What follows belongs to an exercise in optimizing a design on an open flow for a short achievable clock period and few clock cycles per item; a production flow would make more cautious choices. Function was checked by simulation only, so behaviour that the tests miss may differ from the original. The series may have gaps, and a smaller design here may also do less where the tests do not look. Power and IR drop assume default switching activity.

===== design/flow/design.v =====
module PC #(parameter width = 32 )
           (
            input wire [width-1 : 0] PCNext ,
            input wire CLK ,
	          input wire RST ,
	          output reg [width-1 : 0] PC 
    );
  always @(posedge CLK or negedge RST)
  begin
   if(!RST)
     begin
       PC <= 32'b0 ;
     end
   else
	    begin
		     PC <= PCNext ;
		  end
	 end	
endmodule
module PCPlus4 (PC, PCPlus4);
	input  wire  [31:0] PC;
	output wire  [31:0] PCPlus4 ;
	assign PCPlus4 = PC + 4;
endmodule
module PCTargt (PC,ImmExt ,PCTargt);
	input  wire  [31:0] PC;
  input  wire  [31:0] ImmExt;
	output wire  [31:0] PCTargt ;
	assign PCTargt = PC + ImmExt;
endmodule
 module alu
   (
   input     wire  [31:0]  SrcA,
   input     wire  [31:0]  SrcB,
   input     wire  [2:0]   ALUControl,
   output    reg   [31:0]  ALUResult,
   output    wire          Zero
   );
 always @(*)  
   begin
   case(ALUControl)
	 3'b000: begin   
           ALUResult = SrcA+SrcB; 
           end
	 3'b001: begin   
           ALUResult = SrcA-SrcB; 
           end
	 3'b010: begin   
           ALUResult = SrcA&SrcB;
           end
	 3'b011: begin   
           ALUResult = SrcA|SrcB; 
           end
	 3'b101: begin   
           if(SrcA < SrcB)
           begin
				   ALUResult = 32'b1;
           end 
				   else
           begin
				   ALUResult = 0;
           end
	         end
    default:begin
            ALUResult = 0;
            end         
    endcase	
  end
  assign Zero = (ALUResult == 0 ) ? 1'b1 :1'b0;  
endmodule
module ALU_Decoder 
 (
  input   wire    [2:0]     funct3,
  input   wire              funct7,
  input   wire    [1:0]     ALUOP,
  input   wire              OP,
  output  reg     [2:0]     ALUControl
 );
  localparam    [2:0]    add           = 3'b000,
                         sub           = 3'b001,
                         less_than     = 3'b101,
                         OR            = 3'b011,
                         AND           = 3'b010;
  always@(*)
  begin
    case(ALUOP)
      2'b00: begin
             ALUControl = add;
             end 
      2'b01: begin
             ALUControl = sub;
             end
      2'b10: begin
             if (funct3 == 3'b000)
             begin
             if( {OP,funct7} == 2'b11 )
             begin
             ALUControl = sub;
             end
             else
             begin
             ALUControl = add;
             end
             end
             else if (funct3 == 3'b010)
             begin
             ALUControl = less_than;
             end
             else if (funct3 == 3'b110)
             begin
             ALUControl = OR;
             end
             else  
             begin
             ALUControl = AND;
             end
             end
    default: begin
             ALUControl = add;
             end 
   endcase
 end     
endmodule
module control_decode  (
 input   wire     [6:0]       OP,
 output  reg                  Branch,
 output  reg                  Jump, 
 output  reg                  ALUSrc,
 output  reg                  RegWrite,
 output  reg                  MemWrite,
 output  reg      [1:0]       ResultSrc, 
 output  reg      [1:0]       ALUOp,
 output  reg      [1:0]       ImmSrc
);
parameter   [6:0]   lw    = 7'b0000011,
                    sw    = 7'b0100011,
					R     = 7'b0110011,
					I     = 7'b0010011,
					jal   = 7'b1101111,
                    beq   = 7'b1100011;
always @ (*)
begin
 case(OP)
  lw      : {RegWrite,ImmSrc,ALUSrc,MemWrite,ResultSrc,Branch,ALUOp,Jump} = 11'b 1_00_1_0_01_0_00_0;          
  sw      : {RegWrite,ImmSrc,ALUSrc,MemWrite,ResultSrc,Branch,ALUOp,Jump} = 11'b 0_01_1_1_00_0_00_0;
  R       : {RegWrite,ImmSrc,ALUSrc,MemWrite,ResultSrc,Branch,ALUOp,Jump} = 11'b 1_00_0_0_00_0_10_0;
  beq     : {RegWrite,ImmSrc,ALUSrc,MemWrite,ResultSrc,Branch,ALUOp,Jump} = 11'b 0_10_0_0_00_1_01_0;
  I       : {RegWrite,ImmSrc,ALUSrc,MemWrite,ResultSrc,Branch,ALUOp,Jump} = 11'b 1_00_1_0_00_0_10_0;
  jal     : {RegWrite,ImmSrc,ALUSrc,MemWrite,ResultSrc,Branch,ALUOp,Jump} = 11'b 1_11_0_0_10_0_00_1;
  default : {RegWrite,ImmSrc,ALUSrc,MemWrite,ResultSrc,Branch,ALUOp,Jump} = 11'b 0_00_0_0_00_0_00_0;
  endcase            
 end 
endmodule
module Control_Unit 
(
 input   wire     [6:0]        OP,
 input   wire                  Zero,
 input   wire     [2:0]        funct3,
 input   wire                  funct7,
 output  wire                  PCSrc,
 output  wire                  ALUSrc,
 output  wire                  RegWrite,
 output  wire                  MemWrite,
 output  wire      [1:0]       ResultSrc, 
 output  wire      [2:0]       ALUControl,
 output  wire      [1:0]       ImmSrc
);
wire                            Branch_c,Jump_c;
wire               [1:0]        ALUOp_c;  
control_decode  U0_control_decode(
  .OP(OP),
  .Branch(Branch_c),
  .Jump(Jump_c), 
  .ALUSrc(ALUSrc),
  .RegWrite(RegWrite),
  .MemWrite(MemWrite),
  .ResultSrc(ResultSrc), 
  .ALUOp(ALUOp_c),
  .ImmSrc(ImmSrc)
);
ALU_Decoder U0_ALU_Decoder(
  .funct3(funct3),
  .funct7(funct7),
  .ALUOP(ALUOp_c),
  .OP(OP[5]),
  .ALUControl(ALUControl)
);
assign PCSrc = ( ( Zero & Branch_c) | (Jump_c) ) ? 1'b1 : 1'b0 ;
endmodule
module Extend #(parameter width = 32)(
    input wire  [31 : 7] INSTR ,
	 input wire [1 : 0] IMMSrc ,
	 output reg [31 : 0] IMMExt
    );
	 always @(*)
	 begin
	   case(IMMSrc)
		  2'b00 : begin 
		         IMMExt = {{20{INSTR[31]}} , INSTR[31 : 20]} ;
		       end
		  2'b01 : begin 
		         IMMExt = {{20{INSTR[31]}} , INSTR[31 : 25] , INSTR[11 : 7]} ;
		       end
		  2'b10 : begin
		         IMMExt = {{20{INSTR[31]}}, INSTR[7], INSTR[30 : 25], INSTR[11 : 8], 1'b0} ;
		       end
		  2'b11 : begin 
		         IMMExt = {{12{INSTR[31]}}, INSTR[19 : 12], INSTR[20], INSTR[30 : 21], 1'b0} ;
		       end
                 default : IMMExt =32'b0;
		endcase
	 end
endmodule
module mux_2x1 #(parameter width = 32)
          (
            input  wire [width-1 : 0] RD2 ,
	          input  wire [width-1 : 0] ImmExt ,
	          input  wire ALUSrc ,
	          output wire [width-1 : 0] SrcB 
    );
  assign SrcB = ALUSrc ? ImmExt : RD2 ;
endmodule
module mux_3x1 #(parameter N =32 )
				(
					input [N-1:0] ALUResult,
					input [N-1:0] ReadData,
					input [N-1:0] PCPlus4,
					input [1:0] ResultSrc,
					output reg [N-1:0] Result
				);
				always @(*)
				 begin
					case (ResultSrc)
					 2'b00   : Result = ALUResult;
					 2'b01   : Result = ReadData;
					 2'b10   : Result = PCPlus4;
					 default : Result = 0;
					endcase
				 end
endmodule
module Register_File( 
    input  wire [4:0]    A1,
    input  wire [4:0]    A2,
    input  wire [4:0]    A3,
    input  wire [31:0]   WD3,
    input  wire          CLK,
    input  wire          RST,
    input  wire          WE3,
    output wire [31:0]   RD1,
    output wire [31:0]   RD2
  );
reg [31:0] MEM [31:0];
integer i ;
always@(posedge CLK or negedge RST)
begin
     if(!RST)
        begin
         for(i=0;i<=31;i=i+1)
          begin
            MEM[i] <= 0 ;
          end
        end
      else if(WE3)
        begin
         MEM[A3] <= WD3 ;     
        end
end 
assign RD1 = MEM[A1];
assign RD2 = MEM[A2];
endmodule
module risc_v  
(
 input   wire                        CLK,
 input   wire                        RST,
 output  wire     [31:0]             PC,
 input   wire     [31:0]             Instr,
 output  wire                        MemWrite,
 output  wire     [31:0]             DataAdr,
 output  wire     [31:0]             WriteData,
 input   wire     [31:0]             ReadData
);
 wire      [6:0]       OP_c;
 wire                  Zero_c;
 wire      [2:0]       funct3_c;
 wire                  funct7_c;
 wire                  PCSrc_c;
 wire                  ALUSrc_c;
 wire                  RegWrite_c;
 wire                  MemWrite_c;
 wire       [1:0]      ResultSrc_c;
 wire       [2:0]      ALUControl_c;
 wire       [1:0]      ImmSrc_c;
 wire       [31:0]     PC_c;
 wire       [31:0]     PCNext_c;
 wire       [31:0]     RD2_c;
 wire       [31:0]     ImmExt_c;
 wire       [31:0]     PCPlus_c;
 wire       [31:0]     PCTargt_c;
 wire       [31:0]     ALU_Result_c;   
 wire       [31:0]     Result_c; 
 wire       [31:0]     RD1_c;
 wire       [31:0]     SrcB_c;
Control_Unit U0_Control_Unit (
    .OP(Instr[6:0]),
    .Zero(Zero_c),
    .funct3(Instr[14:12]),
    .funct7(Instr[30]),
    .PCSrc(PCSrc_c),
    .ALUSrc(ALUSrc_c),
    .RegWrite(RegWrite_c),
    .MemWrite(MemWrite_c),
    .ResultSrc(ResultSrc_c),
    .ALUControl(ALUControl_c),
    .ImmSrc(ImmSrc_c)
);
PC U0_PC(
    .PCNext(PCNext_c),
    .CLK(CLK),
    .RST(RST),
    .PC(PC_c) 
);
PCPlus4 U0_PCPlus4(
    .PC(PC_c),
    .PCPlus4(PCPlus_c)
);
PCTargt U0_PCTargt(
    .PC(PC_c),
    .ImmExt(ImmExt_c),
    .PCTargt(PCTargt_c)
);
mux_2x1 U0_mux_2x1(
    .RD2(RD2_c),
    .ImmExt(ImmExt_c),
    .ALUSrc(ALUSrc_c),
    .SrcB(SrcB_c) 
);
mux_2x1 U1_mux_2x1(
    .RD2(PCPlus_c),
    .ImmExt(PCTargt_c),
    .ALUSrc(PCSrc_c),
    .SrcB(PCNext_c) 
);
assign PC = PC_c;
Register_File U0_Register_File( 
    .A1(Instr[19:15]),
    .A2(Instr[24:20]),
    .A3(Instr[11:7]),
    .WD3(Result_c),
    .CLK(CLK),
    .RST(RST),
    .WE3(RegWrite_c),
    .RD1(RD1_c),
    .RD2(RD2_c)   
);
mux_3x1 U0_mux_3x1(
    .ALUResult(ALU_Result_c),
    .ReadData(ReadData),
    .PCPlus4(PCPlus_c),
    .ResultSrc(ResultSrc_c),
    .Result(Result_c)
);
Extend U0_Extend(
    .INSTR(Instr[31:7]),
    .IMMSrc(ImmSrc_c),
    .IMMExt(ImmExt_c)
);
alu  U0_alu(
    .SrcA(RD1_c),
    .SrcB(SrcB_c),
    .ALUControl(ALUControl_c),
    .ALUResult(ALU_Result_c),
    .Zero(Zero_c)
);
assign MemWrite  = MemWrite_c;
assign DataAdr   = ALU_Result_c;
assign WriteData = RD2_c;
endmodule

===== design/flow/run.sh =====
#!/bin/bash
# synth_recipe.tcl (not shown) runs the flow's synth.tcl, then flattens the netlist and writes it again
# the make line also repeats each setting of config.mk as NAME=value (left out here)
make -C /OpenROAD-flow-scripts/flow DESIGN_CONFIG=/design/flow/config.mk WORK_HOME=/design/flow/orfs CLKGATE_MAP_FILE= SYNTH_SCRIPT=/design/flow/synth_recipe.tcl finish

===== design/flow/config.mk =====
export PLATFORM = sky130hd
export DESIGN_NAME = risc_v
export DESIGN_NICKNAME = risc_v
export VERILOG_FILES = /design/flow/design.v
export SDC_FILE = /design/flow/constraint.sdc
export NUM_CORES = 8
export LEC_CHECK = 0
export CAP_MARGIN = 20
export CORE_MARGIN = 2
export CORE_UTILIZATION = 30
export SETUP_SLACK_MARGIN = 0.5
export SLEW_MARGIN = 20

===== design/flow/constraint.sdc =====
create_clock -name core_clock -period 14.0 [get_ports {CLK}]
set_input_delay 2.8000 -clock core_clock [delete_from_list [all_inputs] [get_ports {CLK}]]
set_output_delay 2.8000 -clock core_clock [all_outputs]
set_load 0.01 [all_outputs]

Figure 1. Congestion heat map (run 1).
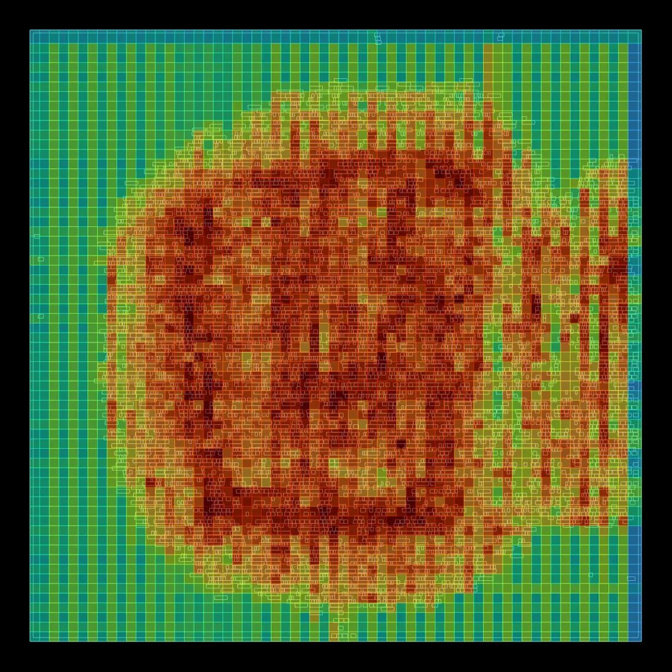
routing usage on met1: 39.21%
post-layout util: 35.54%

Figure 2. Selected gate families (run 1).
The bar under the picture is 100 um long.
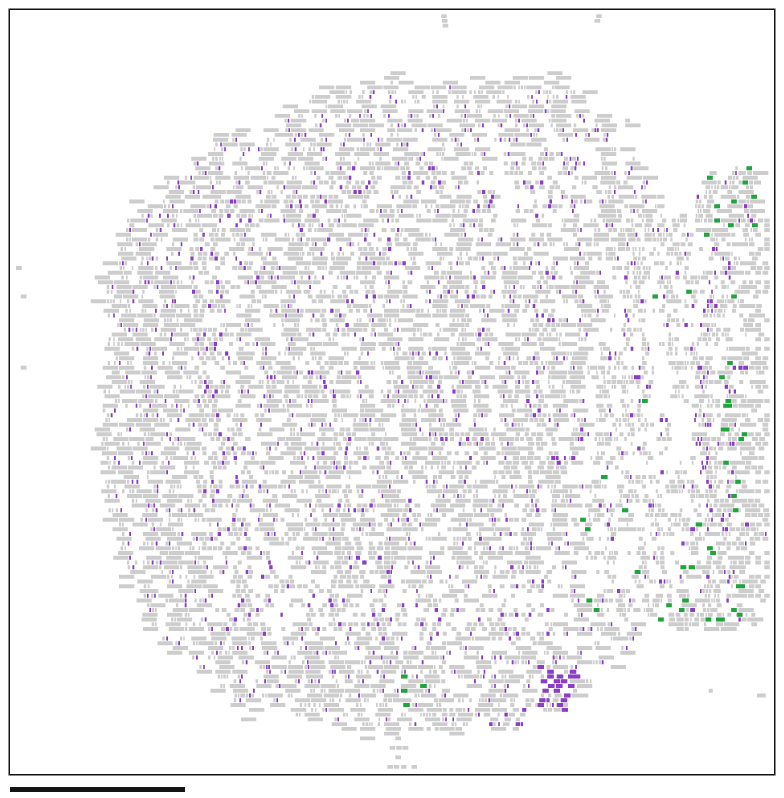
legend:
  purple:
    family: NAND gates
    cells: 1067
    where: widely spread
  green:
    family: multiplexers
    cells: 50
commonest non-fill, non-tap cell in the layout: dfrtp_1
final non-filler cell total: 8893
fraction of area in multi-input gates: 42.99%

Figure 3. Routed metal, one colour a layer (run 1).
Only two layers are drawn.
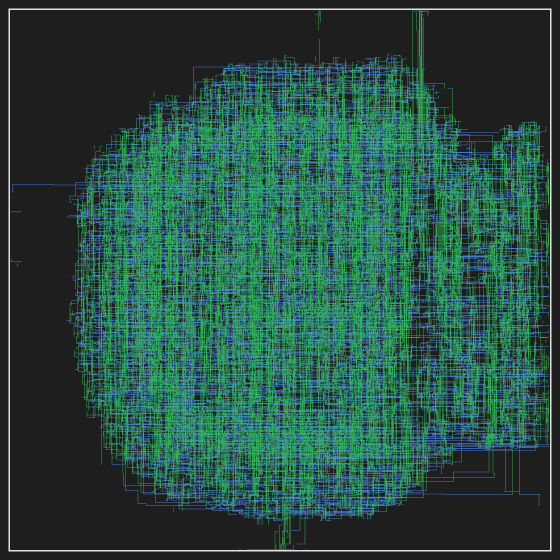
legend:
  blue:
    layer: met1
    wire_length: 114 mm
  green:
    layer: met2
    wire_length: 124 mm
routed wire length: 309900 um
routed length per placed instance: 34.84 um
vias after detailed routing: 58280

Figure 4. A small window of the routed layout (run 1).
Region (318, 99) to (338, 119) um. Cells in grey, sequential cells in the stronger grey; small squares are vias.
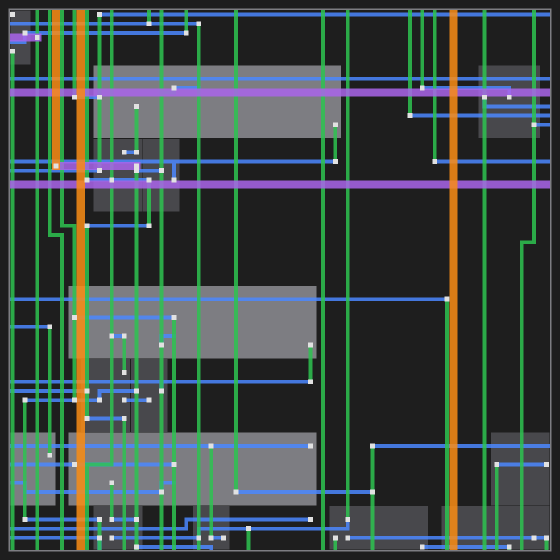
legend:
  orange:
    layer: met4
  green:
    layer: met2
  purple:
    layer: met3
  blue:
    layer: met1
cells with their middle in the window: 13
netlist names of flops here include: U0_Register_File.MEM (3)
most frequent: nand2_1 (4), dfrtp_1 (3), o21ai_0 (3)
sequential cells in the window: 3

==> impl_metrics.py, run 1 <==
metrics = {
    "outcome": {
        "status": "finished clean",
    },
    "grt": {
        "overflow": 0,
        "busiest_layer": "met2",
        "grt_max_degree": 176,
        "met2_usage_pct": 44.37,
        "grt_pass1_vias": 54347,
        "antenna_found_initial": 21,
        "track_usage_pct": 31.33,
    },
    "worst_setup_path": {
        "reg2regPathDepth": 20,
        "endpoint": "DataAdr[31]",
        "start_kind": "primary input",
        "arrival_ns": 10.59,
        "reg2reg_from": "U0_Register_File.MEM[22][1]$_DFFE_PN0P_",
        "crit_start": "Instr[20]",
        "r2r_slack_ns": 6.29,
        "worst_setup_path_end_kind": "output port",
        "cp.required_ns": 11.20,
        "cp_slowest_cell": "clkdlybuf4s50_1",
        "cpPeakStageDelay_ns": 0.79,
    },
    "route": {
        "drc_errors": 0,
        "via_per_inst": 6.553,
        "dr.max_layer_used": "met5",
        "wl_met3_um": 46860,
        "met1_length_um": 114200,
        "ant_nets": 0,
    },
    "floorplanning": {
        "fp.coreArea_um2": 187200,
        "taps": 2495,
        "die-area_um2": 191300,
        "start_util_pct": 30.09,
        "rows": 159,
        "fp.dieH_um": 437.3,
        "ioPinCount": 163,
        "fp.dieW_um": 437.3,
    },
    "pwr": {
        "internal_power_mw": 5.606,
        "comb_power_share_pct": 15.1,
        "fin_total_pwr_mw": 8.002,
        "peakVddDrop_v": 0.0001004,
        "seqPwrFrac_pct": 41.5,
        "p_switching_mw": 2.396,
        "power_leader": "clock",
        "cellPowerDensity_nw_per_um2": 120.3,
        "power.leakage_nw": 28.33,
        "p_comb_mw": 1.21,
        "pg_clk_mw": 3.47,
    },
    "cts": {
        "postCtsSetupBuffers": 0,
        "cts_hold_buf": 0,
        "cts_sinks": 1056,
        "cts_tree": "done",
        "cts_resized": 0,
        "max-clock-path-buffers": 3,
        "cts_made_buffers": 118,
        "clk_pin_slew_ns": 0.06,
        "insertion_delay_ns": 0.82,
        "clockRootBuffer": "clkbuf_16",
    },
    "placed_design": {
        "placed_cell_area_um2": 62040,
        "hpwl_um": 196000,
        "pre_cts_ws_ns": 0.9560,
        "dpl.cell_count": 8651,
        "routabilityCongestion": 1.027,
        "place.port_buffers": 162,
    },
    "timing": {
        "whs_ns": 0.5100,
        "fin_worst_skew_ns": 0.06562,
        "slew_headroom_pct": 10.91,
        "max_freq_ghz": 0.07471,
        "setup_ws_ns": 0.6143,
        "setup_viol": 0,
        "period_share_pct": 95.61,
        "rsz0062_at_grt": "false",
        "fin_tns_setup_ns": 0,
        "finalMaxSlewViolations": 0,
        "hold_viol": 0,
        "worst_slew_pin_slew_ns": 1.336,
    },
    "hold_path": {
        "hold_depth": 2,
        "holdCritPathClass": "register to register",
        "hold_path_end": "U0_Register_File.MEM[25][15]$_DFFE_PN0P_",
        "hold_start": "U0_Register_File.MEM[25][15]$_DFFE_PN0P_",
    },
    "yosys": {
        "synthXorXnorAreaFrac_pct": 1.197,
        "synth_area_um2": 56330,
        "yosys.area_share.simple_pct": 13.95,
        "synth_edf_count": 0,
        "yosys.area_share.adder_pct": 2.994,
        "yosys_register_bits": 1056,
        "synthCells": 6325,
        "ys_dominant_reg_cell": "dfrtp_1",
        "synth_compound_area_share_pct": 29.47,
        "synth_area_leaders": "dfrtp_1 47%, o21ai_0 6.2%, a22oi_1 6.1%",
        "synth_top_area_share_pct": 46.91,
    },
    "cells_and_area": {
        "diodes": 15,
        "final_cell_mix": "1056 x dfrtp_1, 757 x nand2_1, 703 x o21ai_0, 559 x a21oi_1, 502 x nor2_1",
        "largest_register_ffs": 1024,
        "top_regs": "U0_Register_File.MEM (1024), U0_PC.PC (32)",
        "finalNetCount": 6481,
        "largest_cell_class": "multi-input gates",
        "drive_gt1_share_pct": 9.635,
        "seq_cells": 1056,
        "multi_input_area_um2": 28600,
        "clkCellAreaFrac_pct": 6.449,
        "inverters": 108,
        "nFillCells": 18923,
        "fin_area_um2": 66530,
        "regMostFlops": "U0_Register_File.MEM",
        "buffers": 400,
    },
}
Testbench counts for the RTL of run 1, summed over its fixed seeds: cycles 70,638, instructions 70,638.
## Run 2: files that changed since run 1, shown whole
==> design/flow/design.v <==
module risc_v
(
 input   wire                        CLK,
 input   wire                        RST,
 output  wire     [31:0]             PC,
 input   wire     [31:0]             Instr,
 output  wire                        MemWrite,
 output  wire     [31:0]             DataAdr,
 output  wire     [31:0]             WriteData,
 input   wire     [31:0]             ReadData
);
  reg  [31:0] pc_f;
  reg  [31:0] ir_d;
  reg  [31:0] pc_d;
  reg         v_d;
  reg  [31:0] a_e, b_e, imm_e, tgt_e;
  reg         we_e, lw_e, sw_e, br_e, bimm_e, sub_e;
  reg  [1:0]  rsel_e;             
  reg         fam_e, faw_e, fbm_e, fbw_e;
  reg  [4:0]  rd_e;
  reg  [31:0] res_m, wd_m;
  reg         we_m, lw_m, sw_m;
  reg  [4:0]  rd_m;
  reg  [31:0] val_w;
  reg         we_w;
  reg  [4:0]  rd_w;
  reg  [31:0] rf [0:31];
  wire [6:0] op_d  = ir_d[6:0];
  wire [4:0] rd_d  = ir_d[11:7];
  wire [2:0] f3_d  = ir_d[14:12];
  wire [4:0] rs1_d = ir_d[19:15];
  wire [4:0] rs2_d = ir_d[24:20];
  wire is_lw_d  = (op_d == 7'b0000011);
  wire is_sw_d  = (op_d == 7'b0100011);
  wire is_r_d   = (op_d == 7'b0110011);
  wire is_i_d   = (op_d == 7'b0010011);
  wire is_br_d  = (op_d == 7'b1100011);
  wire is_jal_d = (op_d == 7'b1101111);
  wire same_d   = (rs1_d == rs2_d);
  wire use1_d = is_lw_d | is_sw_d | is_r_d | is_i_d | (is_br_d & ~same_d);
  wire use2_d = is_sw_d | is_r_d | (is_br_d & ~same_d);
  wire wr_d   = is_lw_d | is_r_d | is_i_d | is_jal_d;
  wire [31:0] immI_d = {{20{ir_d[31]}}, ir_d[31:20]};
  wire [31:0] immS_d = {{20{ir_d[31]}}, ir_d[31:25], ir_d[11:7]};
  wire [31:0] immB_d = {{20{ir_d[31]}}, ir_d[7], ir_d[30:25], ir_d[11:8], 1'b0};
  wire [31:0] immJ_d = {{12{ir_d[31]}}, ir_d[19:12], ir_d[20], ir_d[30:21], 1'b0};
  wire [31:0] tgt_d = pc_d + (is_jal_d ? immJ_d : immB_d);
  wire [31:0] rf1_d = (we_w && rd_w == rs1_d) ? val_w : rf[rs1_d];
  wire [31:0] rf2_d = (we_w && rd_w == rs2_d) ? val_w : rf[rs2_d];
  wire [31:0] A  = fam_e ? res_m : faw_e ? val_w : a_e;
  wire [31:0] Bv = fbm_e ? res_m : fbw_e ? val_w : b_e;
  wire [31:0] B  = bimm_e ? imm_e : Bv;
  wire [31:0] Bx = B ^ {32{sub_e}};
  wire [32:0] sum_e = {1'b0, A} + {1'b0, Bx} + {32'b0, sub_e};
  reg  [31:0] res_e;
  always @(*) begin
    case (rsel_e)
      2'd0: res_e = sum_e[31:0];
      2'd1: res_e = {31'b0, ~sum_e[32]};
      2'd2: res_e = A | B;
      default: res_e = A & B;
    endcase
  end
  wire taken_e = br_e & (A == Bv);
  wire stall = v_d & lw_e &
               ((use1_d & (rs1_d == rd_e)) | (use2_d & (rs2_d == rd_e)));
  wire kill_d  = taken_e;
  wire redir_d = v_d & ~kill_d & (is_jal_d | (is_br_d & same_d));
  wire go_d    = v_d & ~kill_d & ~stall;
  assign PC = pc_f;
  always @(posedge CLK or negedge RST) begin
    if (!RST) begin
      pc_f <= 32'b0;
      ir_d <= 32'b0;
      pc_d <= 32'b0;
      v_d  <= 1'b0;
    end else begin
      if (taken_e)      pc_f <= tgt_e;
      else if (redir_d) pc_f <= tgt_d;
      else if (!stall)  pc_f <= pc_f + 32'd4;
      if (taken_e | redir_d) v_d <= 1'b0;
      else if (!stall) begin
        v_d  <= 1'b1;
        ir_d <= Instr;
        pc_d <= pc_f;
      end
    end
  end
  always @(posedge CLK or negedge RST) begin
    if (!RST) begin
      a_e <= 32'b0; b_e <= 32'b0; imm_e <= 32'b0; tgt_e <= 32'b0;
      we_e <= 1'b0; lw_e <= 1'b0; sw_e <= 1'b0; br_e <= 1'b0;
      bimm_e <= 1'b0; sub_e <= 1'b0; rsel_e <= 2'd0;
      fam_e <= 1'b0; faw_e <= 1'b0; fbm_e <= 1'b0; fbw_e <= 1'b0;
      rd_e <= 5'b0;
    end else begin
      a_e   <= is_jal_d ? pc_d : rf1_d;
      b_e   <= rf2_d;
      imm_e <= is_jal_d ? 32'd4 : is_sw_d ? immS_d : immI_d;
      tgt_e <= tgt_d;
      rd_e  <= rd_d;
      we_e  <= go_d & wr_d;
      lw_e  <= go_d & is_lw_d;
      sw_e  <= go_d & is_sw_d;
      br_e  <= go_d & is_br_d & ~same_d;
      bimm_e <= ~is_r_d;
      if ((is_r_d | is_i_d) && f3_d == 3'b000) begin
        sub_e  <= is_r_d & ir_d[30];
        rsel_e <= 2'd0;
      end else if ((is_r_d | is_i_d) && f3_d == 3'b010) begin
        sub_e  <= 1'b1;
        rsel_e <= 2'd1;
      end else if ((is_r_d | is_i_d) && f3_d == 3'b110) begin
        sub_e  <= 1'b0;
        rsel_e <= 2'd2;
      end else if (is_r_d | is_i_d) begin
        sub_e  <= 1'b0;
        rsel_e <= 2'd3;
      end else begin
        sub_e  <= 1'b0;
        rsel_e <= 2'd0;
      end
      fam_e <= use1_d & we_e & (rd_e == rs1_d);
      faw_e <= use1_d & ~(we_e & (rd_e == rs1_d)) & we_m & (rd_m == rs1_d);
      fbm_e <= use2_d & we_e & (rd_e == rs2_d);
      fbw_e <= use2_d & ~(we_e & (rd_e == rs2_d)) & we_m & (rd_m == rs2_d);
    end
  end
  always @(posedge CLK or negedge RST) begin
    if (!RST) begin
      res_m <= 32'b0; wd_m <= 32'b0;
      we_m <= 1'b0; lw_m <= 1'b0; sw_m <= 1'b0; rd_m <= 5'b0;
    end else begin
      res_m <= res_e;
      wd_m  <= Bv;
      we_m  <= we_e;
      lw_m  <= lw_e;
      sw_m  <= sw_e;
      rd_m  <= rd_e;
    end
  end
  assign MemWrite  = sw_m;
  assign DataAdr   = res_m;
  assign WriteData = wd_m;
  always @(posedge CLK or negedge RST) begin
    if (!RST) begin
      val_w <= 32'b0; we_w <= 1'b0; rd_w <= 5'b0;
    end else begin
      val_w <= lw_m ? ReadData : res_m;
      we_w  <= we_m;
      rd_w  <= rd_m;
    end
  end
  integer i;
  always @(posedge CLK or negedge RST) begin
    if (!RST) begin
      for (i = 0; i < 32; i = i + 1) rf[i] <= 32'b0;
    end else if (we_w) begin
      rf[rd_w] <= val_w;
    end
  end
endmodule
Figure 5. Selected gate families (run 2).
The bar under the picture is 100 um long.
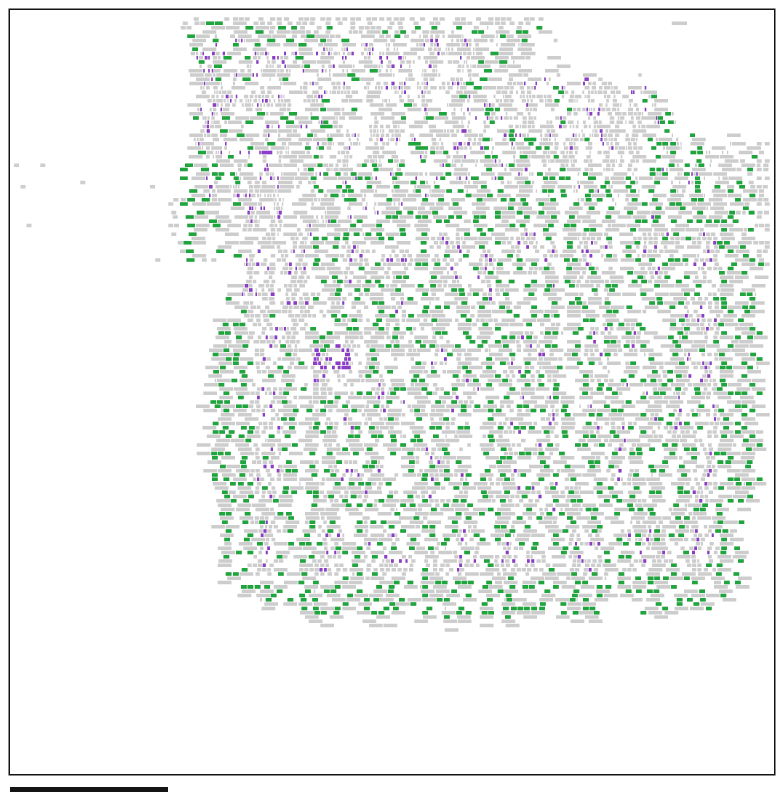
legend:
  purple:
    family: NAND gates
    cells: 446
  green:
    family: multiplexers
    cells: 1262
final non-filler cell total: 8870
fraction of area in multi-input gates: 41.70%

Figure 6. Routed metal, one colour a layer (run 2).
Only two layers are drawn.
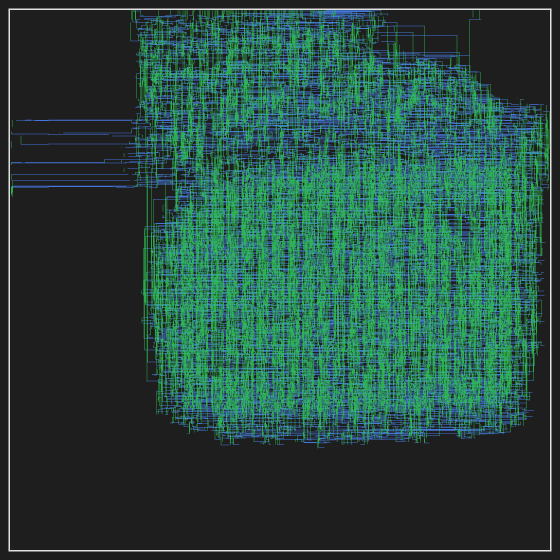
legend:
  green:
    layer: met2
    wire_length: 125 mm
  blue:
    layer: met1
    wire_length: 121 mm
routed wire length: 319900 um
vias after detailed routing: 58305
routed length per placed instance: 36.06 um
Total GRT Usage: 26.35%

Figure 7. Congestion heat map (run 2).
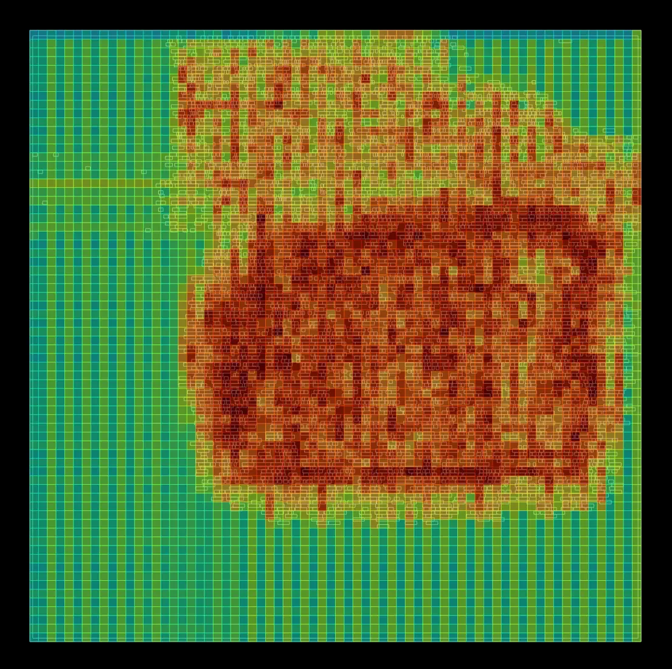
GRT met2 Usage: 35.92%
grt peak-use layer: met2
post-layout util: 34.79%

==> run 2 against run 1 <==
Fmax grew to 2.6 times the previous value; largest cell class is now flip-flops and latches; core utilization fell by 0.75 points; sequential power grew 36%; non-clock buffer count decreased by 56; clock power grew 18%; sequential share of layout area increased by 3.1 points; count of clock-buffer cells in the layout is 71 higher; critical path type is now register to register; total power increased by 23%.
==> impl_metrics.py, run 2 <==
metrics = {
    "worst_setup_path": {
        "cp.required_ns": 14.66,
        "start_kind": "register",
        "cp_slowest_cell": "fa_1",
        "cp.depth": 16,
        "arrival_ns": 5.91,
        "cpPeakStageDelay_ns": 0.47,
        "cp_top_family": "compound AO/OA/AOI/OAI gates",
        "crit_start": "fbw_e$_DFF_PN0_",
        "r2r_slack_ns": 8.75,
        "worst_setup_path_end_kind": "register",
        "endpoint": "res_m[30]$_DFF_PN0_",
        "reg2reg_from": "fbw_e$_DFF_PN0_",
    },
    "cells_and_area": {
        "largest_cell_class": "flip-flops and latches",
        "drive_gt1_share_pct": 29.53,
        "regMostFlops": "rf",
        "fin_area_um2": 79220,
        "clkCellAreaFrac_pct": 6.386,
        "final_common_cell": "dfrtp_1",
        "final_cell_mix": "1337 x dfrtp_1, 1093 x mux2_2, 323 x a221oi_1, 322 x a22o_1, 321 x a22oi_1",
        "inverters": 92,
        "seq_cells": 1356,
        "multi_input_area_um2": 33040,
        "nFillCells": 22175,
        "diodes": 9,
        "largest_register_ffs": 1024,
        "buffers": 344,
    },
    "yosys": {
        "yosys_register_bits": 1356,
        "synth_top_area_share_pct": 49.28,
        "ys_dominant_reg_cell": "dfrtp_1",
        "synth_warnings": 2,
        "yosys.area_share.simple_pct": 5.555,
        "synth_commonest_cells": "1356 x dfrtp_1, 1093 x mux2_2, 406 x clkbuf_1, 323 x a221oi_1, 322 x a22o_1",
        "synthCells": 5784,
        "yosys.area_share.adder_pct": 1.635,
        "synthXorXnorAreaFrac_pct": 2.201,
        "synth_area_leaders": "dfrtp_1 49%, mux2_2 18%, a221oi_1 4.1%",
        "synth_edf_count": 0,
        "synth_compound_area_share_pct": 16.61,
    },
    "cts": {
        "max-clock-path-buffers": 3,
        "postCtsSetupBuffers": 0,
        "cts_hold_buf": 0,
        "clk_pin_slew_ns": 0.06,
        "cts_made_buffers": 151,
        "cts_sinks": 1356,
        "clockRootBuffer": "clkbuf_16",
        "insertion_delay_ns": 0.85,
    },
    "outcome": {
        "status": "finished clean",
    },
    "pwr": {
        "power_leader": "registers",
        "fin_total_pwr_mw": 9.876,
        "seqPwrFrac_pct": 45.8,
        "internal_power_mw": 7.047,
        "pg_clk_mw": 4.10,
        "comb_power_share_pct": 12.7,
        "p_comb_mw": 1.25,
        "cellPowerDensity_nw_per_um2": 124.7,
        "peakVddDrop_v": 0.0001025,
        "p_sw_share_pct": 28.64,
    },
    "placed_design": {
        "placed_cell_area_um2": 74070,
        "routabilityCongestion": 0.9551,
        "hpwl_um": 184900,
        "place.port_buffers": 162,
        "pre_cts_ws_ns": 7.931,
    },
    "hold_path": {
        "hold_path_end": "sw_m$_DFF_PN0_",
        "holdCritPathClass": "register to register",
        "hold_start": "sw_e$_DFF_PN0_",
        "hold_depth": 0,
    },
    "route": {
        "dr.max_layer_used": "met5",
        "via_per_inst": 6.573,
        "drc_errors": 0,
        "met1_length_um": 121100,
        "ant_nets": 0,
        "wl_met3_um": 48070,
    },
    "timing": {
        "setup_viol": 0,
        "fin_worst_skew_ns": 0.06048,
        "hold_viol": 0,
        "period_share_pct": 37.48,
        "rsz0062_at_grt": "false",
        "whs_ns": 0.3586,
        "setup_ws_ns": 8.753,
        "finalMaxSlewViolations": 0,
        "worst_slew_pin_slew_ns": 1.259,
        "max_freq_ghz": 0.1906,
        "slew_headroom_pct": 15.82,
    },
    "grt": {
        "grt_max_degree": 184,
        "antenna_found_initial": 20,
        "overflow": 0,
        "met1_usage_pct": 33.88,
        "grt_pass1_vias": 56351,
    },
    "floorplanning": {
        "die-area_um2": 233400,
        "start_util_pct": 30.24,
        "fp.coreArea_um2": 227700,
        "fp.dieW_um": 483.1,
        "rows": 175,
        "ioPinCount": 163,
        "taps": 3009,
        "fp.dieH_um": 483.1,
    },
}
Testbench counts for the RTL of run 2, summed over its fixed seeds: cycles 80,925, instructions 70,638.
==> run 3: a larger rewrite; changed files in full <==
removed: design/flow/run.sh
==> design/flow/design.v <==
module risc_v
(
 input   wire                        CLK,
 input   wire                        RST,
 output  wire     [31:0]             PC,
 input   wire     [31:0]             Instr,
 output  wire                        MemWrite,
 output  wire     [31:0]             DataAdr,
 output  wire     [31:0]             WriteData,
 input   wire     [31:0]             ReadData
);
  reg         rst_q;              
  reg  [31:0] pc_f;
  reg  [31:0] pc_o;               
  reg         v_d;
  reg  [31:0] pc_d;
  reg  [31:0] ir_d;
  reg  [31:0] rs1oh_d, rs2oh_d;
  reg  [31:0] immop_d;            
  reg         lw_d, sw_d, r_d, jal_d, brd_d, wr_d, use1_d, use2_d;
  reg         sub_d, ssum_d, slt_d, sor_d, sand_d;
  reg         stall;              
  reg  [31:0] a_e, b_e, bb_e, tgt_e;
  reg         we_e, lw_e, sw_e, br_e;
  reg         sub_e, ssum_e, slt_e, sor_e, sand_e;
  reg  [4:0]  rd_e;
  reg  [31:0] res_m, wd_m;
  reg  [31:0] res_o;              
  reg         we_m, lw_m, sw_m;
  reg  [4:0]  rd_m;
  reg  [31:0] val_w;
  reg         we_w;
  reg  [4:0]  rd_w;
  reg  [31:0] rfv;
  wire [1023:0] rf;               
  wire [6:0] op_f   = Instr[6:0];
  wire [2:0] f3_f   = Instr[14:12];
  wire [4:0] rs1_f  = Instr[19:15];
  wire [4:0] rs2_f  = Instr[24:20];
  wire lw_f   = (op_f == 7'b0000011);
  wire sw_f   = (op_f == 7'b0100011);
  wire r_f    = (op_f == 7'b0110011);
  wire i_f    = (op_f == 7'b0010011);
  wire br_f   = (op_f == 7'b1100011);
  wire jal_f  = (op_f == 7'b1101111);
  wire same_f = (rs1_f == rs2_f);
  wire alu_f  = r_f | i_f;
  wire brd_f  = br_f & ~same_f;
  wire beqs_f = br_f & same_f;
  wire use1_f = lw_f | sw_f | alu_f | brd_f;
  wire use2_f = sw_f | r_f | brd_f;
  wire wr_f   = lw_f | alu_f | jal_f;
  wire sub_f  = alu_f & ((f3_f == 3'b000) ? (r_f & Instr[30]) : (f3_f == 3'b010));
  wire ssum_f = ~alu_f | (f3_f == 3'b000);
  wire slt_f  = alu_f & (f3_f == 3'b010);
  wire sor_f  = alu_f & (f3_f == 3'b110);
  wire sand_f = alu_f & (f3_f != 3'b000) & (f3_f != 3'b010) & (f3_f != 3'b110);
  wire [31:0] immI_f  = {{20{Instr[31]}}, Instr[31:20]};
  wire [31:0] immS_f  = {{20{Instr[31]}}, Instr[31:25], Instr[11:7]};
  wire [31:0] immop_f = jal_f ? 32'd4 : sw_f ? immS_f : immI_f;
  wire [31:0] rs1oh_f = 32'b1 << rs1_f;
  wire [31:0] rs2oh_f = 32'b1 << rs2_f;
  wire [20:0] immJ_f = {Instr[31], Instr[19:12], Instr[20], Instr[30:21], 1'b0};
  wire [20:0] immB_f = {{9{Instr[31]}}, Instr[7], Instr[30:25], Instr[11:8], 1'b0};
  wire [10:0] hip_f, him_f;
  wire [21:0] loJ_f, loB_f;
  wire [31:0] p4_f;
  incdec11 u_hif (.a(pc_f[31:21]), .p(hip_f), .m(him_f));
  ksadd #(.N(21), .L(5)) u_tj (.a(pc_f[20:0]), .b(immJ_f), .ci(1'b0), .s(loJ_f));
  ksadd #(.N(21), .L(5)) u_tb (.a(pc_f[20:0]), .b(immB_f), .ci(1'b0), .s(loB_f));
  inc4     u_p4  (.a(pc_f), .s(p4_f));
  wire [4:0] rd_d  = ir_d[11:7];
  wire [4:0] rs1_d = ir_d[19:15];
  wire [4:0] rs2_d = ir_d[24:20];
  wire [31:0] immB_d = {{20{ir_d[31]}}, ir_d[7], ir_d[30:25], ir_d[11:8], 1'b0};
  wire [31:0] tgt_d;
  add32 u_tgtd (.a(pc_d), .b(immB_d), .s(tgt_d));
  wire [31:0] sel1_d = rs1oh_d & rfv;
  wire [31:0] sel2_d = rs2oh_d & rfv;
  reg  [31:0] rr1_d, rr2_d;
  integer k;
  always @(*) begin
    rr1_d = 32'b0;
    rr2_d = 32'b0;
    for (k = 0; k < 32; k = k + 1) begin
      rr1_d = rr1_d | ({32{sel1_d[k]}} & rf[32*k +: 32]);
      rr2_d = rr2_d | ({32{sel2_d[k]}} & rf[32*k +: 32]);
    end
  end
  wire [31:0] wv_m  = lw_m ? ReadData : res_m;
  wire [31:0] rf1_d = (we_m && rd_m == rs1_d) ? wv_m :
                      (we_w && rd_w == rs1_d) ? val_w : rr1_d;
  wire [31:0] rf2_d = (we_m && rd_m == rs2_d) ? wv_m :
                      (we_w && rd_w == rs2_d) ? val_w : rr2_d;
  wire fa_d = use1_d & we_e & (rd_e == rs1_d);
  wire fb_d = use2_d & we_e & (rd_e == rs2_d);
  wire [32:0] sum_e;
  add32c u_adde (.a(a_e), .b(bb_e), .ci(sub_e), .s(sum_e));
  wire [31:0] res_e, reso_e;
  resmux u_res  (.ssum(ssum_e), .sor(sor_e), .sand(sand_e), .slt(slt_e),
                 .sum(sum_e), .a(a_e), .b(bb_e), .r(res_e));
  resmux u_reso (.ssum(ssum_e), .sor(sor_e), .sand(sand_e), .slt(slt_e),
                 .sum(sum_e), .a(a_e), .b(bb_e), .r(reso_e));
  wire taken_e = br_e & (a_e == b_e);
  wire go_d    = v_d & ~taken_e & ~stall;
  wire stall_n = rst_q & go_d & lw_d &
                 ((use1_f & (rs1_f == rd_d)) | (use2_f & (rs2_f == rd_d)));
  assign PC = pc_o;
  wire [31:0] early_f = ~rst_q ? 32'b0 : taken_e ? tgt_e : stall ? pc_f : p4_f;
  wire        ok_f    = rst_q & ~taken_e & ~stall;
  wire [31:0] next_f, nexto_f;
  fsel u_fsel (.loJ(loJ_f[20:0]), .loB(loB_f[20:0]), .cJ(loJ_f[21]), .cB(loB_f[21]), .s(Instr[31]),
               .selj(ok_f & jal_f), .selb(ok_f & beqs_f),
               .hi0(pc_f[31:21]), .hip(hip_f), .him(him_f), .early(early_f), .nxt(next_f));
  fsel u_fselo (.loJ(loJ_f[20:0]), .loB(loB_f[20:0]), .cJ(loJ_f[21]), .cB(loB_f[21]), .s(Instr[31]),
                .selj(ok_f & jal_f), .selb(ok_f & beqs_f),
                .hi0(pc_f[31:21]), .hip(hip_f), .him(him_f), .early(early_f), .nxt(nexto_f));
  always @(posedge CLK or negedge RST) begin
    if (!RST) begin
      rst_q <= 1'b0;
      v_d   <= 1'b0;
      stall <= 1'b0;
    end else begin
      rst_q <= 1'b1;
      stall <= stall_n;
      if (!rst_q || taken_e) v_d <= 1'b0;
      else if (!stall)       v_d <= 1'b1;
    end
  end
  always @(posedge CLK) begin
    pc_f <= next_f;
    pc_o <= nexto_f;
    if (!stall) begin
      pc_d    <= pc_f;
      ir_d    <= Instr;
      rs1oh_d <= rs1oh_f;
      rs2oh_d <= rs2oh_f;
      immop_d <= immop_f;
      lw_d    <= lw_f;
      sw_d    <= sw_f;
      r_d     <= r_f;
      jal_d   <= jal_f;
      brd_d   <= brd_f;
      wr_d    <= wr_f;
      use1_d  <= use1_f;
      use2_d  <= use2_f;
      sub_d   <= sub_f;
      ssum_d  <= ssum_f;
      slt_d   <= slt_f;
      sor_d   <= sor_f;
      sand_d  <= sand_f;
    end
  end
  always @(posedge CLK or negedge RST) begin
    if (!RST) begin
      we_e <= 1'b0; lw_e <= 1'b0; sw_e <= 1'b0; br_e <= 1'b0;
    end else begin
      we_e  <= go_d & wr_d;
      lw_e  <= go_d & lw_d;
      sw_e  <= go_d & sw_d;
      br_e  <= go_d & brd_d;
    end
  end
  always @(posedge CLK) begin
    a_e    <= fa_d ? res_e : jal_d ? pc_d : rf1_d;
    b_e    <= fb_d ? res_e : rf2_d;
    bb_e   <= (r_d ? (fb_d ? res_e : rf2_d) : immop_d) ^ {32{sub_d}};
    tgt_e  <= tgt_d;
    rd_e   <= rd_d;
    sub_e  <= sub_d;
    ssum_e <= ssum_d;
    slt_e  <= slt_d;
    sor_e  <= sor_d;
    sand_e <= sand_d;
  end
  always @(posedge CLK or negedge RST) begin
    if (!RST) begin
      we_m <= 1'b0; lw_m <= 1'b0; sw_m <= 1'b0;
    end else begin
      we_m  <= we_e;
      lw_m  <= lw_e;
      sw_m  <= sw_e;
    end
  end
  always @(posedge CLK) begin
    res_m <= res_e;
    res_o <= reso_e;
    wd_m  <= b_e;
    rd_m  <= rd_e;
  end
  assign MemWrite  = sw_m;
  assign DataAdr   = res_o;
  assign WriteData = wd_m;
  always @(posedge CLK or negedge RST) begin
    if (!RST) we_w <= 1'b0;
    else      we_w <= we_m;
  end
  always @(posedge CLK) begin
    val_w <= wv_m;
    rd_w  <= rd_m;
  end
  genvar gi;
  generate
    for (gi = 0; gi < 32; gi = gi + 1) begin : x
      reg [31:0] q;
      always @(posedge CLK) begin
        if (we_w && rd_w == gi) q <= val_w;
      end
      assign rf[32*gi +: 32] = q;
    end
  endgenerate
  always @(posedge CLK or negedge RST) begin
    if (!RST)      rfv <= 32'b0;
    else if (we_w) rfv[rd_w] <= 1'b1;
  end
endmodule
module ksadd #(parameter N = 32, parameter L = 5)
(
  input  wire [N-1:0] a,
  input  wire [N-1:0] b,
  input  wire         ci,
  output wire [N:0]   s
);
  wire [N-1:0] p = a ^ b;
  wire [N-1:0] g = a & b;
  wire [N*(L+1)-1:0] G, P;
  assign G[N-1:0] = g;
  assign P[N-1:0] = p;
  genvar l, i;
  generate
    for (l = 0; l < L; l = l + 1) begin : lev
      for (i = 0; i < N; i = i + 1) begin : bit_
        if (i >= (1 << l)) begin : pr
          assign G[(l+1)*N+i] = G[l*N+i] | (P[l*N+i] & G[l*N+i-(1<<l)]);
          assign P[(l+1)*N+i] = P[l*N+i] & P[l*N+i-(1<<l)];
        end else begin : pa
          assign G[(l+1)*N+i] = G[l*N+i];
          assign P[(l+1)*N+i] = P[l*N+i];
        end
      end
    end
  endgenerate
  wire [N-1:0] GL = G[L*N+N-1:L*N];
  wire [N-1:0] PL = P[L*N+N-1:L*N];
  wire [N:0]   c  = {GL | (PL & {N{ci}}), ci};
  assign s = {c[N], p ^ c[N-1:0]};
endmodule
module add32c (input wire [31:0] a, input wire [31:0] b, input wire ci, output wire [32:0] s);
  ksadd #(.N(32), .L(5)) u (.a(a), .b(b), .ci(ci), .s(s));
endmodule
module add32 (input wire [31:0] a, input wire [31:0] b, output wire [31:0] s);
  wire [32:0] t;
  ksadd #(.N(32), .L(5)) u (.a(a), .b(b), .ci(1'b0), .s(t));
  assign s = t[31:0];
endmodule
module resmux
(
  input  wire        ssum,
  input  wire        sor,
  input  wire        sand,
  input  wire        slt,
  input  wire [32:0] sum,
  input  wire [31:0] a,
  input  wire [31:0] b,
  output wire [31:0] r
);
  assign r = ({32{ssum}} & sum[31:0]) |
             ({32{sor}}  & (a | b)) |
             ({32{sand}} & (a & b)) |
             {31'b0, slt & ~sum[32]};
endmodule
module inc4 (input wire [31:0] a, output wire [31:0] s);
  assign s = a + 32'd4;
endmodule
module incdec11 (input wire [10:0] a, output wire [10:0] p, output wire [10:0] m);
  assign p = a + 11'd1;
  assign m = a - 11'd1;
endmodule
module fsel
(
  input  wire [20:0] loJ,
  input  wire [20:0] loB,
  input  wire        cJ,
  input  wire        cB,
  input  wire        s,
  input  wire        selj,
  input  wire        selb,
  input  wire [10:0] hi0,
  input  wire [10:0] hip,
  input  wire [10:0] him,
  input  wire [31:0] early,
  output wire [31:0] nxt
);
  wire        ne   = ~selj & ~selb;
  wire [10:0] x1   = s ? hi0 : hip;
  wire [10:0] x0   = s ? him : hi0;
  wire [10:0] h0   = ne ? early[31:21] : x0;
  wire        cany = (selj & cJ) | (selb & cB);
  assign nxt[20:0]  = ({21{selj}} & loJ) | ({21{selb}} & loB) | ({21{ne}} & early[20:0]);
  assign nxt[31:21] = cany ? x1 : h0;
endmodule
==> design/flow/flow/run.sh <==
#!/bin/bash
# Layout flow: the standard ORFS flow (standard.sh), unchanged synthesis,
# with two changes to how the layout is made:
#  - the ports are buffered with sky130_fd_sc_hd__buf_8 instead of the default pick;
#  - timing repair (repair_timing after CTS and after global routing) asks for
#    SETUP_SLACK_MARGIN ns of setup slack, so that it works on paths well inside
#    the 14 ns clock. The clock, the SDC and every constraint stay the design's.
# Each step's full output goes to a log file in the folder this runs in; ORFS's
# own per-step logs are under orfs/logs/.
set -euo pipefail
bash standard.sh synth > synth.log 2>&1
bash standard.sh SETUP_SLACK_MARGIN=10 "BUFFER_PORTS_ARGS=-buffer_cell sky130_fd_sc_hd__buf_8" finish > layout.log 2>&1
==> design/flow/standard.sh <==
#!/bin/bash
# synth_recipe.tcl (not shown) runs the flow's synth.tcl, then flattens the netlist and writes it again
# the make line also repeats each setting of config.mk as NAME=value (left out here)
make -C /OpenROAD-flow-scripts/flow DESIGN_CONFIG=/design/flow/config.mk WORK_HOME=/design/flow/orfs CLKGATE_MAP_FILE= SYNTH_SCRIPT=/design/flow/synth_recipe.tcl "${@:-finish}"
==> design/flow/config.mk <==
export PLATFORM = sky130hd
export DESIGN_NAME = risc_v
export DESIGN_NICKNAME = risc_v
export VERILOG_FILES = /design/flow/design.v
export SDC_FILE = /design/flow/constraint.sdc
export NUM_CORES = 8
export LEC_CHECK = 0
export CAP_MARGIN = 20
export CORE_MARGIN = 2
export CORE_UTILIZATION = 30
export SLEW_MARGIN = 20
export SYNTH_HIERARCHICAL = 1
export SYNTH_MINIMUM_KEEP_SIZE = 0
Figure 8. Routed metal, one colour a layer (run 3).
Only two layers are drawn.
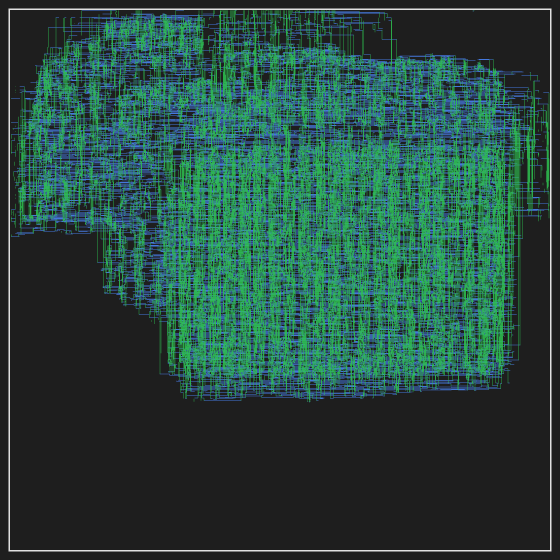
legend:
  blue:
    layer: met1
    wire_length: 118 mm
  green:
    layer: met2
    wire_length: 125 mm
Total GRT Usage: 25.64%
routed length per placed instance: 35.79 um
vias after detailed routing: 58489
routed wire length: 320800 um

Figure 9. Met1 routing (run 3).
Supply wires on this layer in grey.
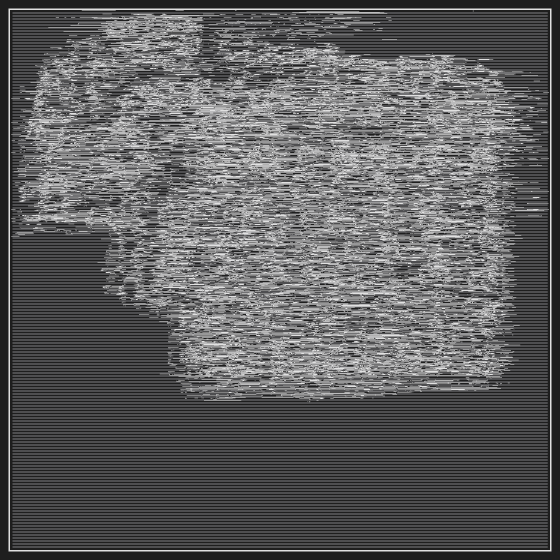
main direction: horizontal
longest straight run: 139 um
nets with wire on the layer: 5565
wire length on this layer: 118 mm
share of all routed wire: 37%
routing usage on met1: 34.21%

Figure 10. Congestion heat map (run 3).
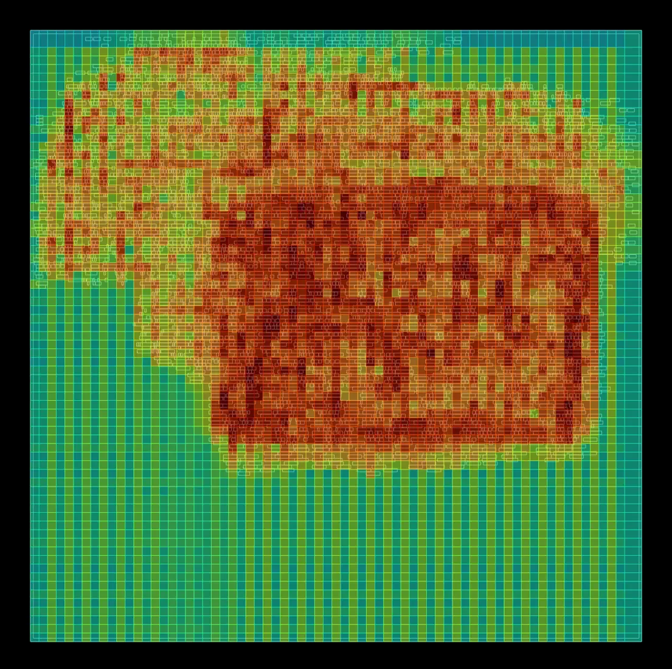
post-layout util: 35.34%
GR Util met3: 11.25%
GRT met2 Usage: 34.69%

==> run 3 against run 2 <==
Still clean; sequential cell count up 194; cell count is 1.0% higher; combinational power is 61% lower; worst setup slack gained 0.77 ns; clock skew fell by 0.0065 ns; synthesized cell count fell by 2.6%; hold slack worse by 0.011 ns; total power increased by 1.8%; sequential power up 13%; wire length grew 0.28%; final area up 4.8%; critical path type is now primary input to register; largest power group unchanged; highest routed layer unchanged.
==> impl_metrics.py, run 3 <==
metrics = {
    "worst_setup_path": {
        "start_kind": "primary input",
        "endpoint": "pc_f[23]$_DFF_P_",
        "cp.required_ns": 14.73,
        "cp.depth": 14,
        "cpPeakStageDelay_ns": 0.26,
        "worst_setup_path_end_kind": "register",
        "r2r_slack_ns": 9.90,
        "reg2reg_from": "a_e[19]$_DFF_P_",
        "crit_start": "Instr[31]",
        "cp_slowest_cell": "o211ai_2",
        "cp_top_family": "compound AO/OA/AOI/OAI gates",
        "arrival_ns": 5.20,
    },
    "cells_and_area": {
        "final_cells": 8963,
        "multi_input_area_um2": 26450,
        "final_common_cell": "edfxtp_1",
        "regMostFlops": "x.q",
        "largest_register_ffs": 1024,
        "finalNetCount": 5864,
        "seq_cells": 1550,
        "clkCellAreaFrac_pct": 6.375,
        "largest_cell_class": "flip-flops and latches",
        "inverters": 122,
        "final_cell_mix": "1167 x edfxtp_1, 556 x a22oi_1, 269 x a221oi_1, 267 x a22o_1, 260 x nand2_1",
        "fin_area_um2": 83020,
        "nFillCells": 22639,
        "drive_gt1_share_pct": 18.45,
        "comb.multi_input.count": 3536,
        "diodes": 2,
        "buffers": 314,
    },
    "floorplanning": {
        "taps": 3150,
        "die-area_um2": 239800,
        "fp.dieH_um": 489.7,
        "fp.coreArea_um2": 235000,
        "ioPinCount": 163,
        "rows": 178,
        "fp.dieW_um": 489.7,
        "start_util_pct": 30.12,
    },
    "pwr": {
        "p_comb_mw": 0.484,
        "power.leakage_nw": 28.97,
        "p_seq_mw": 5.13,
        "cellPowerDensity_nw_per_um2": 121.1,
        "internal_power_mw": 7.704,
        "p_sw_share_pct": 23.36,
        "peakVddDrop_v": 0.00009745,
        "power_leader": "registers",
        "p_switching_mw": 2.349,
        "pg_clk_mw": 4.44,
        "seqPwrFrac_pct": 51.0,
    },
    "grt": {
        "overflow": 0,
        "grt_pass1_vias": 54006,
        "busiest_layer": "met2",
        "grt_max_degree": 89,
        "antenna_found_initial": 15,
    },
    "hold_path": {
        "hold_path_end": "sand_e$_DFF_P_",
        "holdCritPathClass": "register to register",
        "hold_depth": 0,
        "hold_start": "sand_d$_DFFE_PN_",
    },
    "yosys": {
        "synthCells": 5631,
        "synth_warnings": 7,
        "synth_area_um2": 70760,
    },
    "route": {
        "via_per_inst": 6.526,
        "dr.max_layer_used": "met5",
        "wl_met3_um": 56320,
        "drc_errors": 0,
    },
    "placed_design": {
        "routabilityCongestion": 0.9649,
        "place.port_buffers": 162,
        "pre_cts_ws_ns": 7.963,
        "hpwl_um": 177400,
        "dpl.cell_count": 8625,
        "placed_cell_area_um2": 76700,
    },
    "timing": {
        "finalMaxSlewViolations": 0,
        "whs_ns": 0.3477,
        "slew_headroom_pct": 12.95,
        "setup_viol": 0,
        "setup_ws_ns": 9.526,
        "worst_slew_pin_slew_ns": 1.306,
        "fin_tns_setup_ns": 0,
        "max_freq_ghz": 0.2235,
        "fin_worst_skew_ns": 0.05394,
        "period_share_pct": 31.96,
        "hold_viol": 0,
    },
    "cts": {
        "cts_sinks": 1550,
        "clockRootBuffer": "clkbuf_16",
        "postCtsSetupBuffers": 22,
        "cts_resized": 134,
        "insertion_delay_ns": 0.85,
        "cts_tree": "done",
        "clk_pin_slew_ns": 0.07,
        "cts_made_buffers": 155,
        "cts_hold_buf": 0,
        "max-clock-path-buffers": 3,
    },
    "outcome": {
        "status": "finished clean",
    },
}
Testbench counts for the RTL of run 3, summed over its fixed seeds: cycles 75,646, instructions 70,638.
==> run 4: a larger rewrite; changed files in full <==
==> design/flow/design.v <==
module risc_v
(
 input   wire                        CLK,
 input   wire                        RST,
 output  wire     [31:0]             PC,
 input   wire     [31:0]             Instr,
 output  wire                        MemWrite,
 output  wire     [31:0]             DataAdr,
 output  wire     [31:0]             WriteData,
 input   wire     [31:0]             ReadData
);
  reg         rst_q;              
  reg  [31:0] pc_f;
  reg  [31:0] pc_o;               
  reg         v_d;
  reg  [31:0] pc_d;
  reg  [31:0] ir_d;
  reg  [31:0] rs1oh_d, rs2oh_d;
  reg  [31:0] immop_d;            
  reg         lw_d, sw_d, r_d, jal_d, brd_d, wr_d, use1_d, use2_d;
  reg         sub_d, ssum_d, slt_d, sor_d, sand_d;
  reg  [31:0] p4_d;               
  reg         pt_d;               
  reg  [63:0] bht;                
  reg  [31:0] a_e, b_e, bb_e;
  reg         we_e, lw_e, sw_e, br_e;
  reg         pt_e;
  reg         stall;              
  reg         xm_e, xl_e, ym_e, ymn_e, yl_e, bm_e, bl_e, am_e;
  reg         ci_e, si_e, sltn_e;
  reg  [31:0] rtgt_e;             
  reg  [5:0]  idx_e;
  reg         ssum_e, slt_e, sor_e, sand_e;
  reg  [4:0]  rd_e;
  reg  [31:0] res_m, wd_m;
  reg  [31:0] res_mn;             
  reg  [31:0] res_o;              
  reg         we_m, lw_m, sw_m;
  reg  [4:0]  rd_m;
  reg  [31:0] val_w;
  reg         we_w;
  reg  [4:0]  rd_w;
  reg  [31:0] rfv;
  wire [1023:0] rf;               
  wire [6:0] op_f   = Instr[6:0];
  wire [2:0] f3_f   = Instr[14:12];
  wire [4:0] rs1_f  = Instr[19:15];
  wire [4:0] rs2_f  = Instr[24:20];
  wire lw_f   = (op_f == 7'b0000011);
  wire sw_f   = (op_f == 7'b0100011);
  wire r_f    = (op_f == 7'b0110011);
  wire i_f    = (op_f == 7'b0010011);
  wire br_f   = (op_f == 7'b1100011);
  wire jal_f  = (op_f == 7'b1101111);
  wire same_f = (rs1_f == rs2_f);
  wire alu_f  = r_f | i_f;
  wire brd_f  = br_f & ~same_f;
  wire beqs_f = br_f & same_f;
  wire use1_f = lw_f | sw_f | alu_f | brd_f;
  wire use2_f = sw_f | r_f | brd_f;
  wire wr_f   = lw_f | alu_f | jal_f;
  wire sub_f  = alu_f & ((f3_f == 3'b000) ? (r_f & Instr[30]) : (f3_f == 3'b010));
  wire ssum_f = ~alu_f | (f3_f == 3'b000);
  wire slt_f  = alu_f & (f3_f == 3'b010);
  wire sor_f  = alu_f & (f3_f == 3'b110);
  wire sand_f = alu_f & (f3_f != 3'b000) & (f3_f != 3'b010) & (f3_f != 3'b110);
  wire [31:0] immI_f  = {{20{Instr[31]}}, Instr[31:20]};
  wire [31:0] immS_f  = {{20{Instr[31]}}, Instr[31:25], Instr[11:7]};
  wire [31:0] immop_f = jal_f ? 32'd4 : sw_f ? immS_f : immI_f;
  wire [31:0] rs1oh_f = 32'b1 << rs1_f;
  wire [31:0] rs2oh_f = 32'b1 << rs2_f;
  wire [20:0] immJ_f = {Instr[31], Instr[19:12], Instr[20], Instr[30:21], 1'b0};
  wire [20:0] immB_f = {{9{Instr[31]}}, Instr[7], Instr[30:25], Instr[11:8], 1'b0};
  wire [10:0] hip_f, him_f;
  wire [21:0] loJ_f, loB_f;
  wire [31:0] p4_f;
  incdec11 u_hif (.a(pc_f[31:21]), .p(hip_f), .m(him_f));
  ksadd #(.N(21), .L(5)) u_tj (.a(pc_f[20:0]), .b(immJ_f), .ci(1'b0), .si(1'b0), .s(loJ_f));
  ksadd #(.N(21), .L(5)) u_tb (.a(pc_f[20:0]), .b(immB_f), .ci(1'b0), .si(1'b0), .s(loB_f));
  inc4     u_p4  (.a(pc_f), .s(p4_f));
  wire [4:0] rd_d  = ir_d[11:7];
  wire [4:0] rs1_d = ir_d[19:15];
  wire [4:0] rs2_d = ir_d[24:20];
  wire [31:0] immB_d = {{20{ir_d[31]}}, ir_d[7], ir_d[30:25], ir_d[11:8], 1'b0};
  wire [31:0] tgt_d;
  add32 u_tgtd (.a(pc_d), .b(immB_d), .s(tgt_d));
  wire [31:0] sel1_d = rs1oh_d & rfv;
  wire [31:0] sel2_d = rs2oh_d & rfv;
  reg  [31:0] rr1_d, rr2_d;
  integer k;
  always @(*) begin
    rr1_d = 32'b0;
    rr2_d = 32'b0;
    for (k = 0; k < 32; k = k + 1) begin
      rr1_d = rr1_d | ({32{sel1_d[k]}} & rf[32*k +: 32]);
      rr2_d = rr2_d | ({32{sel2_d[k]}} & rf[32*k +: 32]);
    end
  end
  wire [31:0] wv_m  = lw_m ? ReadData : res_m;
  wire [31:0] rf1_d = (we_m && rd_m == rs1_d) ? wv_m :
                      (we_w && rd_w == rs1_d) ? val_w : rr1_d;
  wire [31:0] rf2_d = (we_m && rd_m == rs2_d) ? wv_m :
                      (we_w && rd_w == rs2_d) ? val_w : rr2_d;
  wire ealu_d = we_e & ~lw_e;
  wire ma_d   = use1_d & ealu_d & (rd_e == rs1_d);
  wire la_d   = use1_d & lw_e   & (rd_e == rs1_d);
  wire mb_d   = use2_d & ealu_d & (rd_e == rs2_d);
  wire lb_d   = use2_d & lw_e   & (rd_e == rs2_d);
  wire mbY_d  = mb_d & r_d;                   
  wire lbY_d  = lb_d & r_d;
  wire inva_d = sub_d & lbY_d & ~la_d;        
  wire zero_d = sub_d & lbY_d & la_d;         
  wire invb_d = sub_d & ~lbY_d;               
  wire [31:0] Xe_e = xm_e ? res_m : a_e;
  wire [31:0] X_e  = xl_e ? ReadData : Xe_e;
  wire [31:0] Ye_e = ymn_e ? res_mn : ym_e ? res_m : bb_e;
  wire [31:0] Y_e  = yl_e ? ReadData : Ye_e;
  wire [31:0] Bq_e = bm_e ? res_m : b_e;
  wire [31:0] Bv_e = bl_e ? ReadData : Bq_e;
  wire [31:0] Aq_e = am_e ? res_m : a_e;
  wire [32:0] sum_e;
  add32c u_adde (.a(X_e), .b(Y_e), .ci(ci_e), .si(si_e), .s(sum_e));
  wire [31:0] res_e, resn_e, reso_e;
  resmux #(.INV(0)) u_res  (.ssum(ssum_e), .sor(sor_e), .sand(sand_e), .slt(slt_e), .sltn(sltn_e),
                            .sum(sum_e), .a(X_e), .b(Y_e), .r(res_e));
  resmux #(.INV(1)) u_resn (.ssum(ssum_e), .sor(sor_e), .sand(sand_e), .slt(slt_e), .sltn(sltn_e),
                            .sum(sum_e), .a(X_e), .b(Y_e), .r(resn_e));
  resmux #(.INV(0)) u_reso (.ssum(ssum_e), .sor(sor_e), .sand(sand_e), .slt(slt_e), .sltn(sltn_e),
                            .sum(sum_e), .a(X_e), .b(Y_e), .r(reso_e));
  wire eq_e    = (Aq_e == Bq_e);
  wire taken_e = br_e & (eq_e ^ pt_e);    
  wire go_d    = v_d & ~taken_e & ~stall;
  wire stall_n = rst_q & go_d & lw_d & brd_f & ((rs1_f == rd_d) | (rs2_f == rd_d));
  assign PC = pc_o;
  wire        pred_f  = bht[pc_f[7:2]];
  wire [31:0] early_f = ~rst_q ? 32'b0 : taken_e ? rtgt_e : stall ? pc_f : p4_f;
  wire        ok_f    = rst_q & ~taken_e & ~stall;
  wire [31:0] next_f, nexto_f;
  fsel u_fsel (.loJ(loJ_f[20:0]), .loB(loB_f[20:0]), .cJ(loJ_f[21]), .cB(loB_f[21]), .s(Instr[31]),
               .selj(ok_f & jal_f), .selb(ok_f & (beqs_f | (brd_f & pred_f))),
               .hi0(pc_f[31:21]), .hip(hip_f), .him(him_f), .early(early_f), .nxt(next_f));
  fsel u_fselo (.loJ(loJ_f[20:0]), .loB(loB_f[20:0]), .cJ(loJ_f[21]), .cB(loB_f[21]), .s(Instr[31]),
                .selj(ok_f & jal_f), .selb(ok_f & (beqs_f | (brd_f & pred_f))),
                .hi0(pc_f[31:21]), .hip(hip_f), .him(him_f), .early(early_f), .nxt(nexto_f));
  always @(posedge CLK or negedge RST) begin
    if (!RST) begin
      rst_q <= 1'b0;
      stall <= 1'b0;
      v_d   <= 1'b0;
    end else begin
      rst_q <= 1'b1;
      stall <= stall_n;
      if (!rst_q || taken_e) v_d <= 1'b0;
      else if (!stall)       v_d <= 1'b1;
    end
  end
  always @(posedge CLK) begin
    pc_f <= next_f;
    pc_o <= nexto_f;
    if (!stall) begin
      pc_d    <= pc_f;
      p4_d    <= p4_f;
      pt_d    <= brd_f & pred_f;
      ir_d    <= Instr;
      rs1oh_d <= rs1oh_f;
      rs2oh_d <= rs2oh_f;
      immop_d <= immop_f;
      lw_d    <= lw_f;
      sw_d    <= sw_f;
      r_d     <= r_f;
      jal_d   <= jal_f;
      brd_d   <= brd_f;
      wr_d    <= wr_f;
      use1_d  <= use1_f;
      use2_d  <= use2_f;
      sub_d   <= sub_f;
      ssum_d  <= ssum_f;
      slt_d   <= slt_f;
      sor_d   <= sor_f;
      sand_d  <= sand_f;
    end
  end
  always @(posedge CLK or negedge RST) begin
    if (!RST) begin
      we_e <= 1'b0; lw_e <= 1'b0; sw_e <= 1'b0; br_e <= 1'b0;
    end else begin
      we_e  <= go_d & wr_d;
      lw_e  <= go_d & lw_d;
      sw_e  <= go_d & sw_d;
      br_e  <= go_d & brd_d;
    end
  end
  always @(posedge CLK) begin
    a_e    <= jal_d ? pc_d : (rf1_d ^ {32{inva_d}});
    b_e    <= rf2_d;
    bb_e   <= (r_d ? rf2_d : immop_d) ^ {32{invb_d}};
    rtgt_e <= pt_d ? p4_d : tgt_d;
    xm_e   <= ma_d;               
    xl_e   <= la_d;
    ym_e   <= mbY_d & ~invb_d;
    ymn_e  <= mbY_d & invb_d;
    yl_e   <= lbY_d;
    bm_e   <= mb_d;
    bl_e   <= lb_d;
    am_e   <= ma_d;
    ci_e   <= invb_d;
    si_e   <= inva_d;
    sltn_e <= ~inva_d;
    pt_e   <= pt_d;
    idx_e  <= pc_d[7:2];
    rd_e   <= rd_d;
    ssum_e <= ssum_d & ~zero_d;
    slt_e  <= slt_d & ~zero_d;
    sor_e  <= sor_d;
    sand_e <= sand_d;
  end
  always @(posedge CLK or negedge RST) begin
    if (!RST) begin
      we_m <= 1'b0; lw_m <= 1'b0; sw_m <= 1'b0;
    end else begin
      we_m  <= we_e;
      lw_m  <= lw_e;
      sw_m  <= sw_e;
    end
  end
  always @(posedge CLK) begin
    res_m <= res_e;
    res_mn <= resn_e;
    res_o <= reso_e;
    wd_m  <= Bv_e;
    rd_m  <= rd_e;
  end
  assign MemWrite  = sw_m;
  assign DataAdr   = res_o;
  assign WriteData = wd_m;
  always @(posedge CLK or negedge RST) begin
    if (!RST) we_w <= 1'b0;
    else      we_w <= we_m;
  end
  always @(posedge CLK) begin
    val_w <= wv_m;
    rd_w  <= rd_m;
  end
  genvar gi;
  generate
    for (gi = 0; gi < 32; gi = gi + 1) begin : x
      reg [31:0] q;
      always @(posedge CLK) begin
        if (we_w && rd_w == gi) q <= val_w;
      end
      assign rf[32*gi +: 32] = q;
    end
  endgenerate
  always @(posedge CLK or negedge RST) begin
    if (!RST)      bht <= 64'b0;
    else if (br_e) bht[idx_e] <= eq_e;
  end
  always @(posedge CLK or negedge RST) begin
    if (!RST)      rfv <= 32'b0;
    else if (we_w) rfv[rd_w] <= 1'b1;
  end
endmodule
module ksadd #(parameter N = 32, parameter L = 5)
(
  input  wire [N-1:0] a,
  input  wire [N-1:0] b,
  input  wire         ci,
  input  wire         si,             
  output wire [N:0]   s
);
  wire [N-1:0] p = a ^ b;
  wire [N-1:0] g = a & b;
  wire [N*(L+1)-1:0] G, P;
  assign G[N-1:0] = g;
  assign P[N-1:0] = p;
  genvar l, i;
  generate
    for (l = 0; l < L; l = l + 1) begin : lev
      for (i = 0; i < N; i = i + 1) begin : bit_
        if (i >= (1 << l)) begin : pr
          if (l % 2 == 0) begin : a_
            pg_aoi c (.g(G[l*N+i]), .p(P[l*N+i]), .gj(G[l*N+i-(1<<l)]), .pj(P[l*N+i-(1<<l)]),
                      .gn(G[(l+1)*N+i]), .pn(P[(l+1)*N+i]));
          end else begin : o_
            pg_oai c (.gn(G[l*N+i]), .pn(P[l*N+i]), .gjn(G[l*N+i-(1<<l)]), .pjn(P[l*N+i-(1<<l)]),
                      .g(G[(l+1)*N+i]), .p(P[(l+1)*N+i]));
          end
        end else begin : pa
          pg_inv c (.g(G[l*N+i]), .p(P[l*N+i]), .gn(G[(l+1)*N+i]), .pn(P[(l+1)*N+i]));
        end
      end
    end
  endgenerate
  wire [N-1:0] GL = (L % 2 == 0) ? G[L*N+N-1:L*N] : ~G[L*N+N-1:L*N];
  wire [N-1:0] PL = (L % 2 == 0) ? P[L*N+N-1:L*N] : ~P[L*N+N-1:L*N];
  wire [N:0]   c  = {GL | (PL & {N{ci}}), ci};
  assign s = {c[N], (p ^ {N{si}}) ^ c[N-1:0]};
endmodule
module pg_aoi (input wire g, input wire p, input wire gj, input wire pj,
               output wire gn, output wire pn);
  assign gn = ~(g | (p & gj));
  assign pn = ~(p & pj);
endmodule
module pg_oai (input wire gn, input wire pn, input wire gjn, input wire pjn,
               output wire g, output wire p);
  assign g = ~(gn & (pn | gjn));
  assign p = ~(pn | pjn);
endmodule
module pg_inv (input wire g, input wire p, output wire gn, output wire pn);
  assign gn = ~g;
  assign pn = ~p;
endmodule
module add32c (input wire [31:0] a, input wire [31:0] b, input wire ci, input wire si,
               output wire [32:0] s);
  ksadd #(.N(32), .L(5)) u (.a(a), .b(b), .ci(ci), .si(si), .s(s));
endmodule
module add32 (input wire [31:0] a, input wire [31:0] b, output wire [31:0] s);
  wire [32:0] t;
  ksadd #(.N(32), .L(5)) u (.a(a), .b(b), .ci(1'b0), .si(1'b0), .s(t));
  assign s = t[31:0];
endmodule
module resmux #(parameter INV = 0)
(
  input  wire        ssum,
  input  wire        sor,
  input  wire        sand,
  input  wire        slt,
  input  wire        sltn,
  input  wire [32:0] sum,
  input  wire [31:0] a,
  input  wire [31:0] b,
  output wire [31:0] r
);
  wire [31:0] t = ({32{ssum}} & sum[31:0]) |
                  ({32{sor}}  & (a | b)) |
                  ({32{sand}} & (a & b)) |
                  {31'b0, slt & (sum[32] ^ sltn)};
  assign r = INV ? ~t : t;
endmodule
module inc4 (input wire [31:0] a, output wire [31:0] s);
  assign s = a + 32'd4;
endmodule
module incdec11 (input wire [10:0] a, output wire [10:0] p, output wire [10:0] m);
  assign p = a + 11'd1;
  assign m = a - 11'd1;
endmodule
module fsel
(
  input  wire [20:0] loJ,
  input  wire [20:0] loB,
  input  wire        cJ,
  input  wire        cB,
  input  wire        s,
  input  wire        selj,
  input  wire        selb,
  input  wire [10:0] hi0,
  input  wire [10:0] hip,
  input  wire [10:0] him,
  input  wire [31:0] early,
  output wire [31:0] nxt
);
  wire        ne   = ~selj & ~selb;
  wire [10:0] x1   = s ? hi0 : hip;
  wire [10:0] x0   = s ? him : hi0;
  wire [10:0] h0   = ne ? early[31:21] : x0;
  wire        cany = (selj & cJ) | (selb & cB);
  assign nxt[20:0]  = ({21{selj}} & loJ) | ({21{selb}} & loB) | ({21{ne}} & early[20:0]);
  assign nxt[31:21] = cany ? x1 : h0;
endmodule
Figure 11. Routed metal, one colour a layer (run 4).
Only two layers are drawn.
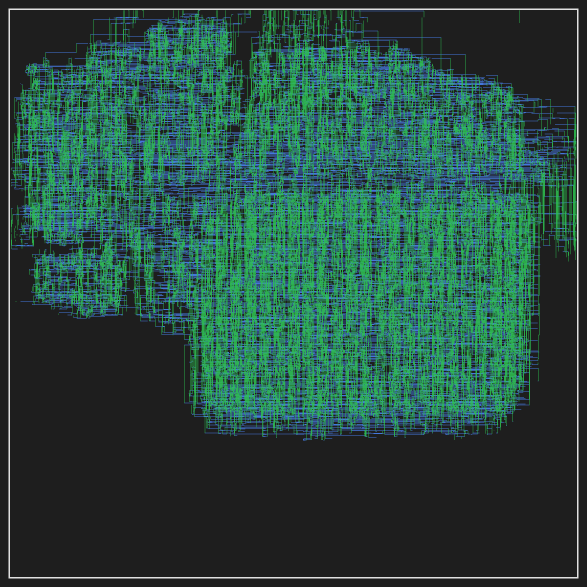
legend:
  blue:
    layer: met1
    wire_length: 142 mm
  green:
    layer: met2
    wire_length: 152 mm
routed length per placed instance: 33.15 um
vias after detailed routing: 71017
Total GRT Usage: 25.27%
routed wire length: 378200 um

Figure 12. Selected gate families (run 4).
The bar under the picture is 200 um long.
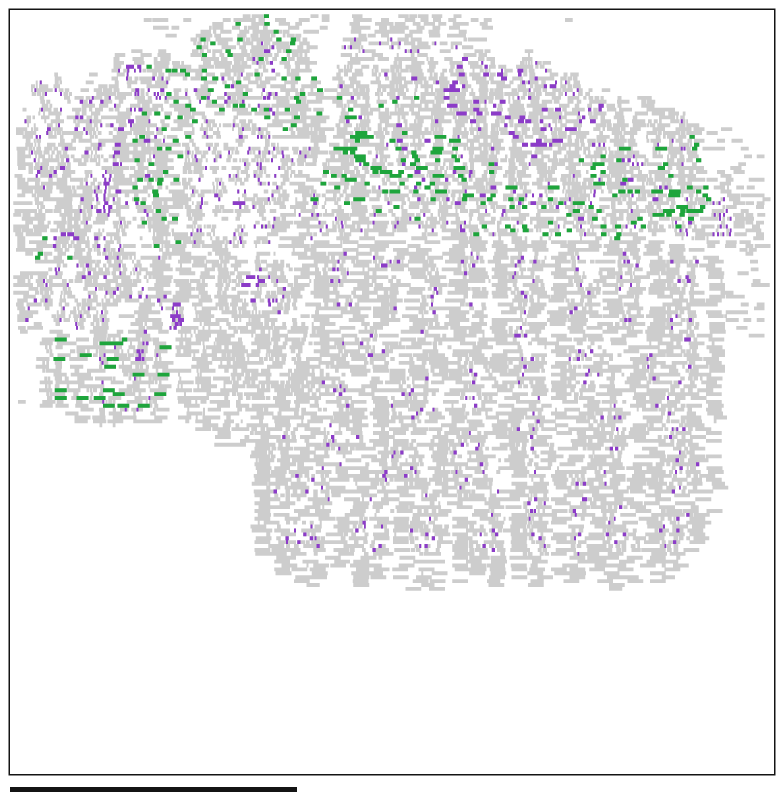
legend:
  purple:
    family: NAND gates
    cells: 818
  green:
    family: multiplexers
    cells: 267
    where: a band across the top
final non-filler cell total: 11409
fraction of area in multi-input gates: 37.62%
commonest non-fill, non-tap cell in the layout: edfxtp_1

Figure 13. Met1 routing (run 4).
Supply wires on this layer in grey.
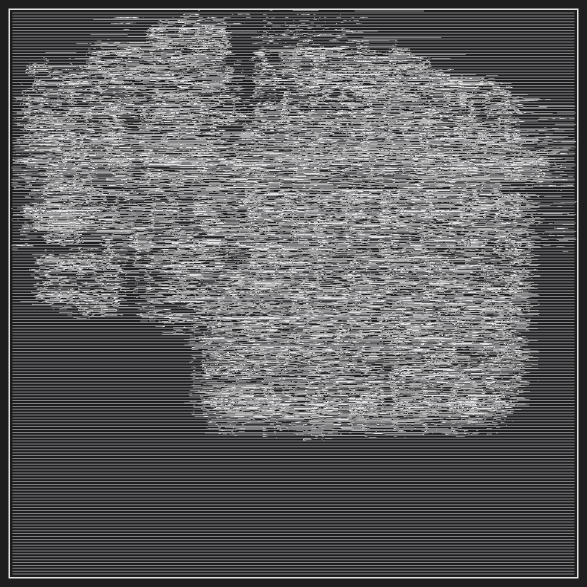
share of all routed wire: 37%
wire length on this layer: 142 mm
routing usage on met1: 33.46%

==> run 4 against run 3 <==
Sequential cell count grew 145; global-route usage is 0.37 points lower; highest routed layer unchanged; largest cell class unchanged; largest power group unchanged; final area grew 25%; total power increased by 14%; critical endpoint is now MemWrite.
==> impl_metrics.py, run 4 <==
metrics = {
    "pwr": {
        "seqPwrFrac_pct": 48.8,
        "p_comb_mw": 0.869,
        "cellPowerDensity_nw_per_um2": 110.3,
        "pg_clk_mw": 4.98,
        "internal_power_mw": 8.611,
        "fin_total_pwr_mw": 11.42,
        "p_switching_mw": 2.807,
        "comb_power_share_pct": 7.6,
        "p_seq_mw": 5.57,
        "p_sw_share_pct": 24.58,
        "power.leakage_nw": 35.66,
    },
    "worst_setup_path": {
        "cp.depth": 1,
        "reg2regPathDepth": 9,
        "cpPeakStageDelay_ns": 0.48,
        "cp_top_family": "flip-flops",
        "cp_slowest_cell": "dfrtp_2",
        "endpoint": "MemWrite",
        "crit_start": "sw_m$_DFF_PN0_",
        "arrival_ns": 1.47,
        "reg2reg_from": "rd_w[3]$_DFF_P_",
        "worst_setup_path_end_kind": "output port",
        "cp.required_ns": 11.20,
    },
    "cells_and_area": {
        "largest_cell_class": "flip-flops and latches",
        "largest_register_ffs": 1024,
        "seq_cells": 1695,
        "clkCellAreaFrac_pct": 5.827,
        "drive_gt1_share_pct": 28.39,
        "multi_input_area_um2": 38940,
        "utilization_pct": 37.11,
        "inverters": 375,
        "final_cell_mix": "1200 x edfxtp_1, 613 x a22oi_1, 484 x nand2_1, 329 x inv_1, 316 x xnor2_1",
        "diodes": 7,
        "buffers": 497,
        "nFillCells": 26635,
        "top_regs": "x.q (1024), bht (64)",
        "regMostFlops": "x.q",
    },
    "timing": {
        "setup_ws_ns": 9.733,
        "slew_headroom_pct": 3.168,
        "worst_slew_pin_slew_ns": 1.443,
        "period_share_pct": 30.48,
        "whs_ns": 0.3302,
        "finalMaxSlewViolations": 0,
        "rsz0062_at_grt": "true",
        "hold_viol": 0,
        "fin_tns_setup_ns": 0,
        "setup_viol": 0,
        "fin_worst_skew_ns": 0.08538,
    },
    "cts": {
        "cts_sinks": 1695,
        "cts_tree": "done",
        "clockRootBuffer": "clkbuf_16",
        "insertion_delay_ns": 0.88,
        "cts_made_buffers": 175,
        "clk_pin_slew_ns": 0.06,
        "cts_resized": 479,
    },
    "placed_design": {
        "routabilityCongestion": 0.9669,
        "place.port_buffers": 162,
        "pre_cts_ws_ns": 7.989,
        "placed_cell_area_um2": 91730,
        "hpwl_um": 217700,
    },
    "hold_path": {
        "hold_path_end": "sw_m$_DFF_PN0_",
        "hold_start": "sw_e$_DFF_PN0_",
        "hold_depth": 0,
    },
    "floorplanning": {
        "start_util_pct": 30.13,
        "taps": 3724,
        "fp.dieW_um": 533.3,
        "fp.coreArea_um2": 278900,
        "ioPinCount": 163,
    },
    "route": {
        "drc_errors": 0,
        "wl_met3_um": 57200,
        "ant_nets": 0,
        "dr.max_layer_used": "met5",
        "via_per_inst": 6.225,
    },
    "grt": {
        "met2_usage_pct": 35.49,
        "grt_pass1_vias": 67127,
        "busiest_layer": "met2",
        "grt_max_degree": 176,
    },
    "outcome": {
        "status": "finished clean",
    },
    "yosys": {
        "synth_warnings": 7,
    },
}
Testbench counts for the RTL of run 4, summed over its fixed seeds: cycles 73,725, instructions 70,638.
## Run 5: files that changed since run 4, shown whole
==> design/flow/design.v <==
module risc_v
(
 input   wire                        CLK,
 input   wire                        RST,
 output  wire     [31:0]             PC,
 input   wire     [31:0]             Instr,
 output  wire                        MemWrite,
 output  wire     [31:0]             DataAdr,
 output  wire     [31:0]             WriteData,
 input   wire     [31:0]             ReadData
);
  reg         rst_q;              
  reg  [31:0] pc_f;
  reg  [31:0] pc_o;               
  reg         v_d;
  reg  [31:0] pc_d;
  reg  [31:0] ir_d;
  reg  [31:0] rs1oh_d, rs2oh_d;
  reg  [31:0] immop_d;            
  reg         lw_d, sw_d, r_d, jal_d, brd_d, wr_d, use1_d, use2_d;
  reg         fe1_d, fe2_d, fm1_d, fm2_d, fw1_d, fw2_d;
  reg         vsel_d;             
  reg         sub_d, ssum_d, slt_d, sor_d, sand_d;
  reg  [31:0] p4_d;               
  reg         pt_d;               
  reg  [63:0] bht;                
  reg  [31:0] a_e, b_e, bb_e;
  reg         we_e, lw_e, sw_e, br_e;
  reg         pt_e;
  reg         upd_e, out_e;       
  reg         stall;              
  reg         xm_e, xl_e, ym_e, ymn_e, yl_e, bm_e, bl_e, am_e;
  reg         ci_e, si_e, sltn_e;
  reg  [31:0] rtgt_e;             
  reg  [5:0]  idx_e;
  reg         ssum_e, slt_e, sor_e, sand_e;
  reg  [4:0]  rd_e;
  reg  [31:0] res_m, wd_m;
  reg  [31:0] res_mn;             
  reg  [31:0] res_o;              
  reg         we_m, lw_m, sw_m;
  reg  [4:0]  rd_m;
  reg  [31:0] val_w;
  reg         we_w;
  reg  [4:0]  rd_w;
  reg  [31:0] rfv;
  wire [1023:0] rf;               
  wire [6:0] op_f   = Instr[6:0];
  wire [2:0] f3_f   = Instr[14:12];
  wire [4:0] rs1_f  = Instr[19:15];
  wire [4:0] rs2_f  = Instr[24:20];
  wire lw_f   = (op_f == 7'b0000011);
  wire sw_f   = (op_f == 7'b0100011);
  wire r_f    = (op_f == 7'b0110011);
  wire i_f    = (op_f == 7'b0010011);
  wire br_f   = (op_f == 7'b1100011);
  wire jal_f  = (op_f == 7'b1101111);
  wire same_f = (rs1_f == rs2_f);
  wire alu_f  = r_f | i_f;
  wire brd_f  = br_f & ~same_f;
  wire beqs_f = br_f & same_f;
  wire use1_f = lw_f | sw_f | alu_f | brd_f;
  wire use2_f = sw_f | r_f | brd_f;
  wire wr_f   = lw_f | alu_f | jal_f;
  wire sub_f  = alu_f & ((f3_f == 3'b000) ? (r_f & Instr[30]) : (f3_f == 3'b010));
  wire ssum_f = ~alu_f | (f3_f == 3'b000);
  wire slt_f  = alu_f & (f3_f == 3'b010);
  wire sor_f  = alu_f & (f3_f == 3'b110);
  wire sand_f = alu_f & (f3_f != 3'b000) & (f3_f != 3'b010) & (f3_f != 3'b110);
  wire [31:0] immI_f  = {{20{Instr[31]}}, Instr[31:20]};
  wire [31:0] immS_f  = {{20{Instr[31]}}, Instr[31:25], Instr[11:7]};
  wire [31:0] immop_f = jal_f ? 32'd4 : sw_f ? immS_f : immI_f;
  wire [31:0] rs1oh_f = 32'b1 << rs1_f;
  wire [31:0] rs2oh_f = 32'b1 << rs2_f;
  wire [20:0] immJ_f = {Instr[31], Instr[19:12], Instr[20], Instr[30:21], 1'b0};
  wire [20:0] immB_f = {{9{Instr[31]}}, Instr[7], Instr[30:25], Instr[11:8], 1'b0};
  wire [10:0] hip_f, him_f;
  wire [21:0] loJ_f, loB_f;
  wire [31:0] p4_f;
  incdec11 u_hif (.a(pc_f[31:21]), .p(hip_f), .m(him_f));
  ksadd #(.N(21), .L(5)) u_tj (.a(pc_f[20:0]), .b(immJ_f), .ci(1'b0), .si(1'b0), .s(loJ_f));
  ksadd #(.N(21), .L(5)) u_tb (.a(pc_f[20:0]), .b(immB_f), .ci(1'b0), .si(1'b0), .s(loB_f));
  inc4     u_p4  (.a(pc_f), .s(p4_f));
  wire [4:0] rd_d  = ir_d[11:7];
  wire [4:0] rs1_d = ir_d[19:15];
  wire [4:0] rs2_d = ir_d[24:20];
  wire [31:0] immB_d = {{20{ir_d[31]}}, ir_d[7], ir_d[30:25], ir_d[11:8], 1'b0};
  wire [31:0] tgt_d;
  add32 u_tgtd (.a(pc_d), .b(immB_d), .s(tgt_d));
  wire [31:0] sel1_d = rs1oh_d & rfv;
  wire [31:0] sel2_d = rs2oh_d & rfv;
  reg  [31:0] rr1_d, rr2_d;
  integer k;
  always @(*) begin
    rr1_d = 32'b0;
    rr2_d = 32'b0;
    for (k = 0; k < 32; k = k + 1) begin
      rr1_d = rr1_d | ({32{sel1_d[k]}} & rf[32*k +: 32]);
      rr2_d = rr2_d | ({32{sel2_d[k]}} & rf[32*k +: 32]);
    end
  end
  wire [31:0] wv_m  = lw_m ? ReadData : res_m;
  wire [31:0] rf1_d = fm1_d ? wv_m : fw1_d ? val_w : rr1_d;
  wire [31:0] rf2_d = fm2_d ? wv_m : fw2_d ? val_w : rr2_d;
  wire ma_d   = use1_d & ~lw_e & fe1_d;
  wire la_d   = use1_d & lw_e  & fe1_d;
  wire mb_d   = use2_d & ~lw_e & fe2_d;
  wire lb_d   = use2_d & lw_e  & fe2_d;
  wire mbY_d  = mb_d & r_d;                   
  wire lbY_d  = lb_d & r_d;
  wire inva_d = sub_d & lbY_d & ~la_d;        
  wire zero_d = sub_d & lbY_d & la_d;         
  wire invb_d = sub_d & ~lbY_d;               
  wire [31:0] Xe_e = xm_e ? res_m : a_e;
  wire [31:0] X_e, xa_e, xb_e;
  nandv u_xa (.a(ReadData), .b({32{xl_e}}), .y(xa_e));
  nandv u_xb (.a(Xe_e), .b({32{~xl_e}}), .y(xb_e));
  nandv u_xc (.a(xa_e), .b(xb_e), .y(X_e));
  wire [31:0] Ye_e = ymn_e ? res_mn : ym_e ? res_m : bb_e;
  wire [31:0] Y_e, ya_e, yb_e;
  nandv u_ya (.a(ReadData), .b({32{yl_e}}), .y(ya_e));
  nandv u_yb (.a(Ye_e), .b({32{~yl_e}}), .y(yb_e));
  nandv u_yc (.a(ya_e), .b(yb_e), .y(Y_e));
  wire [31:0] Bq_e = bm_e ? res_m : b_e;
  wire [31:0] Bv_e = bl_e ? ReadData : Bq_e;
  wire [31:0] Aq_e = am_e ? res_m : a_e;
  wire [32:0] sum_e;
  wire [31:0] po_e;
  wire [32:0] co_e;
  add32c u_adde (.a(X_e), .b(Y_e), .ci(ci_e), .si(si_e), .s(sum_e), .po(po_e), .co(co_e));
  wire [31:0] res_e, resn_e, reso_e;
  resmux #(.INV(0)) u_res  (.ssum(ssum_e), .sor(sor_e), .sand(sand_e), .slt(slt_e), .sltn(sltn_e),
                            .po(po_e), .c(co_e), .a(X_e), .b(Y_e), .r(res_e));
  resmux #(.INV(1)) u_resn (.ssum(ssum_e), .sor(sor_e), .sand(sand_e), .slt(slt_e), .sltn(sltn_e),
                            .po(po_e), .c(co_e), .a(X_e), .b(Y_e), .r(resn_e));
  resmux #(.INV(0)) u_reso (.ssum(ssum_e), .sor(sor_e), .sand(sand_e), .slt(slt_e), .sltn(sltn_e),
                            .po(po_e), .c(co_e), .a(X_e), .b(Y_e), .r(reso_e));
  wire eq_e    = (Aq_e == Bq_e);
  wire taken_e = br_e & (eq_e ^ pt_e);    
  wire        e1_d   = fe1_d;
  wire        e2_d   = fe2_d;
  wire        efast  = ~lw_e & ~xl_e & ~yl_e & (ssum_e | sor_e | sand_e);
  wire        ok1_d  = e1_d ? efast : fm1_d ? ~lw_m : fw1_d;
  wire        ok2_d  = e2_d ? efast : fm2_d ? ~lw_m : fw2_d;
  wire        dres_d = ok1_d & ok2_d;
  wire        ee_d   = e1_d | e2_d;                
  wire [31:0] vE_d   = vsel_d ? res_m : val_w;     
  wire        eqR_d  = (fm1_d == fm2_d) | (res_m == val_w);
  wire        eqE_d;
  fasteq u_feq (.x(Xe_e), .y(Ye_e), .ci(ci_e), .ssum(ssum_e), .sor(sor_e), .sand(sand_e),
                .v(vE_d), .eq(eqE_d));
  wire        eq_d   = ee_d ? eqE_d : eqR_d;
  wire [31:0] rtgt_d = pt_d ? p4_d : tgt_d;
  wire go_d    = v_d & ~taken_e & ~stall;
  wire mie_d   = go_d & brd_d & dres_d & ~pt_d;            
  wire min_d   = go_d & brd_d & dres_d & pt_d;             
  wire misR_d  = eqR_d ? mie_d : min_d;
  wire mieX_d  = ee_d ? mie_d : misR_d;
  wire minX_d  = ee_d ? min_d : misR_d;
  wire mis_d   = eqE_d ? mieX_d : minX_d;
  wire stall_n = rst_q & go_d & lw_d & brd_f & ((rs1_f == rd_d) | (rs2_f == rd_d));
  wire [4:0] rs1_n = stall ? rs1_d : rs1_f;
  wire [4:0] rs2_n = stall ? rs2_d : rs2_f;
  wire fe1_n = go_d & wr_d & (rd_d == rs1_f);
  wire fe2_n = go_d & wr_d & (rd_d == rs2_f);
  wire fm1_n = we_e & (rd_e == rs1_n);
  wire fm2_n = we_e & (rd_e == rs2_n);
  wire fw1_n = we_m & (rd_m == rs1_n);
  wire fw2_n = we_m & (rd_m == rs2_n);
  wire vsel_n = fe1_n ? fm2_n : fm1_n;
  assign PC = pc_o;
  wire        pred_f  = bht[pc_f[7:2]];
  wire [31:0] early_f = ~rst_q ? 32'b0 : taken_e ? rtgt_e : stall ? pc_f : p4_f;
  wire        sj0_f   = rst_q & ~stall & jal_f;
  wire        sb0_f   = rst_q & ~stall & (beqs_f | (brd_f & pred_f));
  wire        selj_f  = sj0_f & ~taken_e;
  wire        selb_f  = sb0_f & ~taken_e;
  wire [31:0] next_f, nexto_f;
  wire        eqE1_d, eqE2_d;
  fasteq u_feq1 (.x(Xe_e), .y(Ye_e), .ci(ci_e), .ssum(ssum_e), .sor(sor_e), .sand(sand_e),
                 .v(vE_d), .eq(eqE1_d));
  fasteq u_feq2 (.x(Xe_e), .y(Ye_e), .ci(ci_e), .ssum(ssum_e), .sor(sor_e), .sand(sand_e),
                 .v(vE_d), .eq(eqE2_d));
  fsel u_fsel (.loJ(loJ_f[20:0]), .loB(loB_f[20:0]), .cJ(loJ_f[21]), .cB(loB_f[21]), .s(Instr[31]),
               .selj0(selj_f), .selb0(selb_f), .eq(eqE1_d), .mie(mieX_d), .min(minX_d), .rt(rtgt_d),
               .hi0(pc_f[31:21]), .hip(hip_f), .him(him_f), .early0(early_f), .nxt(next_f));
  fsel u_fselo (.loJ(loJ_f[20:0]), .loB(loB_f[20:0]), .cJ(loJ_f[21]), .cB(loB_f[21]), .s(Instr[31]),
                .selj0(selj_f), .selb0(selb_f), .eq(eqE2_d), .mie(mieX_d), .min(minX_d), .rt(rtgt_d),
                .hi0(pc_f[31:21]), .hip(hip_f), .him(him_f), .early0(early_f), .nxt(nexto_f));
  always @(posedge CLK or negedge RST) begin
    if (!RST) begin
      rst_q <= 1'b0;
      stall <= 1'b0;
      v_d   <= 1'b0;
    end else begin
      rst_q <= 1'b1;
      stall <= stall_n;
      if (!rst_q || taken_e || mis_d) v_d <= 1'b0;
      else if (!stall)       v_d <= 1'b1;
    end
  end
  always @(posedge CLK) begin
    fe1_d <= fe1_n;
    fe2_d <= fe2_n;
    fm1_d <= fm1_n;
    fm2_d <= fm2_n;
    fw1_d <= fw1_n;
    fw2_d <= fw2_n;
    vsel_d <= vsel_n;
    pc_f <= next_f;
    pc_o <= nexto_f;
    if (!stall) begin
      pc_d    <= pc_f;
      p4_d    <= p4_f;
      pt_d    <= brd_f & pred_f;
      ir_d    <= Instr;
      rs1oh_d <= rs1oh_f;
      rs2oh_d <= rs2oh_f;
      immop_d <= immop_f;
      lw_d    <= lw_f;
      sw_d    <= sw_f;
      r_d     <= r_f;
      jal_d   <= jal_f;
      brd_d   <= brd_f;
      wr_d    <= wr_f;
      use1_d  <= use1_f;
      use2_d  <= use2_f;
      sub_d   <= sub_f;
      ssum_d  <= ssum_f;
      slt_d   <= slt_f;
      sor_d   <= sor_f;
      sand_d  <= sand_f;
    end
  end
  always @(posedge CLK or negedge RST) begin
    if (!RST) begin
      we_e <= 1'b0; lw_e <= 1'b0; sw_e <= 1'b0; br_e <= 1'b0; upd_e <= 1'b0;
    end else begin
      we_e  <= go_d & wr_d;
      lw_e  <= go_d & lw_d;
      sw_e  <= go_d & sw_d;
      br_e  <= go_d & brd_d & ~dres_d;
      upd_e <= go_d & brd_d & dres_d;
    end
  end
  always @(posedge CLK) begin
    a_e    <= jal_d ? pc_d : (rf1_d ^ {32{inva_d}});
    b_e    <= rf2_d;
    bb_e   <= (r_d ? rf2_d : immop_d) ^ {32{invb_d}};
    rtgt_e <= rtgt_d;
    out_e  <= eq_d;
    xm_e   <= ma_d;               
    xl_e   <= la_d;
    ym_e   <= mbY_d & ~invb_d;
    ymn_e  <= mbY_d & invb_d;
    yl_e   <= lbY_d;
    bm_e   <= mb_d;
    bl_e   <= lb_d;
    am_e   <= ma_d;
    ci_e   <= invb_d;
    si_e   <= inva_d;
    sltn_e <= ~inva_d;
    pt_e   <= pt_d;
    idx_e  <= pc_d[7:2];
    rd_e   <= rd_d;
    ssum_e <= ssum_d & ~zero_d;
    slt_e  <= slt_d & ~zero_d;
    sor_e  <= sor_d;
    sand_e <= sand_d;
  end
  always @(posedge CLK or negedge RST) begin
    if (!RST) begin
      we_m <= 1'b0; lw_m <= 1'b0;
    end else begin
      we_m  <= we_e;
      lw_m  <= lw_e;
    end
  end
  always @(posedge CLK) begin
    sw_m <= sw_e & rst_q;
  end
  always @(posedge CLK) begin
    res_m <= res_e;
    res_mn <= resn_e;
    res_o <= reso_e;
    wd_m  <= Bv_e;
    rd_m  <= rd_e;
  end
  assign MemWrite  = sw_m;
  assign DataAdr   = res_o;
  assign WriteData = wd_m;
  always @(posedge CLK or negedge RST) begin
    if (!RST) we_w <= 1'b0;
    else      we_w <= we_m;
  end
  always @(posedge CLK) begin
    val_w <= wv_m;
    rd_w  <= rd_m;
  end
  genvar gi;
  generate
    for (gi = 0; gi < 32; gi = gi + 1) begin : x
      reg [31:0] q;
      always @(posedge CLK) begin
        if (we_w && rd_w == gi) q <= val_w;
      end
      assign rf[32*gi +: 32] = q;
    end
  endgenerate
  always @(posedge CLK or negedge RST) begin
    if (!RST)      bht <= 64'b0;
    else if (br_e) bht[idx_e] <= eq_e;
    else if (upd_e) bht[idx_e] <= out_e;
  end
  always @(posedge CLK or negedge RST) begin
    if (!RST)      rfv <= 32'b0;
    else if (we_w) rfv[rd_w] <= 1'b1;
  end
endmodule
module ksadd #(parameter N = 32, parameter L = 5)
(
  input  wire [N-1:0] a,
  input  wire [N-1:0] b,
  input  wire         ci,
  input  wire         si,             
  output wire [N:0]   s,
  output wire [N-1:0] po,             
  output wire [N:0]   co              
);
  wire [N-1:0] p, gn, tn;
  xorv #(.N(N)) ux (.a(a), .b(b), .y(p));
  gtn  #(.N(N)) ug (.a(a), .b(b), .gn(gn), .tn(tn));
  wire [N*(L+1)-1:0] G, T;
  assign G[N-1:0] = gn;
  assign T[N-1:0] = tn;
  genvar l, i;
  generate
    for (l = 0; l < L; l = l + 1) begin : lev
      for (i = 0; i < N; i = i + 1) begin : bit_
        if (i >= (1 << l)) begin : pr
          if (l % 2 == 0) begin : o_
            pg_oai c (.gn(G[l*N+i]), .pn(T[l*N+i]), .gjn(G[l*N+i-(1<<l)]), .pjn(T[l*N+i-(1<<l)]),
                      .g(G[(l+1)*N+i]), .p(T[(l+1)*N+i]));
          end else begin : a_
            pg_aoi c (.g(G[l*N+i]), .p(T[l*N+i]), .gj(G[l*N+i-(1<<l)]), .pj(T[l*N+i-(1<<l)]),
                      .gn(G[(l+1)*N+i]), .pn(T[(l+1)*N+i]));
          end
        end else begin : pa
          pg_inv c (.g(G[l*N+i]), .p(T[l*N+i]), .gn(G[(l+1)*N+i]), .pn(T[(l+1)*N+i]));
        end
      end
    end
  endgenerate
  wire [N-1:0] GL = (L % 2 == 1) ? G[L*N+N-1:L*N] : ~G[L*N+N-1:L*N];
  wire [N-1:0] TL = (L % 2 == 1) ? T[L*N+N-1:L*N] : ~T[L*N+N-1:L*N];
  wire [N:0]   c  = {GL | (TL & {N{ci}}), ci};
  assign po = p ^ {N{si}};
  assign co = c;
  assign s  = {c[N], po ^ c[N-1:0]};
endmodule
module xorv #(parameter N = 32) (input wire [N-1:0] a, input wire [N-1:0] b, output wire [N-1:0] y);
  assign y = a ^ b;
endmodule
module gtn #(parameter N = 32) (input wire [N-1:0] a, input wire [N-1:0] b,
                                output wire [N-1:0] gn, output wire [N-1:0] tn);
  assign gn = ~(a & b);
  assign tn = ~(a | b);
endmodule
module nandv #(parameter N = 32) (input wire [N-1:0] a, input wire [N-1:0] b, output wire [N-1:0] y);
  assign y = ~(a & b);
endmodule
module pg_aoi (input wire g, input wire p, input wire gj, input wire pj,
               output wire gn, output wire pn);
  assign gn = ~(g | (p & gj));
  assign pn = ~(p & pj);
endmodule
module pg_oai (input wire gn, input wire pn, input wire gjn, input wire pjn,
               output wire g, output wire p);
  assign g = ~(gn & (pn | gjn));
  assign p = ~(pn | pjn);
endmodule
module pg_inv (input wire g, input wire p, output wire gn, output wire pn);
  assign gn = ~g;
  assign pn = ~p;
endmodule
module add32c (input wire [31:0] a, input wire [31:0] b, input wire ci, input wire si,
               output wire [32:0] s, output wire [31:0] po, output wire [32:0] co);
  ksadd #(.N(32), .L(5)) u (.a(a), .b(b), .ci(ci), .si(si), .s(s), .po(po), .co(co));
endmodule
module add32 (input wire [31:0] a, input wire [31:0] b, output wire [31:0] s);
  wire [32:0] t;
  ksadd #(.N(32), .L(5)) u (.a(a), .b(b), .ci(1'b0), .si(1'b0), .s(t));
  assign s = t[31:0];
endmodule
module fasteq
(
  input  wire [31:0] x,
  input  wire [31:0] y,
  input  wire        ci,
  input  wire        ssum,
  input  wire        sor,
  input  wire        sand,
  input  wire [31:0] v,
  output wire        eq
);
  wire [31:0] p, g, o, gn, tn;
  xorv u_p (.a(x), .b(y), .y(p));
  gtn  u_g (.a(x), .b(y), .gn(gn), .tn(tn));
  assign g = ~gn;
  assign o = ~tn;
  wire [31:0] z   = p ^ v;                                    
  wire [31:0] k   = {g[30:0] | (p[30:0] & ~v[30:0]), ci};     
  wire [31:0] b   = ({32{ssum}} & (z ~^ k)) | ({32{sor}} & (o ~^ v)) | ({32{sand}} & (g ~^ v));
  and32 u_and (.a(b), .y(eq));
endmodule
module and32 (input wire [31:0] a, output wire y);
  wire [15:0] n1;
  wire [7:0]  n2;
  wire [3:0]  n3;
  wire [1:0]  n4;
  genvar i;
  generate
    for (i = 0; i < 16; i = i + 1) begin : l1
      nand2m c (.a(a[2*i+1:2*i]), .y(n1[i]));
    end
    for (i = 0; i < 8; i = i + 1) begin : l2
      nor2m c (.a(n1[2*i+1:2*i]), .y(n2[i]));
    end
    for (i = 0; i < 4; i = i + 1) begin : l3
      nand2m c (.a(n2[2*i+1:2*i]), .y(n3[i]));
    end
    for (i = 0; i < 2; i = i + 1) begin : l4
      nor2m c (.a(n3[2*i+1:2*i]), .y(n4[i]));
    end
  endgenerate
  and2m c5 (.a(n4), .y(y));
endmodule
module nand2m (input wire [1:0] a, output wire y);
  assign y = ~&a;
endmodule
module nor2m (input wire [1:0] a, output wire y);
  assign y = ~|a;
endmodule
module and2m (input wire [1:0] a, output wire y);
  assign y = &a;
endmodule
module resmux #(parameter INV = 0)
(
  input  wire        ssum,
  input  wire        sor,
  input  wire        sand,
  input  wire        slt,
  input  wire        sltn,
  input  wire [31:0] po,
  input  wire [32:0] c,
  input  wire [31:0] a,
  input  wire [31:0] b,
  output wire [31:0] r
);
  wire [31:0] rest = ({32{sor}} & (a | b)) | ({32{sand}} & (a & b));
  wire [31:0] d1, d0, sel;
  assign d1[31:1]  = ssum ? ~po[31:1] : rest[31:1];
  assign d0[31:1]  = ssum ?  po[31:1] : rest[31:1];
  assign sel[31:1] = c[31:1];
  wire   r0 = rest[0] | (ssum & (po[0] ^ c[0]));
  assign d1[0]  = r0 | (slt & ~sltn);
  assign d0[0]  = r0 | (slt & sltn);
  assign sel[0] = c[32];
  genvar i;
  generate
    for (i = 0; i < 32; i = i + 1) begin : b_
      mux1 m (.s(sel[i]), .a(INV ? ~d1[i] : d1[i]), .b(INV ? ~d0[i] : d0[i]), .y(r[i]));
    end
  endgenerate
endmodule
module inc4 (input wire [31:0] a, output wire [31:0] s);
  assign s = a + 32'd4;
endmodule
module mux1 (input wire s, input wire a, input wire b, output wire y);
  assign y = s ? a : b;
endmodule
module incdec11 (input wire [10:0] a, output wire [10:0] p, output wire [10:0] m);
  assign p = a + 11'd1;
  assign m = a - 11'd1;
endmodule
module fsel
(
  input  wire [20:0] loJ,
  input  wire [20:0] loB,
  input  wire        cJ,
  input  wire        cB,
  input  wire        s,
  input  wire        selj0,
  input  wire        selb0,
  input  wire        eq,
  input  wire        mie,
  input  wire        min,
  input  wire [31:0] rt,
  input  wire [10:0] hi0,
  input  wire [10:0] hip,
  input  wire [10:0] him,
  input  wire [31:0] early0,
  output wire [31:0] nxt
);
  wire        misl, mish;
  mux1 u_ml (.s(eq), .a(mie), .b(min), .y(misl));
  mux1 u_mh (.s(eq), .a(mie), .b(min), .y(mish));
  wire        seljl = selj0 & ~misl;
  wire        selbl = selb0 & ~misl;
  wire        nel   = ~seljl & ~selbl;
  wire        seljh = selj0 & ~mish;
  wire        selbh = selb0 & ~mish;
  wire        neh   = ~seljh & ~selbh;
  wire [20:0] earlyl = misl ? rt[20:0] : early0[20:0];
  wire [10:0] earlyh = mish ? rt[31:21] : early0[31:21];
  wire [10:0] x1   = s ? hi0 : hip;
  wire [10:0] x0   = s ? him : hi0;
  wire [10:0] h0   = neh ? earlyh : x0;
  wire        cany = (seljh & cJ) | (selbh & cB);
  assign nxt[20:0]  = ({21{seljl}} & loJ) | ({21{selbl}} & loB) | ({21{nel}} & earlyl);
  assign nxt[31:21] = cany ? x1 : h0;
endmodule
==> design/flow/config.mk <==
export PLATFORM = sky130hd
export DESIGN_NAME = risc_v
export DESIGN_NICKNAME = risc_v
export VERILOG_FILES = /design/flow/design.v
export SDC_FILE = /design/flow/constraint.sdc
export NUM_CORES = 8
export LEC_CHECK = 0
export CAP_MARGIN = 20
export CORE_MARGIN = 2
export CORE_UTILIZATION = 55
export SLEW_MARGIN = 20
export SYNTH_HIERARCHICAL = 1
export SYNTH_MINIMUM_KEEP_SIZE = 0
Figure 14. Congestion heat map (run 5).
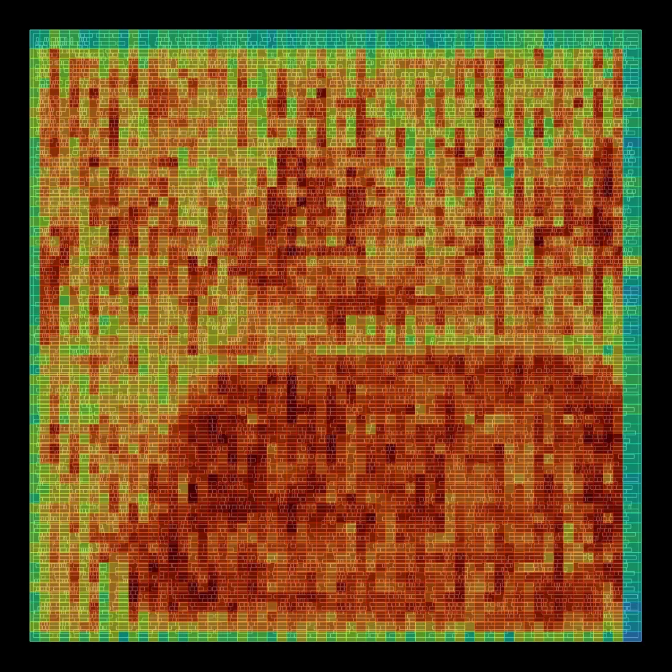
Total GRT Usage: 44.99%
post-layout util: 64.09%
routed length per placed instance: 35.91 um
GRT met2 Usage: 64.65%

Figure 15. Selected gate families (run 5).
The bar under the picture is 100 um long.
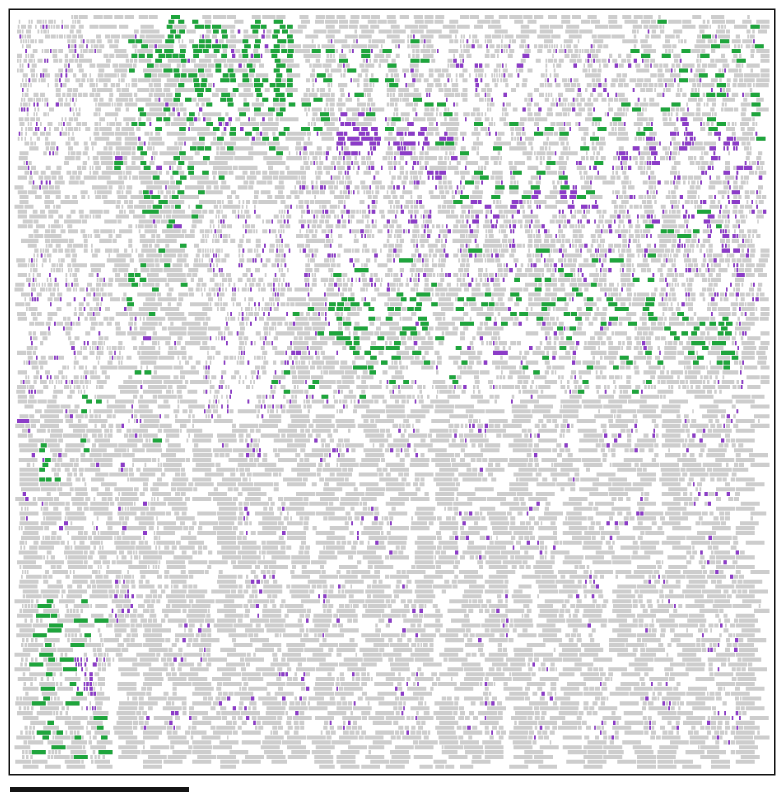
legend:
  purple:
    family: NAND gates
    cells: 1250
    where: widely spread
  green:
    family: multiplexers
    cells: 532
fraction of area in multi-input gates: 44.16%
final non-filler cell total: 11870

Figure 16. Met1 routing (run 5).
Supply wires on this layer in grey.
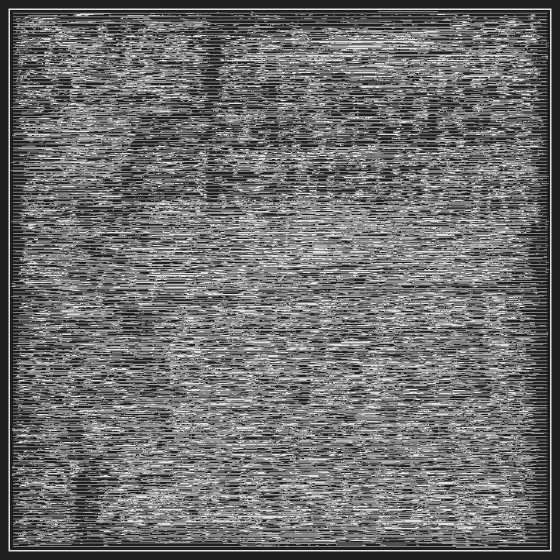
share of all routed wire: 35%
longest straight run: 114 um
vias after detailed routing: 84290
routing usage on met1: 56.61%
routed wire length: 426200 um

==> run 5 against run 4 <==
Clock power is 1% higher; largest power group unchanged; wire length grew 13%; die area fell by 36%; final area grew 10%; sequential share of layout area down 4.0 points; cell count grew 4.0%; largest cell class is now multi-input gates; still clean on timing, DRC and antenna; via count increased by 19%.
==> impl_metrics.py, run 5 <==
metrics = {
    "pwr": {
        "pg_clk_mw": 5.05,
        "p_switching_mw": 3.026,
        "internal_power_mw": 8.837,
        "peakVddDrop_v": 0.0001149,
        "seqPwrFrac_pct": 46.9,
        "power_leader": "registers",
        "cellPowerDensity_nw_per_um2": 104.0,
        "p_comb_mw": 1.24,
    },
    "cells_and_area": {
        "largest_cell_class": "multi-input gates",
        "drive_gt1_share_pct": 26.20,
        "diodes": 14,
        "nFillCells": 14080,
        "seq_cells": 1704,
    },
    "floorplanning": {
        "fp.dieW_um": 426.8,
        "die-area_um2": 182200,
        "start_util_pct": 55.24,
        "fp.dieH_um": 426.8,
        "fp.coreArea_um2": 178000,
        "rows": 155,
    },
    "timing": {
        "fin_worst_skew_ns": 0.06832,
        "setup_ws_ns": 9.821,
        "max_freq_ghz": 0.2393,
        "slew_headroom_pct": 12.65,
        "rsz0062_at_grt": "true",
    },
    "worst_setup_path": {
        "worst_setup_path_end_kind": "output port",
        "endpoint": "PC[3]",
        "cp.depth": 1,
        "cpPeakStageDelay_ns": 0.40,
        "cp_slowest_cell": "dfxtp_4",
        "arrival_ns": 1.38,
        "cp.required_ns": 11.20,
        "crit_start": "pc_o[3]$_DFF_P_",
    },
    "cts": {
        "max-clock-path-buffers": 3,
        "cts_made_buffers": 182,
        "cts_tree": "done",
    },
    "route": {
        "drc_errors": 0,
        "met1_length_um": 149700,
        "ant_nets": 0,
        "wl_met3_um": 65400,
        "dr.max_layer_used": "met5",
    },
    "hold_path": {
        "hold_start": "rd_m[3]$_DFF_P_",
        "holdCritPathClass": "register to register",
        "hold_depth": 0,
    },
    "placed_design": {
        "placed_cell_area_um2": 104500,
        "routabilityCongestion": 1.007,
        "hpwl_um": 259200,
    },
    "grt": {
        "grt_max_degree": 180,
        "antenna_found_initial": 13,
        "overflow": 0,
    },
    "outcome": {
        "status": "finished clean",
    },
    "yosys": {
        "synthCells": 9179,
    },
}
Testbench counts for the RTL of run 5, summed over its fixed seeds: cycles 73,139, instructions 70,638.
==> run 6, diff against run 5 <==
--- a/design/flow/design.v
+++ b/design/flow/design.v
@@ -16,9 +16,10 @@
   reg  [31:0] pc_d;
   reg  [31:0] ir_d;
-  reg  [31:0] rs1oh_d, rs2oh_d;
+  reg  [31:0] erv1_d, erv2_d;     
   reg  [31:0] immop_d;            
   reg         lw_d, sw_d, r_d, jal_d, brd_d, wr_d, use1_d, use2_d;
-  reg         fe1_d, fe2_d, fm1_d, fm2_d, fw1_d, fw2_d;
-  reg         vsel_d;             
+  reg         fe1_d, fe2_d, fm1_d, fm2_d, fw1_d, fw2_d, fx1_d, fx2_d, fy1_d, fy2_d;
+  reg         vm_d, vw_d, vx_d, vr1_d, vr2_d;
+  reg  [12:0] pr_d;
   reg         sub_d, ssum_d, slt_d, sor_d, sand_d;
   reg  [31:0] p4_d;               
@@ -44,4 +45,8 @@
   reg         we_w;
   reg  [4:0]  rd_w;
+  reg  [31:0] val_x;
+  reg         we_x;
+  reg  [4:0]  rd_x;
+  reg  [31:0] val_y;
   reg  [31:0] rfv;
   wire [1023:0] rf;               
@@ -71,6 +76,4 @@
   wire [31:0] immS_f  = {{20{Instr[31]}}, Instr[31:25], Instr[11:7]};
   wire [31:0] immop_f = jal_f ? 32'd4 : sw_f ? immS_f : immI_f;
-  wire [31:0] rs1oh_f = 32'b1 << rs1_f;
-  wire [31:0] rs2oh_f = 32'b1 << rs2_f;
   wire [20:0] immJ_f = {Instr[31], Instr[19:12], Instr[20], Instr[30:21], 1'b0};
   wire [20:0] immB_f = {{9{Instr[31]}}, Instr[7], Instr[30:25], Instr[11:8], 1'b0};
@@ -88,19 +91,7 @@
   wire [31:0] tgt_d;
   add32 u_tgtd (.a(pc_d), .b(immB_d), .s(tgt_d));
-  wire [31:0] sel1_d = rs1oh_d & rfv;
-  wire [31:0] sel2_d = rs2oh_d & rfv;
-  reg  [31:0] rr1_d, rr2_d;
-  integer k;
-  always @(*) begin
-    rr1_d = 32'b0;
-    rr2_d = 32'b0;
-    for (k = 0; k < 32; k = k + 1) begin
-      rr1_d = rr1_d | ({32{sel1_d[k]}} & rf[32*k +: 32]);
-      rr2_d = rr2_d | ({32{sel2_d[k]}} & rf[32*k +: 32]);
-    end
-  end
   wire [31:0] wv_m  = lw_m ? ReadData : res_m;
-  wire [31:0] rf1_d = fm1_d ? wv_m : fw1_d ? val_w : rr1_d;
-  wire [31:0] rf2_d = fm2_d ? wv_m : fw2_d ? val_w : rr2_d;
+  wire [31:0] rf1_d = fm1_d ? wv_m : fw1_d ? val_w : fx1_d ? val_x : fy1_d ? val_y : erv1_d;
+  wire [31:0] rf2_d = fm2_d ? wv_m : fw2_d ? val_w : fx2_d ? val_x : fy2_d ? val_y : erv2_d;
   wire ma_d   = use1_d & ~lw_e & fe1_d;
   wire la_d   = use1_d & lw_e  & fe1_d;
@@ -141,10 +132,25 @@
   wire        e2_d   = fe2_d;
   wire        efast  = ~lw_e & ~xl_e & ~yl_e & (ssum_e | sor_e | sand_e);
-  wire        ok1_d  = e1_d ? efast : fm1_d ? ~lw_m : fw1_d;
-  wire        ok2_d  = e2_d ? efast : fm2_d ? ~lw_m : fw2_d;
+  wire        ok1_d  = e1_d ? efast : ~(fm1_d & lw_m) & ~fy1_d;
+  wire        ok2_d  = e2_d ? efast : ~(fm2_d & lw_m) & ~fy2_d;
   wire        dres_d = ok1_d & ok2_d;
   wire        ee_d   = e1_d | e2_d;                
-  wire [31:0] vE_d   = vsel_d ? res_m : val_w;     
-  wire        eqR_d  = (fm1_d == fm2_d) | (res_m == val_w);
+  wire [31:0] vE_d   = ({32{vm_d}} & res_m) | ({32{vw_d}} & val_w) | ({32{vx_d}} & val_x) |
+                       ({32{vr1_d}} & erv1_d) | ({32{vr2_d}} & erv2_d);
+  wire [12:0] peq_d;
+  eq32 u_e0  (.a(res_m),  .b(val_w),  .eq(peq_d[0]));     
+  eq32 u_e1  (.a(res_m),  .b(val_x),  .eq(peq_d[1]));     
+  eq32 u_e2  (.a(res_m),  .b(erv2_d), .eq(peq_d[2]));     
+  eq32 u_e3  (.a(val_w),  .b(res_m),  .eq(peq_d[3]));     
+  eq32 u_e4  (.a(val_w),  .b(val_x),  .eq(peq_d[4]));     
+  eq32 u_e5  (.a(val_w),  .b(erv2_d), .eq(peq_d[5]));     
+  eq32 u_e6  (.a(val_x),  .b(res_m),  .eq(peq_d[6]));     
+  eq32 u_e7  (.a(val_x),  .b(val_w),  .eq(peq_d[7]));     
+  eq32 u_e8  (.a(val_x),  .b(erv2_d), .eq(peq_d[8]));     
+  eq32 u_e9  (.a(erv1_d), .b(res_m),  .eq(peq_d[9]));     
+  eq32 u_e10 (.a(erv1_d), .b(val_w),  .eq(peq_d[10]));    
+  eq32 u_e11 (.a(erv1_d), .b(val_x),  .eq(peq_d[11]));    
+  eq32 u_e12 (.a(erv1_d), .b(erv2_d), .eq(peq_d[12]));    
+  wire        eqR_d  = |(pr_d & peq_d);
   wire        eqE_d;
   fasteq u_feq (.x(Xe_e), .y(Ye_e), .ci(ci_e), .ssum(ssum_e), .sor(sor_e), .sand(sand_e),
@@ -168,5 +174,32 @@
   wire fw1_n = we_m & (rd_m == rs1_n);
   wire fw2_n = we_m & (rd_m == rs2_n);
-  wire vsel_n = fe1_n ? fm2_n : fm1_n;
+  wire fx1_n = we_w & (rd_w == rs1_n);
+  wire fx2_n = we_w & (rd_w == rs2_n);
+  wire fy1_n = stall & we_x & (rd_x == rs1_d);
+  wire fy2_n = stall & we_x & (rd_x == rs2_d);
+  wire s1m_n = fm1_n;
+  wire s1w_n = ~fm1_n & fw1_n;
+  wire s1x_n = ~fm1_n & ~fw1_n & fx1_n;
+  wire s1r_n = ~fm1_n & ~fw1_n & ~fx1_n & ~fy1_n;
+  wire s2m_n = fm2_n;
+  wire s2w_n = ~fm2_n & fw2_n;
+  wire s2x_n = ~fm2_n & ~fw2_n & fx2_n;
+  wire s2r_n = ~fm2_n & ~fw2_n & ~fx2_n & ~fy2_n;
+  wire [12:0] pr_n = {s1r_n & s2r_n, s1r_n & s2x_n, s1r_n & s2w_n, s1r_n & s2m_n,
+                      s1x_n & s2r_n, s1x_n & s2w_n, s1x_n & s2m_n,
+                      s1w_n & s2r_n, s1w_n & s2x_n, s1w_n & s2m_n,
+                      s1m_n & s2r_n, s1m_n & s2x_n, s1m_n & s2w_n};
+  wire om_n = fe1_n ? fm2_n : fm1_n;
+  wire ow_n = fe1_n ? fw2_n : fw1_n;
+  wire ox_n = fe1_n ? fx2_n : fx1_n;
+  wire vm_n  = om_n;
+  wire vw_n  = ~om_n & ow_n;
+  wire vx_n  = ~om_n & ~ow_n & ox_n;
+  wire vr_n  = ~om_n & ~ow_n & ~ox_n;    
+  wire [31:0] sel1_n = (32'b1 << rs1_f) & rfv;
+  wire [31:0] sel2_n = (32'b1 << rs2_f) & rfv;
+  wire [31:0] rr1_n, rr2_n;
+  rfread u_rr1 (.sel(sel1_n), .rf(rf), .y(rr1_n));
+  rfread u_rr2 (.sel(sel2_n), .rf(rf), .y(rr2_n));
   assign PC = pc_o;
   wire        pred_f  = bht[pc_f[7:2]];
@@ -207,14 +240,23 @@
     fw1_d <= fw1_n;
     fw2_d <= fw2_n;
-    vsel_d <= vsel_n;
+    fx1_d <= fx1_n;
+    fx2_d <= fx2_n;
+    fy1_d <= fy1_n;
+    fy2_d <= fy2_n;
+    pr_d  <= pr_n;
+    vm_d  <= vm_n;
+    vw_d  <= vw_n;
+    vx_d  <= vx_n;
+    vr1_d <= vr_n & ~fe1_n;
+    vr2_d <= vr_n & fe1_n;
     pc_f <= next_f;
     pc_o <= nexto_f;
     if (!stall) begin
+      erv1_d  <= rr1_n;
+      erv2_d  <= rr2_n;
       pc_d    <= pc_f;
       p4_d    <= p4_f;
       pt_d    <= brd_f & pred_f;
       ir_d    <= Instr;
-      rs1oh_d <= rs1oh_f;
-      rs2oh_d <= rs2oh_f;
       immop_d <= immop_f;
       lw_d    <= lw_f;
@@ -291,6 +333,15 @@
   assign WriteData = wd_m;
   always @(posedge CLK or negedge RST) begin
-    if (!RST) we_w <= 1'b0;
-    else      we_w <= we_m;
+    if (!RST) begin
+      we_w <= 1'b0; we_x <= 1'b0;
+    end else begin
+      we_w <= we_m;
+      we_x <= we_w;
+    end
+  end
+  always @(posedge CLK) begin
+    val_x <= val_w;
+    rd_x  <= rd_w;
+    val_y <= val_x;
   end
   always @(posedge CLK) begin
@@ -477,4 +528,44 @@
   assign s = a + 32'd4;
 endmodule
+module eq32 (input wire [31:0] a, input wire [31:0] b, output wire eq);
+  wire [31:0] x;
+  xnorv u_x (.a(a), .b(b), .y(x));
+  and32 u_a (.a(x), .y(eq));
+endmodule
+module xnorv (input wire [31:0] a, input wire [31:0] b, output wire [31:0] y);
+  assign y = a ~^ b;
+endmodule
+module rfread (input wire [31:0] sel, input wire [1023:0] rf, output wire [31:0] y);
+  wire [32*16-1:0] t1;
+  wire [32*8-1:0]  t2;
+  wire [32*4-1:0]  t3;
+  wire [32*2-1:0]  t4;
+  wire [31:0]      t5;
+  genvar j;
+  generate
+    for (j = 0; j < 16; j = j + 1) begin : l1
+      aoi22w c (.s0(sel[2*j]), .a0(rf[32*(2*j) +: 32]), .s1(sel[2*j+1]), .a1(rf[32*(2*j+1) +: 32]),
+                .y(t1[32*j +: 32]));
+    end
+    for (j = 0; j < 8; j = j + 1) begin : l2
+      nandv c (.a(t1[32*(2*j) +: 32]), .b(t1[32*(2*j+1) +: 32]), .y(t2[32*j +: 32]));
+    end
+    for (j = 0; j < 4; j = j + 1) begin : l3
+      norv c (.a(t2[32*(2*j) +: 32]), .b(t2[32*(2*j+1) +: 32]), .y(t3[32*j +: 32]));
+    end
+    for (j = 0; j < 2; j = j + 1) begin : l4
+      nandv c (.a(t3[32*(2*j) +: 32]), .b(t3[32*(2*j+1) +: 32]), .y(t4[32*j +: 32]));
+    end
+  endgenerate
+  norv c5 (.a(t4[31:0]), .b(t4[63:32]), .y(t5));
+  assign y = ~t5;
+endmodule
+module aoi22w (input wire s0, input wire [31:0] a0, input wire s1, input wire [31:0] a1,
+               output wire [31:0] y);
+  assign y = ~(({32{s0}} & a0) | ({32{s1}} & a1));
+endmodule
+module norv #(parameter N = 32) (input wire [N-1:0] a, input wire [N-1:0] b, output wire [N-1:0] y);
+  assign y = ~(a | b);
+endmodule
 module mux1 (input wire s, input wire a, input wire b, output wire y);
   assign y = s ? a : b;
Figure 17. Congestion heat map (run 6).
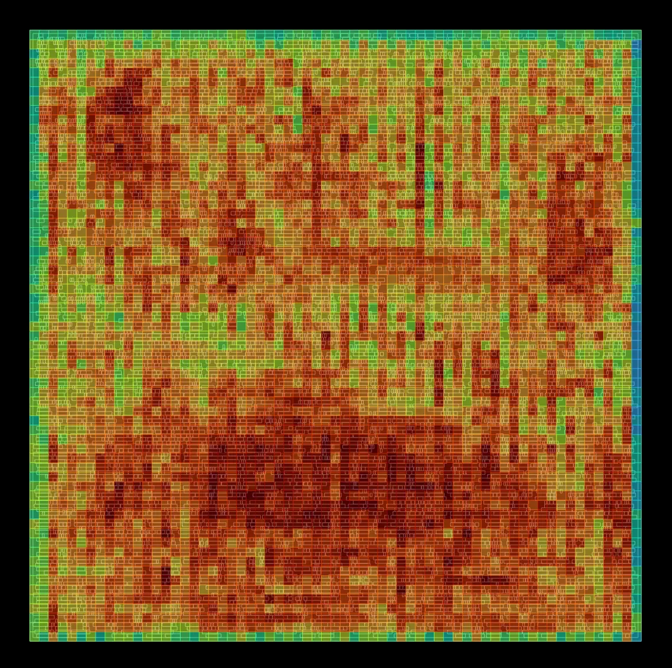
GR Util met3: 15.72%
routing usage on met1: 52.83%
routed length per placed instance: 32.11 um
Total GRT Usage: 41.80%

Figure 18. Routed metal, one colour a layer (run 6).
Only two layers are drawn.
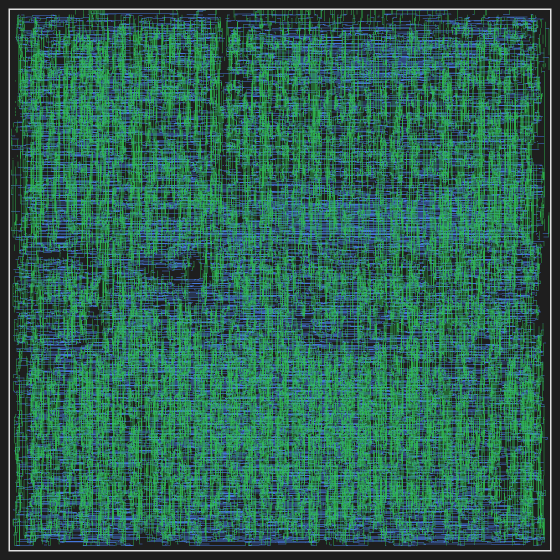
legend:
  green:
    layer: met2
    wire_length: 192 mm
  blue:
    layer: met1
    wire_length: 167 mm
routed wire length: 456200 um
vias after detailed routing: 94791

Figure 19. Selected gate families (run 6).
The bar under the picture is 100 um long.
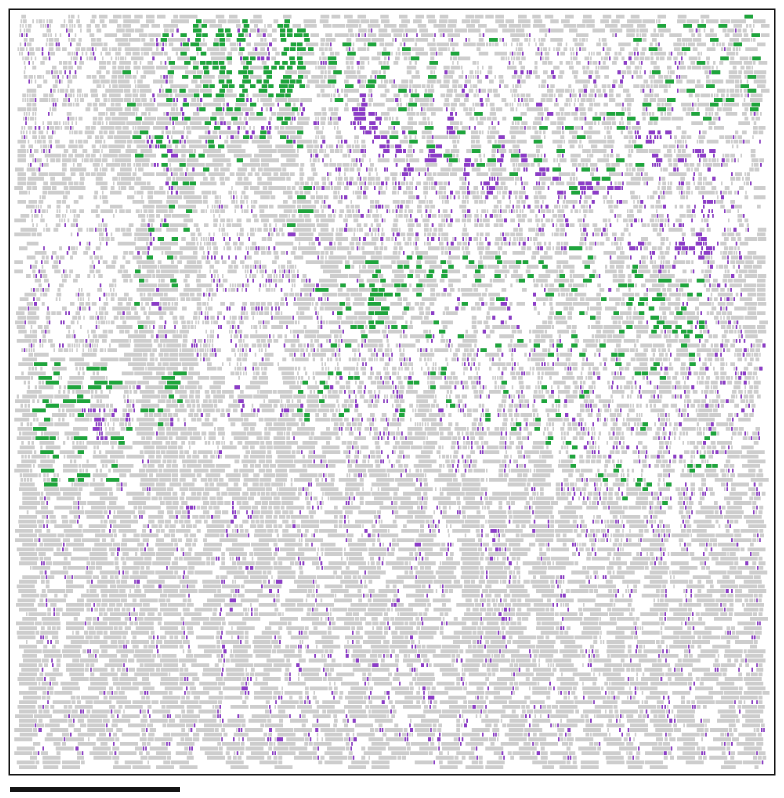
legend:
  purple:
    family: NAND gates
    cells: 2053
    where: widely spread
  green:
    family: multiplexers
    cells: 540
fraction of area in multi-input gates: 47.07%
final non-filler cell total: 14208

==> run 6 against run 5 <==
Worst setup slack got worse by 0.083 ns; count of clock-buffer cells in the layout rose by 29; via count rose by 12%; critical path type is now primary input to register.
==> impl_metrics.py, run 6 <==
metrics = {
    "outcome": {
        "status": "finished clean",
    },
    "route": {
        "dr.max_layer_used": "met5",
        "met1_length_um": 166600,
        "drc_errors": 0,
        "via_per_inst": 6.672,
        "wl_met3_um": 65710,
    },
    "yosys": {
        "synth_area_um2": 108700,
        "synthCells": 11058,
        "synth_warnings": 7,
    },
    "cells_and_area": {
        "seq_cells": 1795,
        "largest_cell_class": "multi-input gates",
        "utilization_pct": 65.15,
        "diodes": 26,
        "drive_gt1_share_pct": 25.24,
        "buffers": 578,
        "inverters": 512,
        "top_regs": "x.q (1024), bht (64)",
        "comb.multi_input.count": 8296,
        "regMostFlops": "x.q",
        "largest_register_ffs": 1024,
    },
    "pwr": {
        "power_leader": "registers",
        "cellPowerDensity_nw_per_um2": 99.53,
        "p_switching_mw": 3.346,
        "fin_total_pwr_mw": 12.76,
        "peakVddDrop_v": 0.0001197,
        "p_sw_share_pct": 26.22,
        "p_seq_mw": 5.98,
        "comb_power_share_pct": 10.7,
        "p_comb_mw": 1.36,
        "pg_clk_mw": 5.42,
    },
    "hold_path": {
        "hold_start": "sor_d$_DFFE_PN_",
        "hold_depth": 0,
        "holdCritPathClass": "register to register",
        "hold_path_end": "sor_e$_DFF_P_",
    },
    "timing": {
        "whs_ns": 0.3399,
        "period_share_pct": 30.45,
        "slew_headroom_pct": 25.09,
        "worst_slew_pin_slew_ns": 1.124,
        "hold_viol": 0,
        "setup_viol": 0,
        "setup_ws_ns": 9.738,
    },
    "grt": {
        "antenna_found_initial": 37,
        "grt_pass1_vias": 87472,
        "met2_usage_pct": 61.90,
        "grt_max_degree": 176,
    },
    "placed_design": {
        "hpwl_um": 266900,
        "routabilityCongestion": 0.9731,
        "placed_cell_area_um2": 115000,
        "place.port_buffers": 162,
        "dpl.cell_count": 13473,
    },
    "worst_setup_path": {
        "reg2reg_from": "am_e$_DFF_P_",
        "arrival_ns": 4.91,
        "reg2regPathDepth": 16,
        "start_kind": "primary input",
        "r2r_slack_ns": 9.75,
        "worst_setup_path_end_kind": "register",
        "crit_start": "Instr[16]",
        "cp_top_family": "simple AND/OR/NAND/NOR gates",
        "cpPeakStageDelay_ns": 0.28,
        "cp_slowest_cell": "nor2_4",
        "endpoint": "erv1_d[19]$_DFFE_PN_",
    },
    "floorplanning": {
        "ioPinCount": 163,
        "fp.dieH_um": 448.6,
        "start_util_pct": 55.25,
        "rows": 163,
        "die-area_um2": 201300,
    },
    "cts": {
        "postCtsSetupBuffers": 79,
        "insertion_delay_ns": 0.88,
        "clk_pin_slew_ns": 0.07,
        "max-clock-path-buffers": 3,
        "cts_hold_buf": 0,
        "cts_made_buffers": 193,
        "cts_resized": 442,
    },
}
Testbench counts for the RTL of run 6, summed over its fixed seeds: cycles 72,408, instructions 70,638.

[static timing again, ports no longer ideal]
The flow's constraints put no driver on any port. The routed layouts listed below were extracted and timed again, unchanged, in two steps.
Step 1, drivers: a clkbuf_16 drives CLK and a buf_2 each remaining input, both assumed.
Step 2 times the ports against the registers' clock, not the clock port: input delays grow and output delays shrink by t, the midpoint of the rising clock arrivals with the driver on.
Three values: ideal ports, drivers, drivers and shift; two values: the first two.
| run | t, ns | setup slack, ns | hold slack, ns | worst slew at a driven data input, ns | cell pins on the clock port's net |
|---|---|---|---|---|---|
| run 1 | 0.876 | 0.614 / 0.586 / 0.586 | 0.510 / 0.510 / 0.510 | 0.06 | 1 |
| run 2 | 0.898 | 8.753 / 8.753 / 7.966 | 0.359 / 0.359 / 0.359 | 0.15 | 1 |
| run 3 | 0.895 | 9.526 / 9.458 / 8.563 | 0.348 / 0.348 / 0.348 | 0.15 | 1 |
| run 4 | 0.924 | 9.733 / 9.645 / 8.832 | 0.330 / 0.330 / 0.330 | 0.16 | 1 |
| run 5 | 0.942 | 9.821 / 9.729 / 9.034 | 0.386 / 0.386 / 0.386 | 0.21 | 1 |
| run 6 | 0.934 | 9.738 / 9.704 / 8.770 | 0.340 / 0.340 / 0.340 | 0.23 | 1 |
After both steps setup and hold are still met in every run listed. For run 6, which loses most, drivers alone change the setup slack by -0.034 ns; drivers and shift together by -0.968 ns. Setup slack includes reset recovery checks.
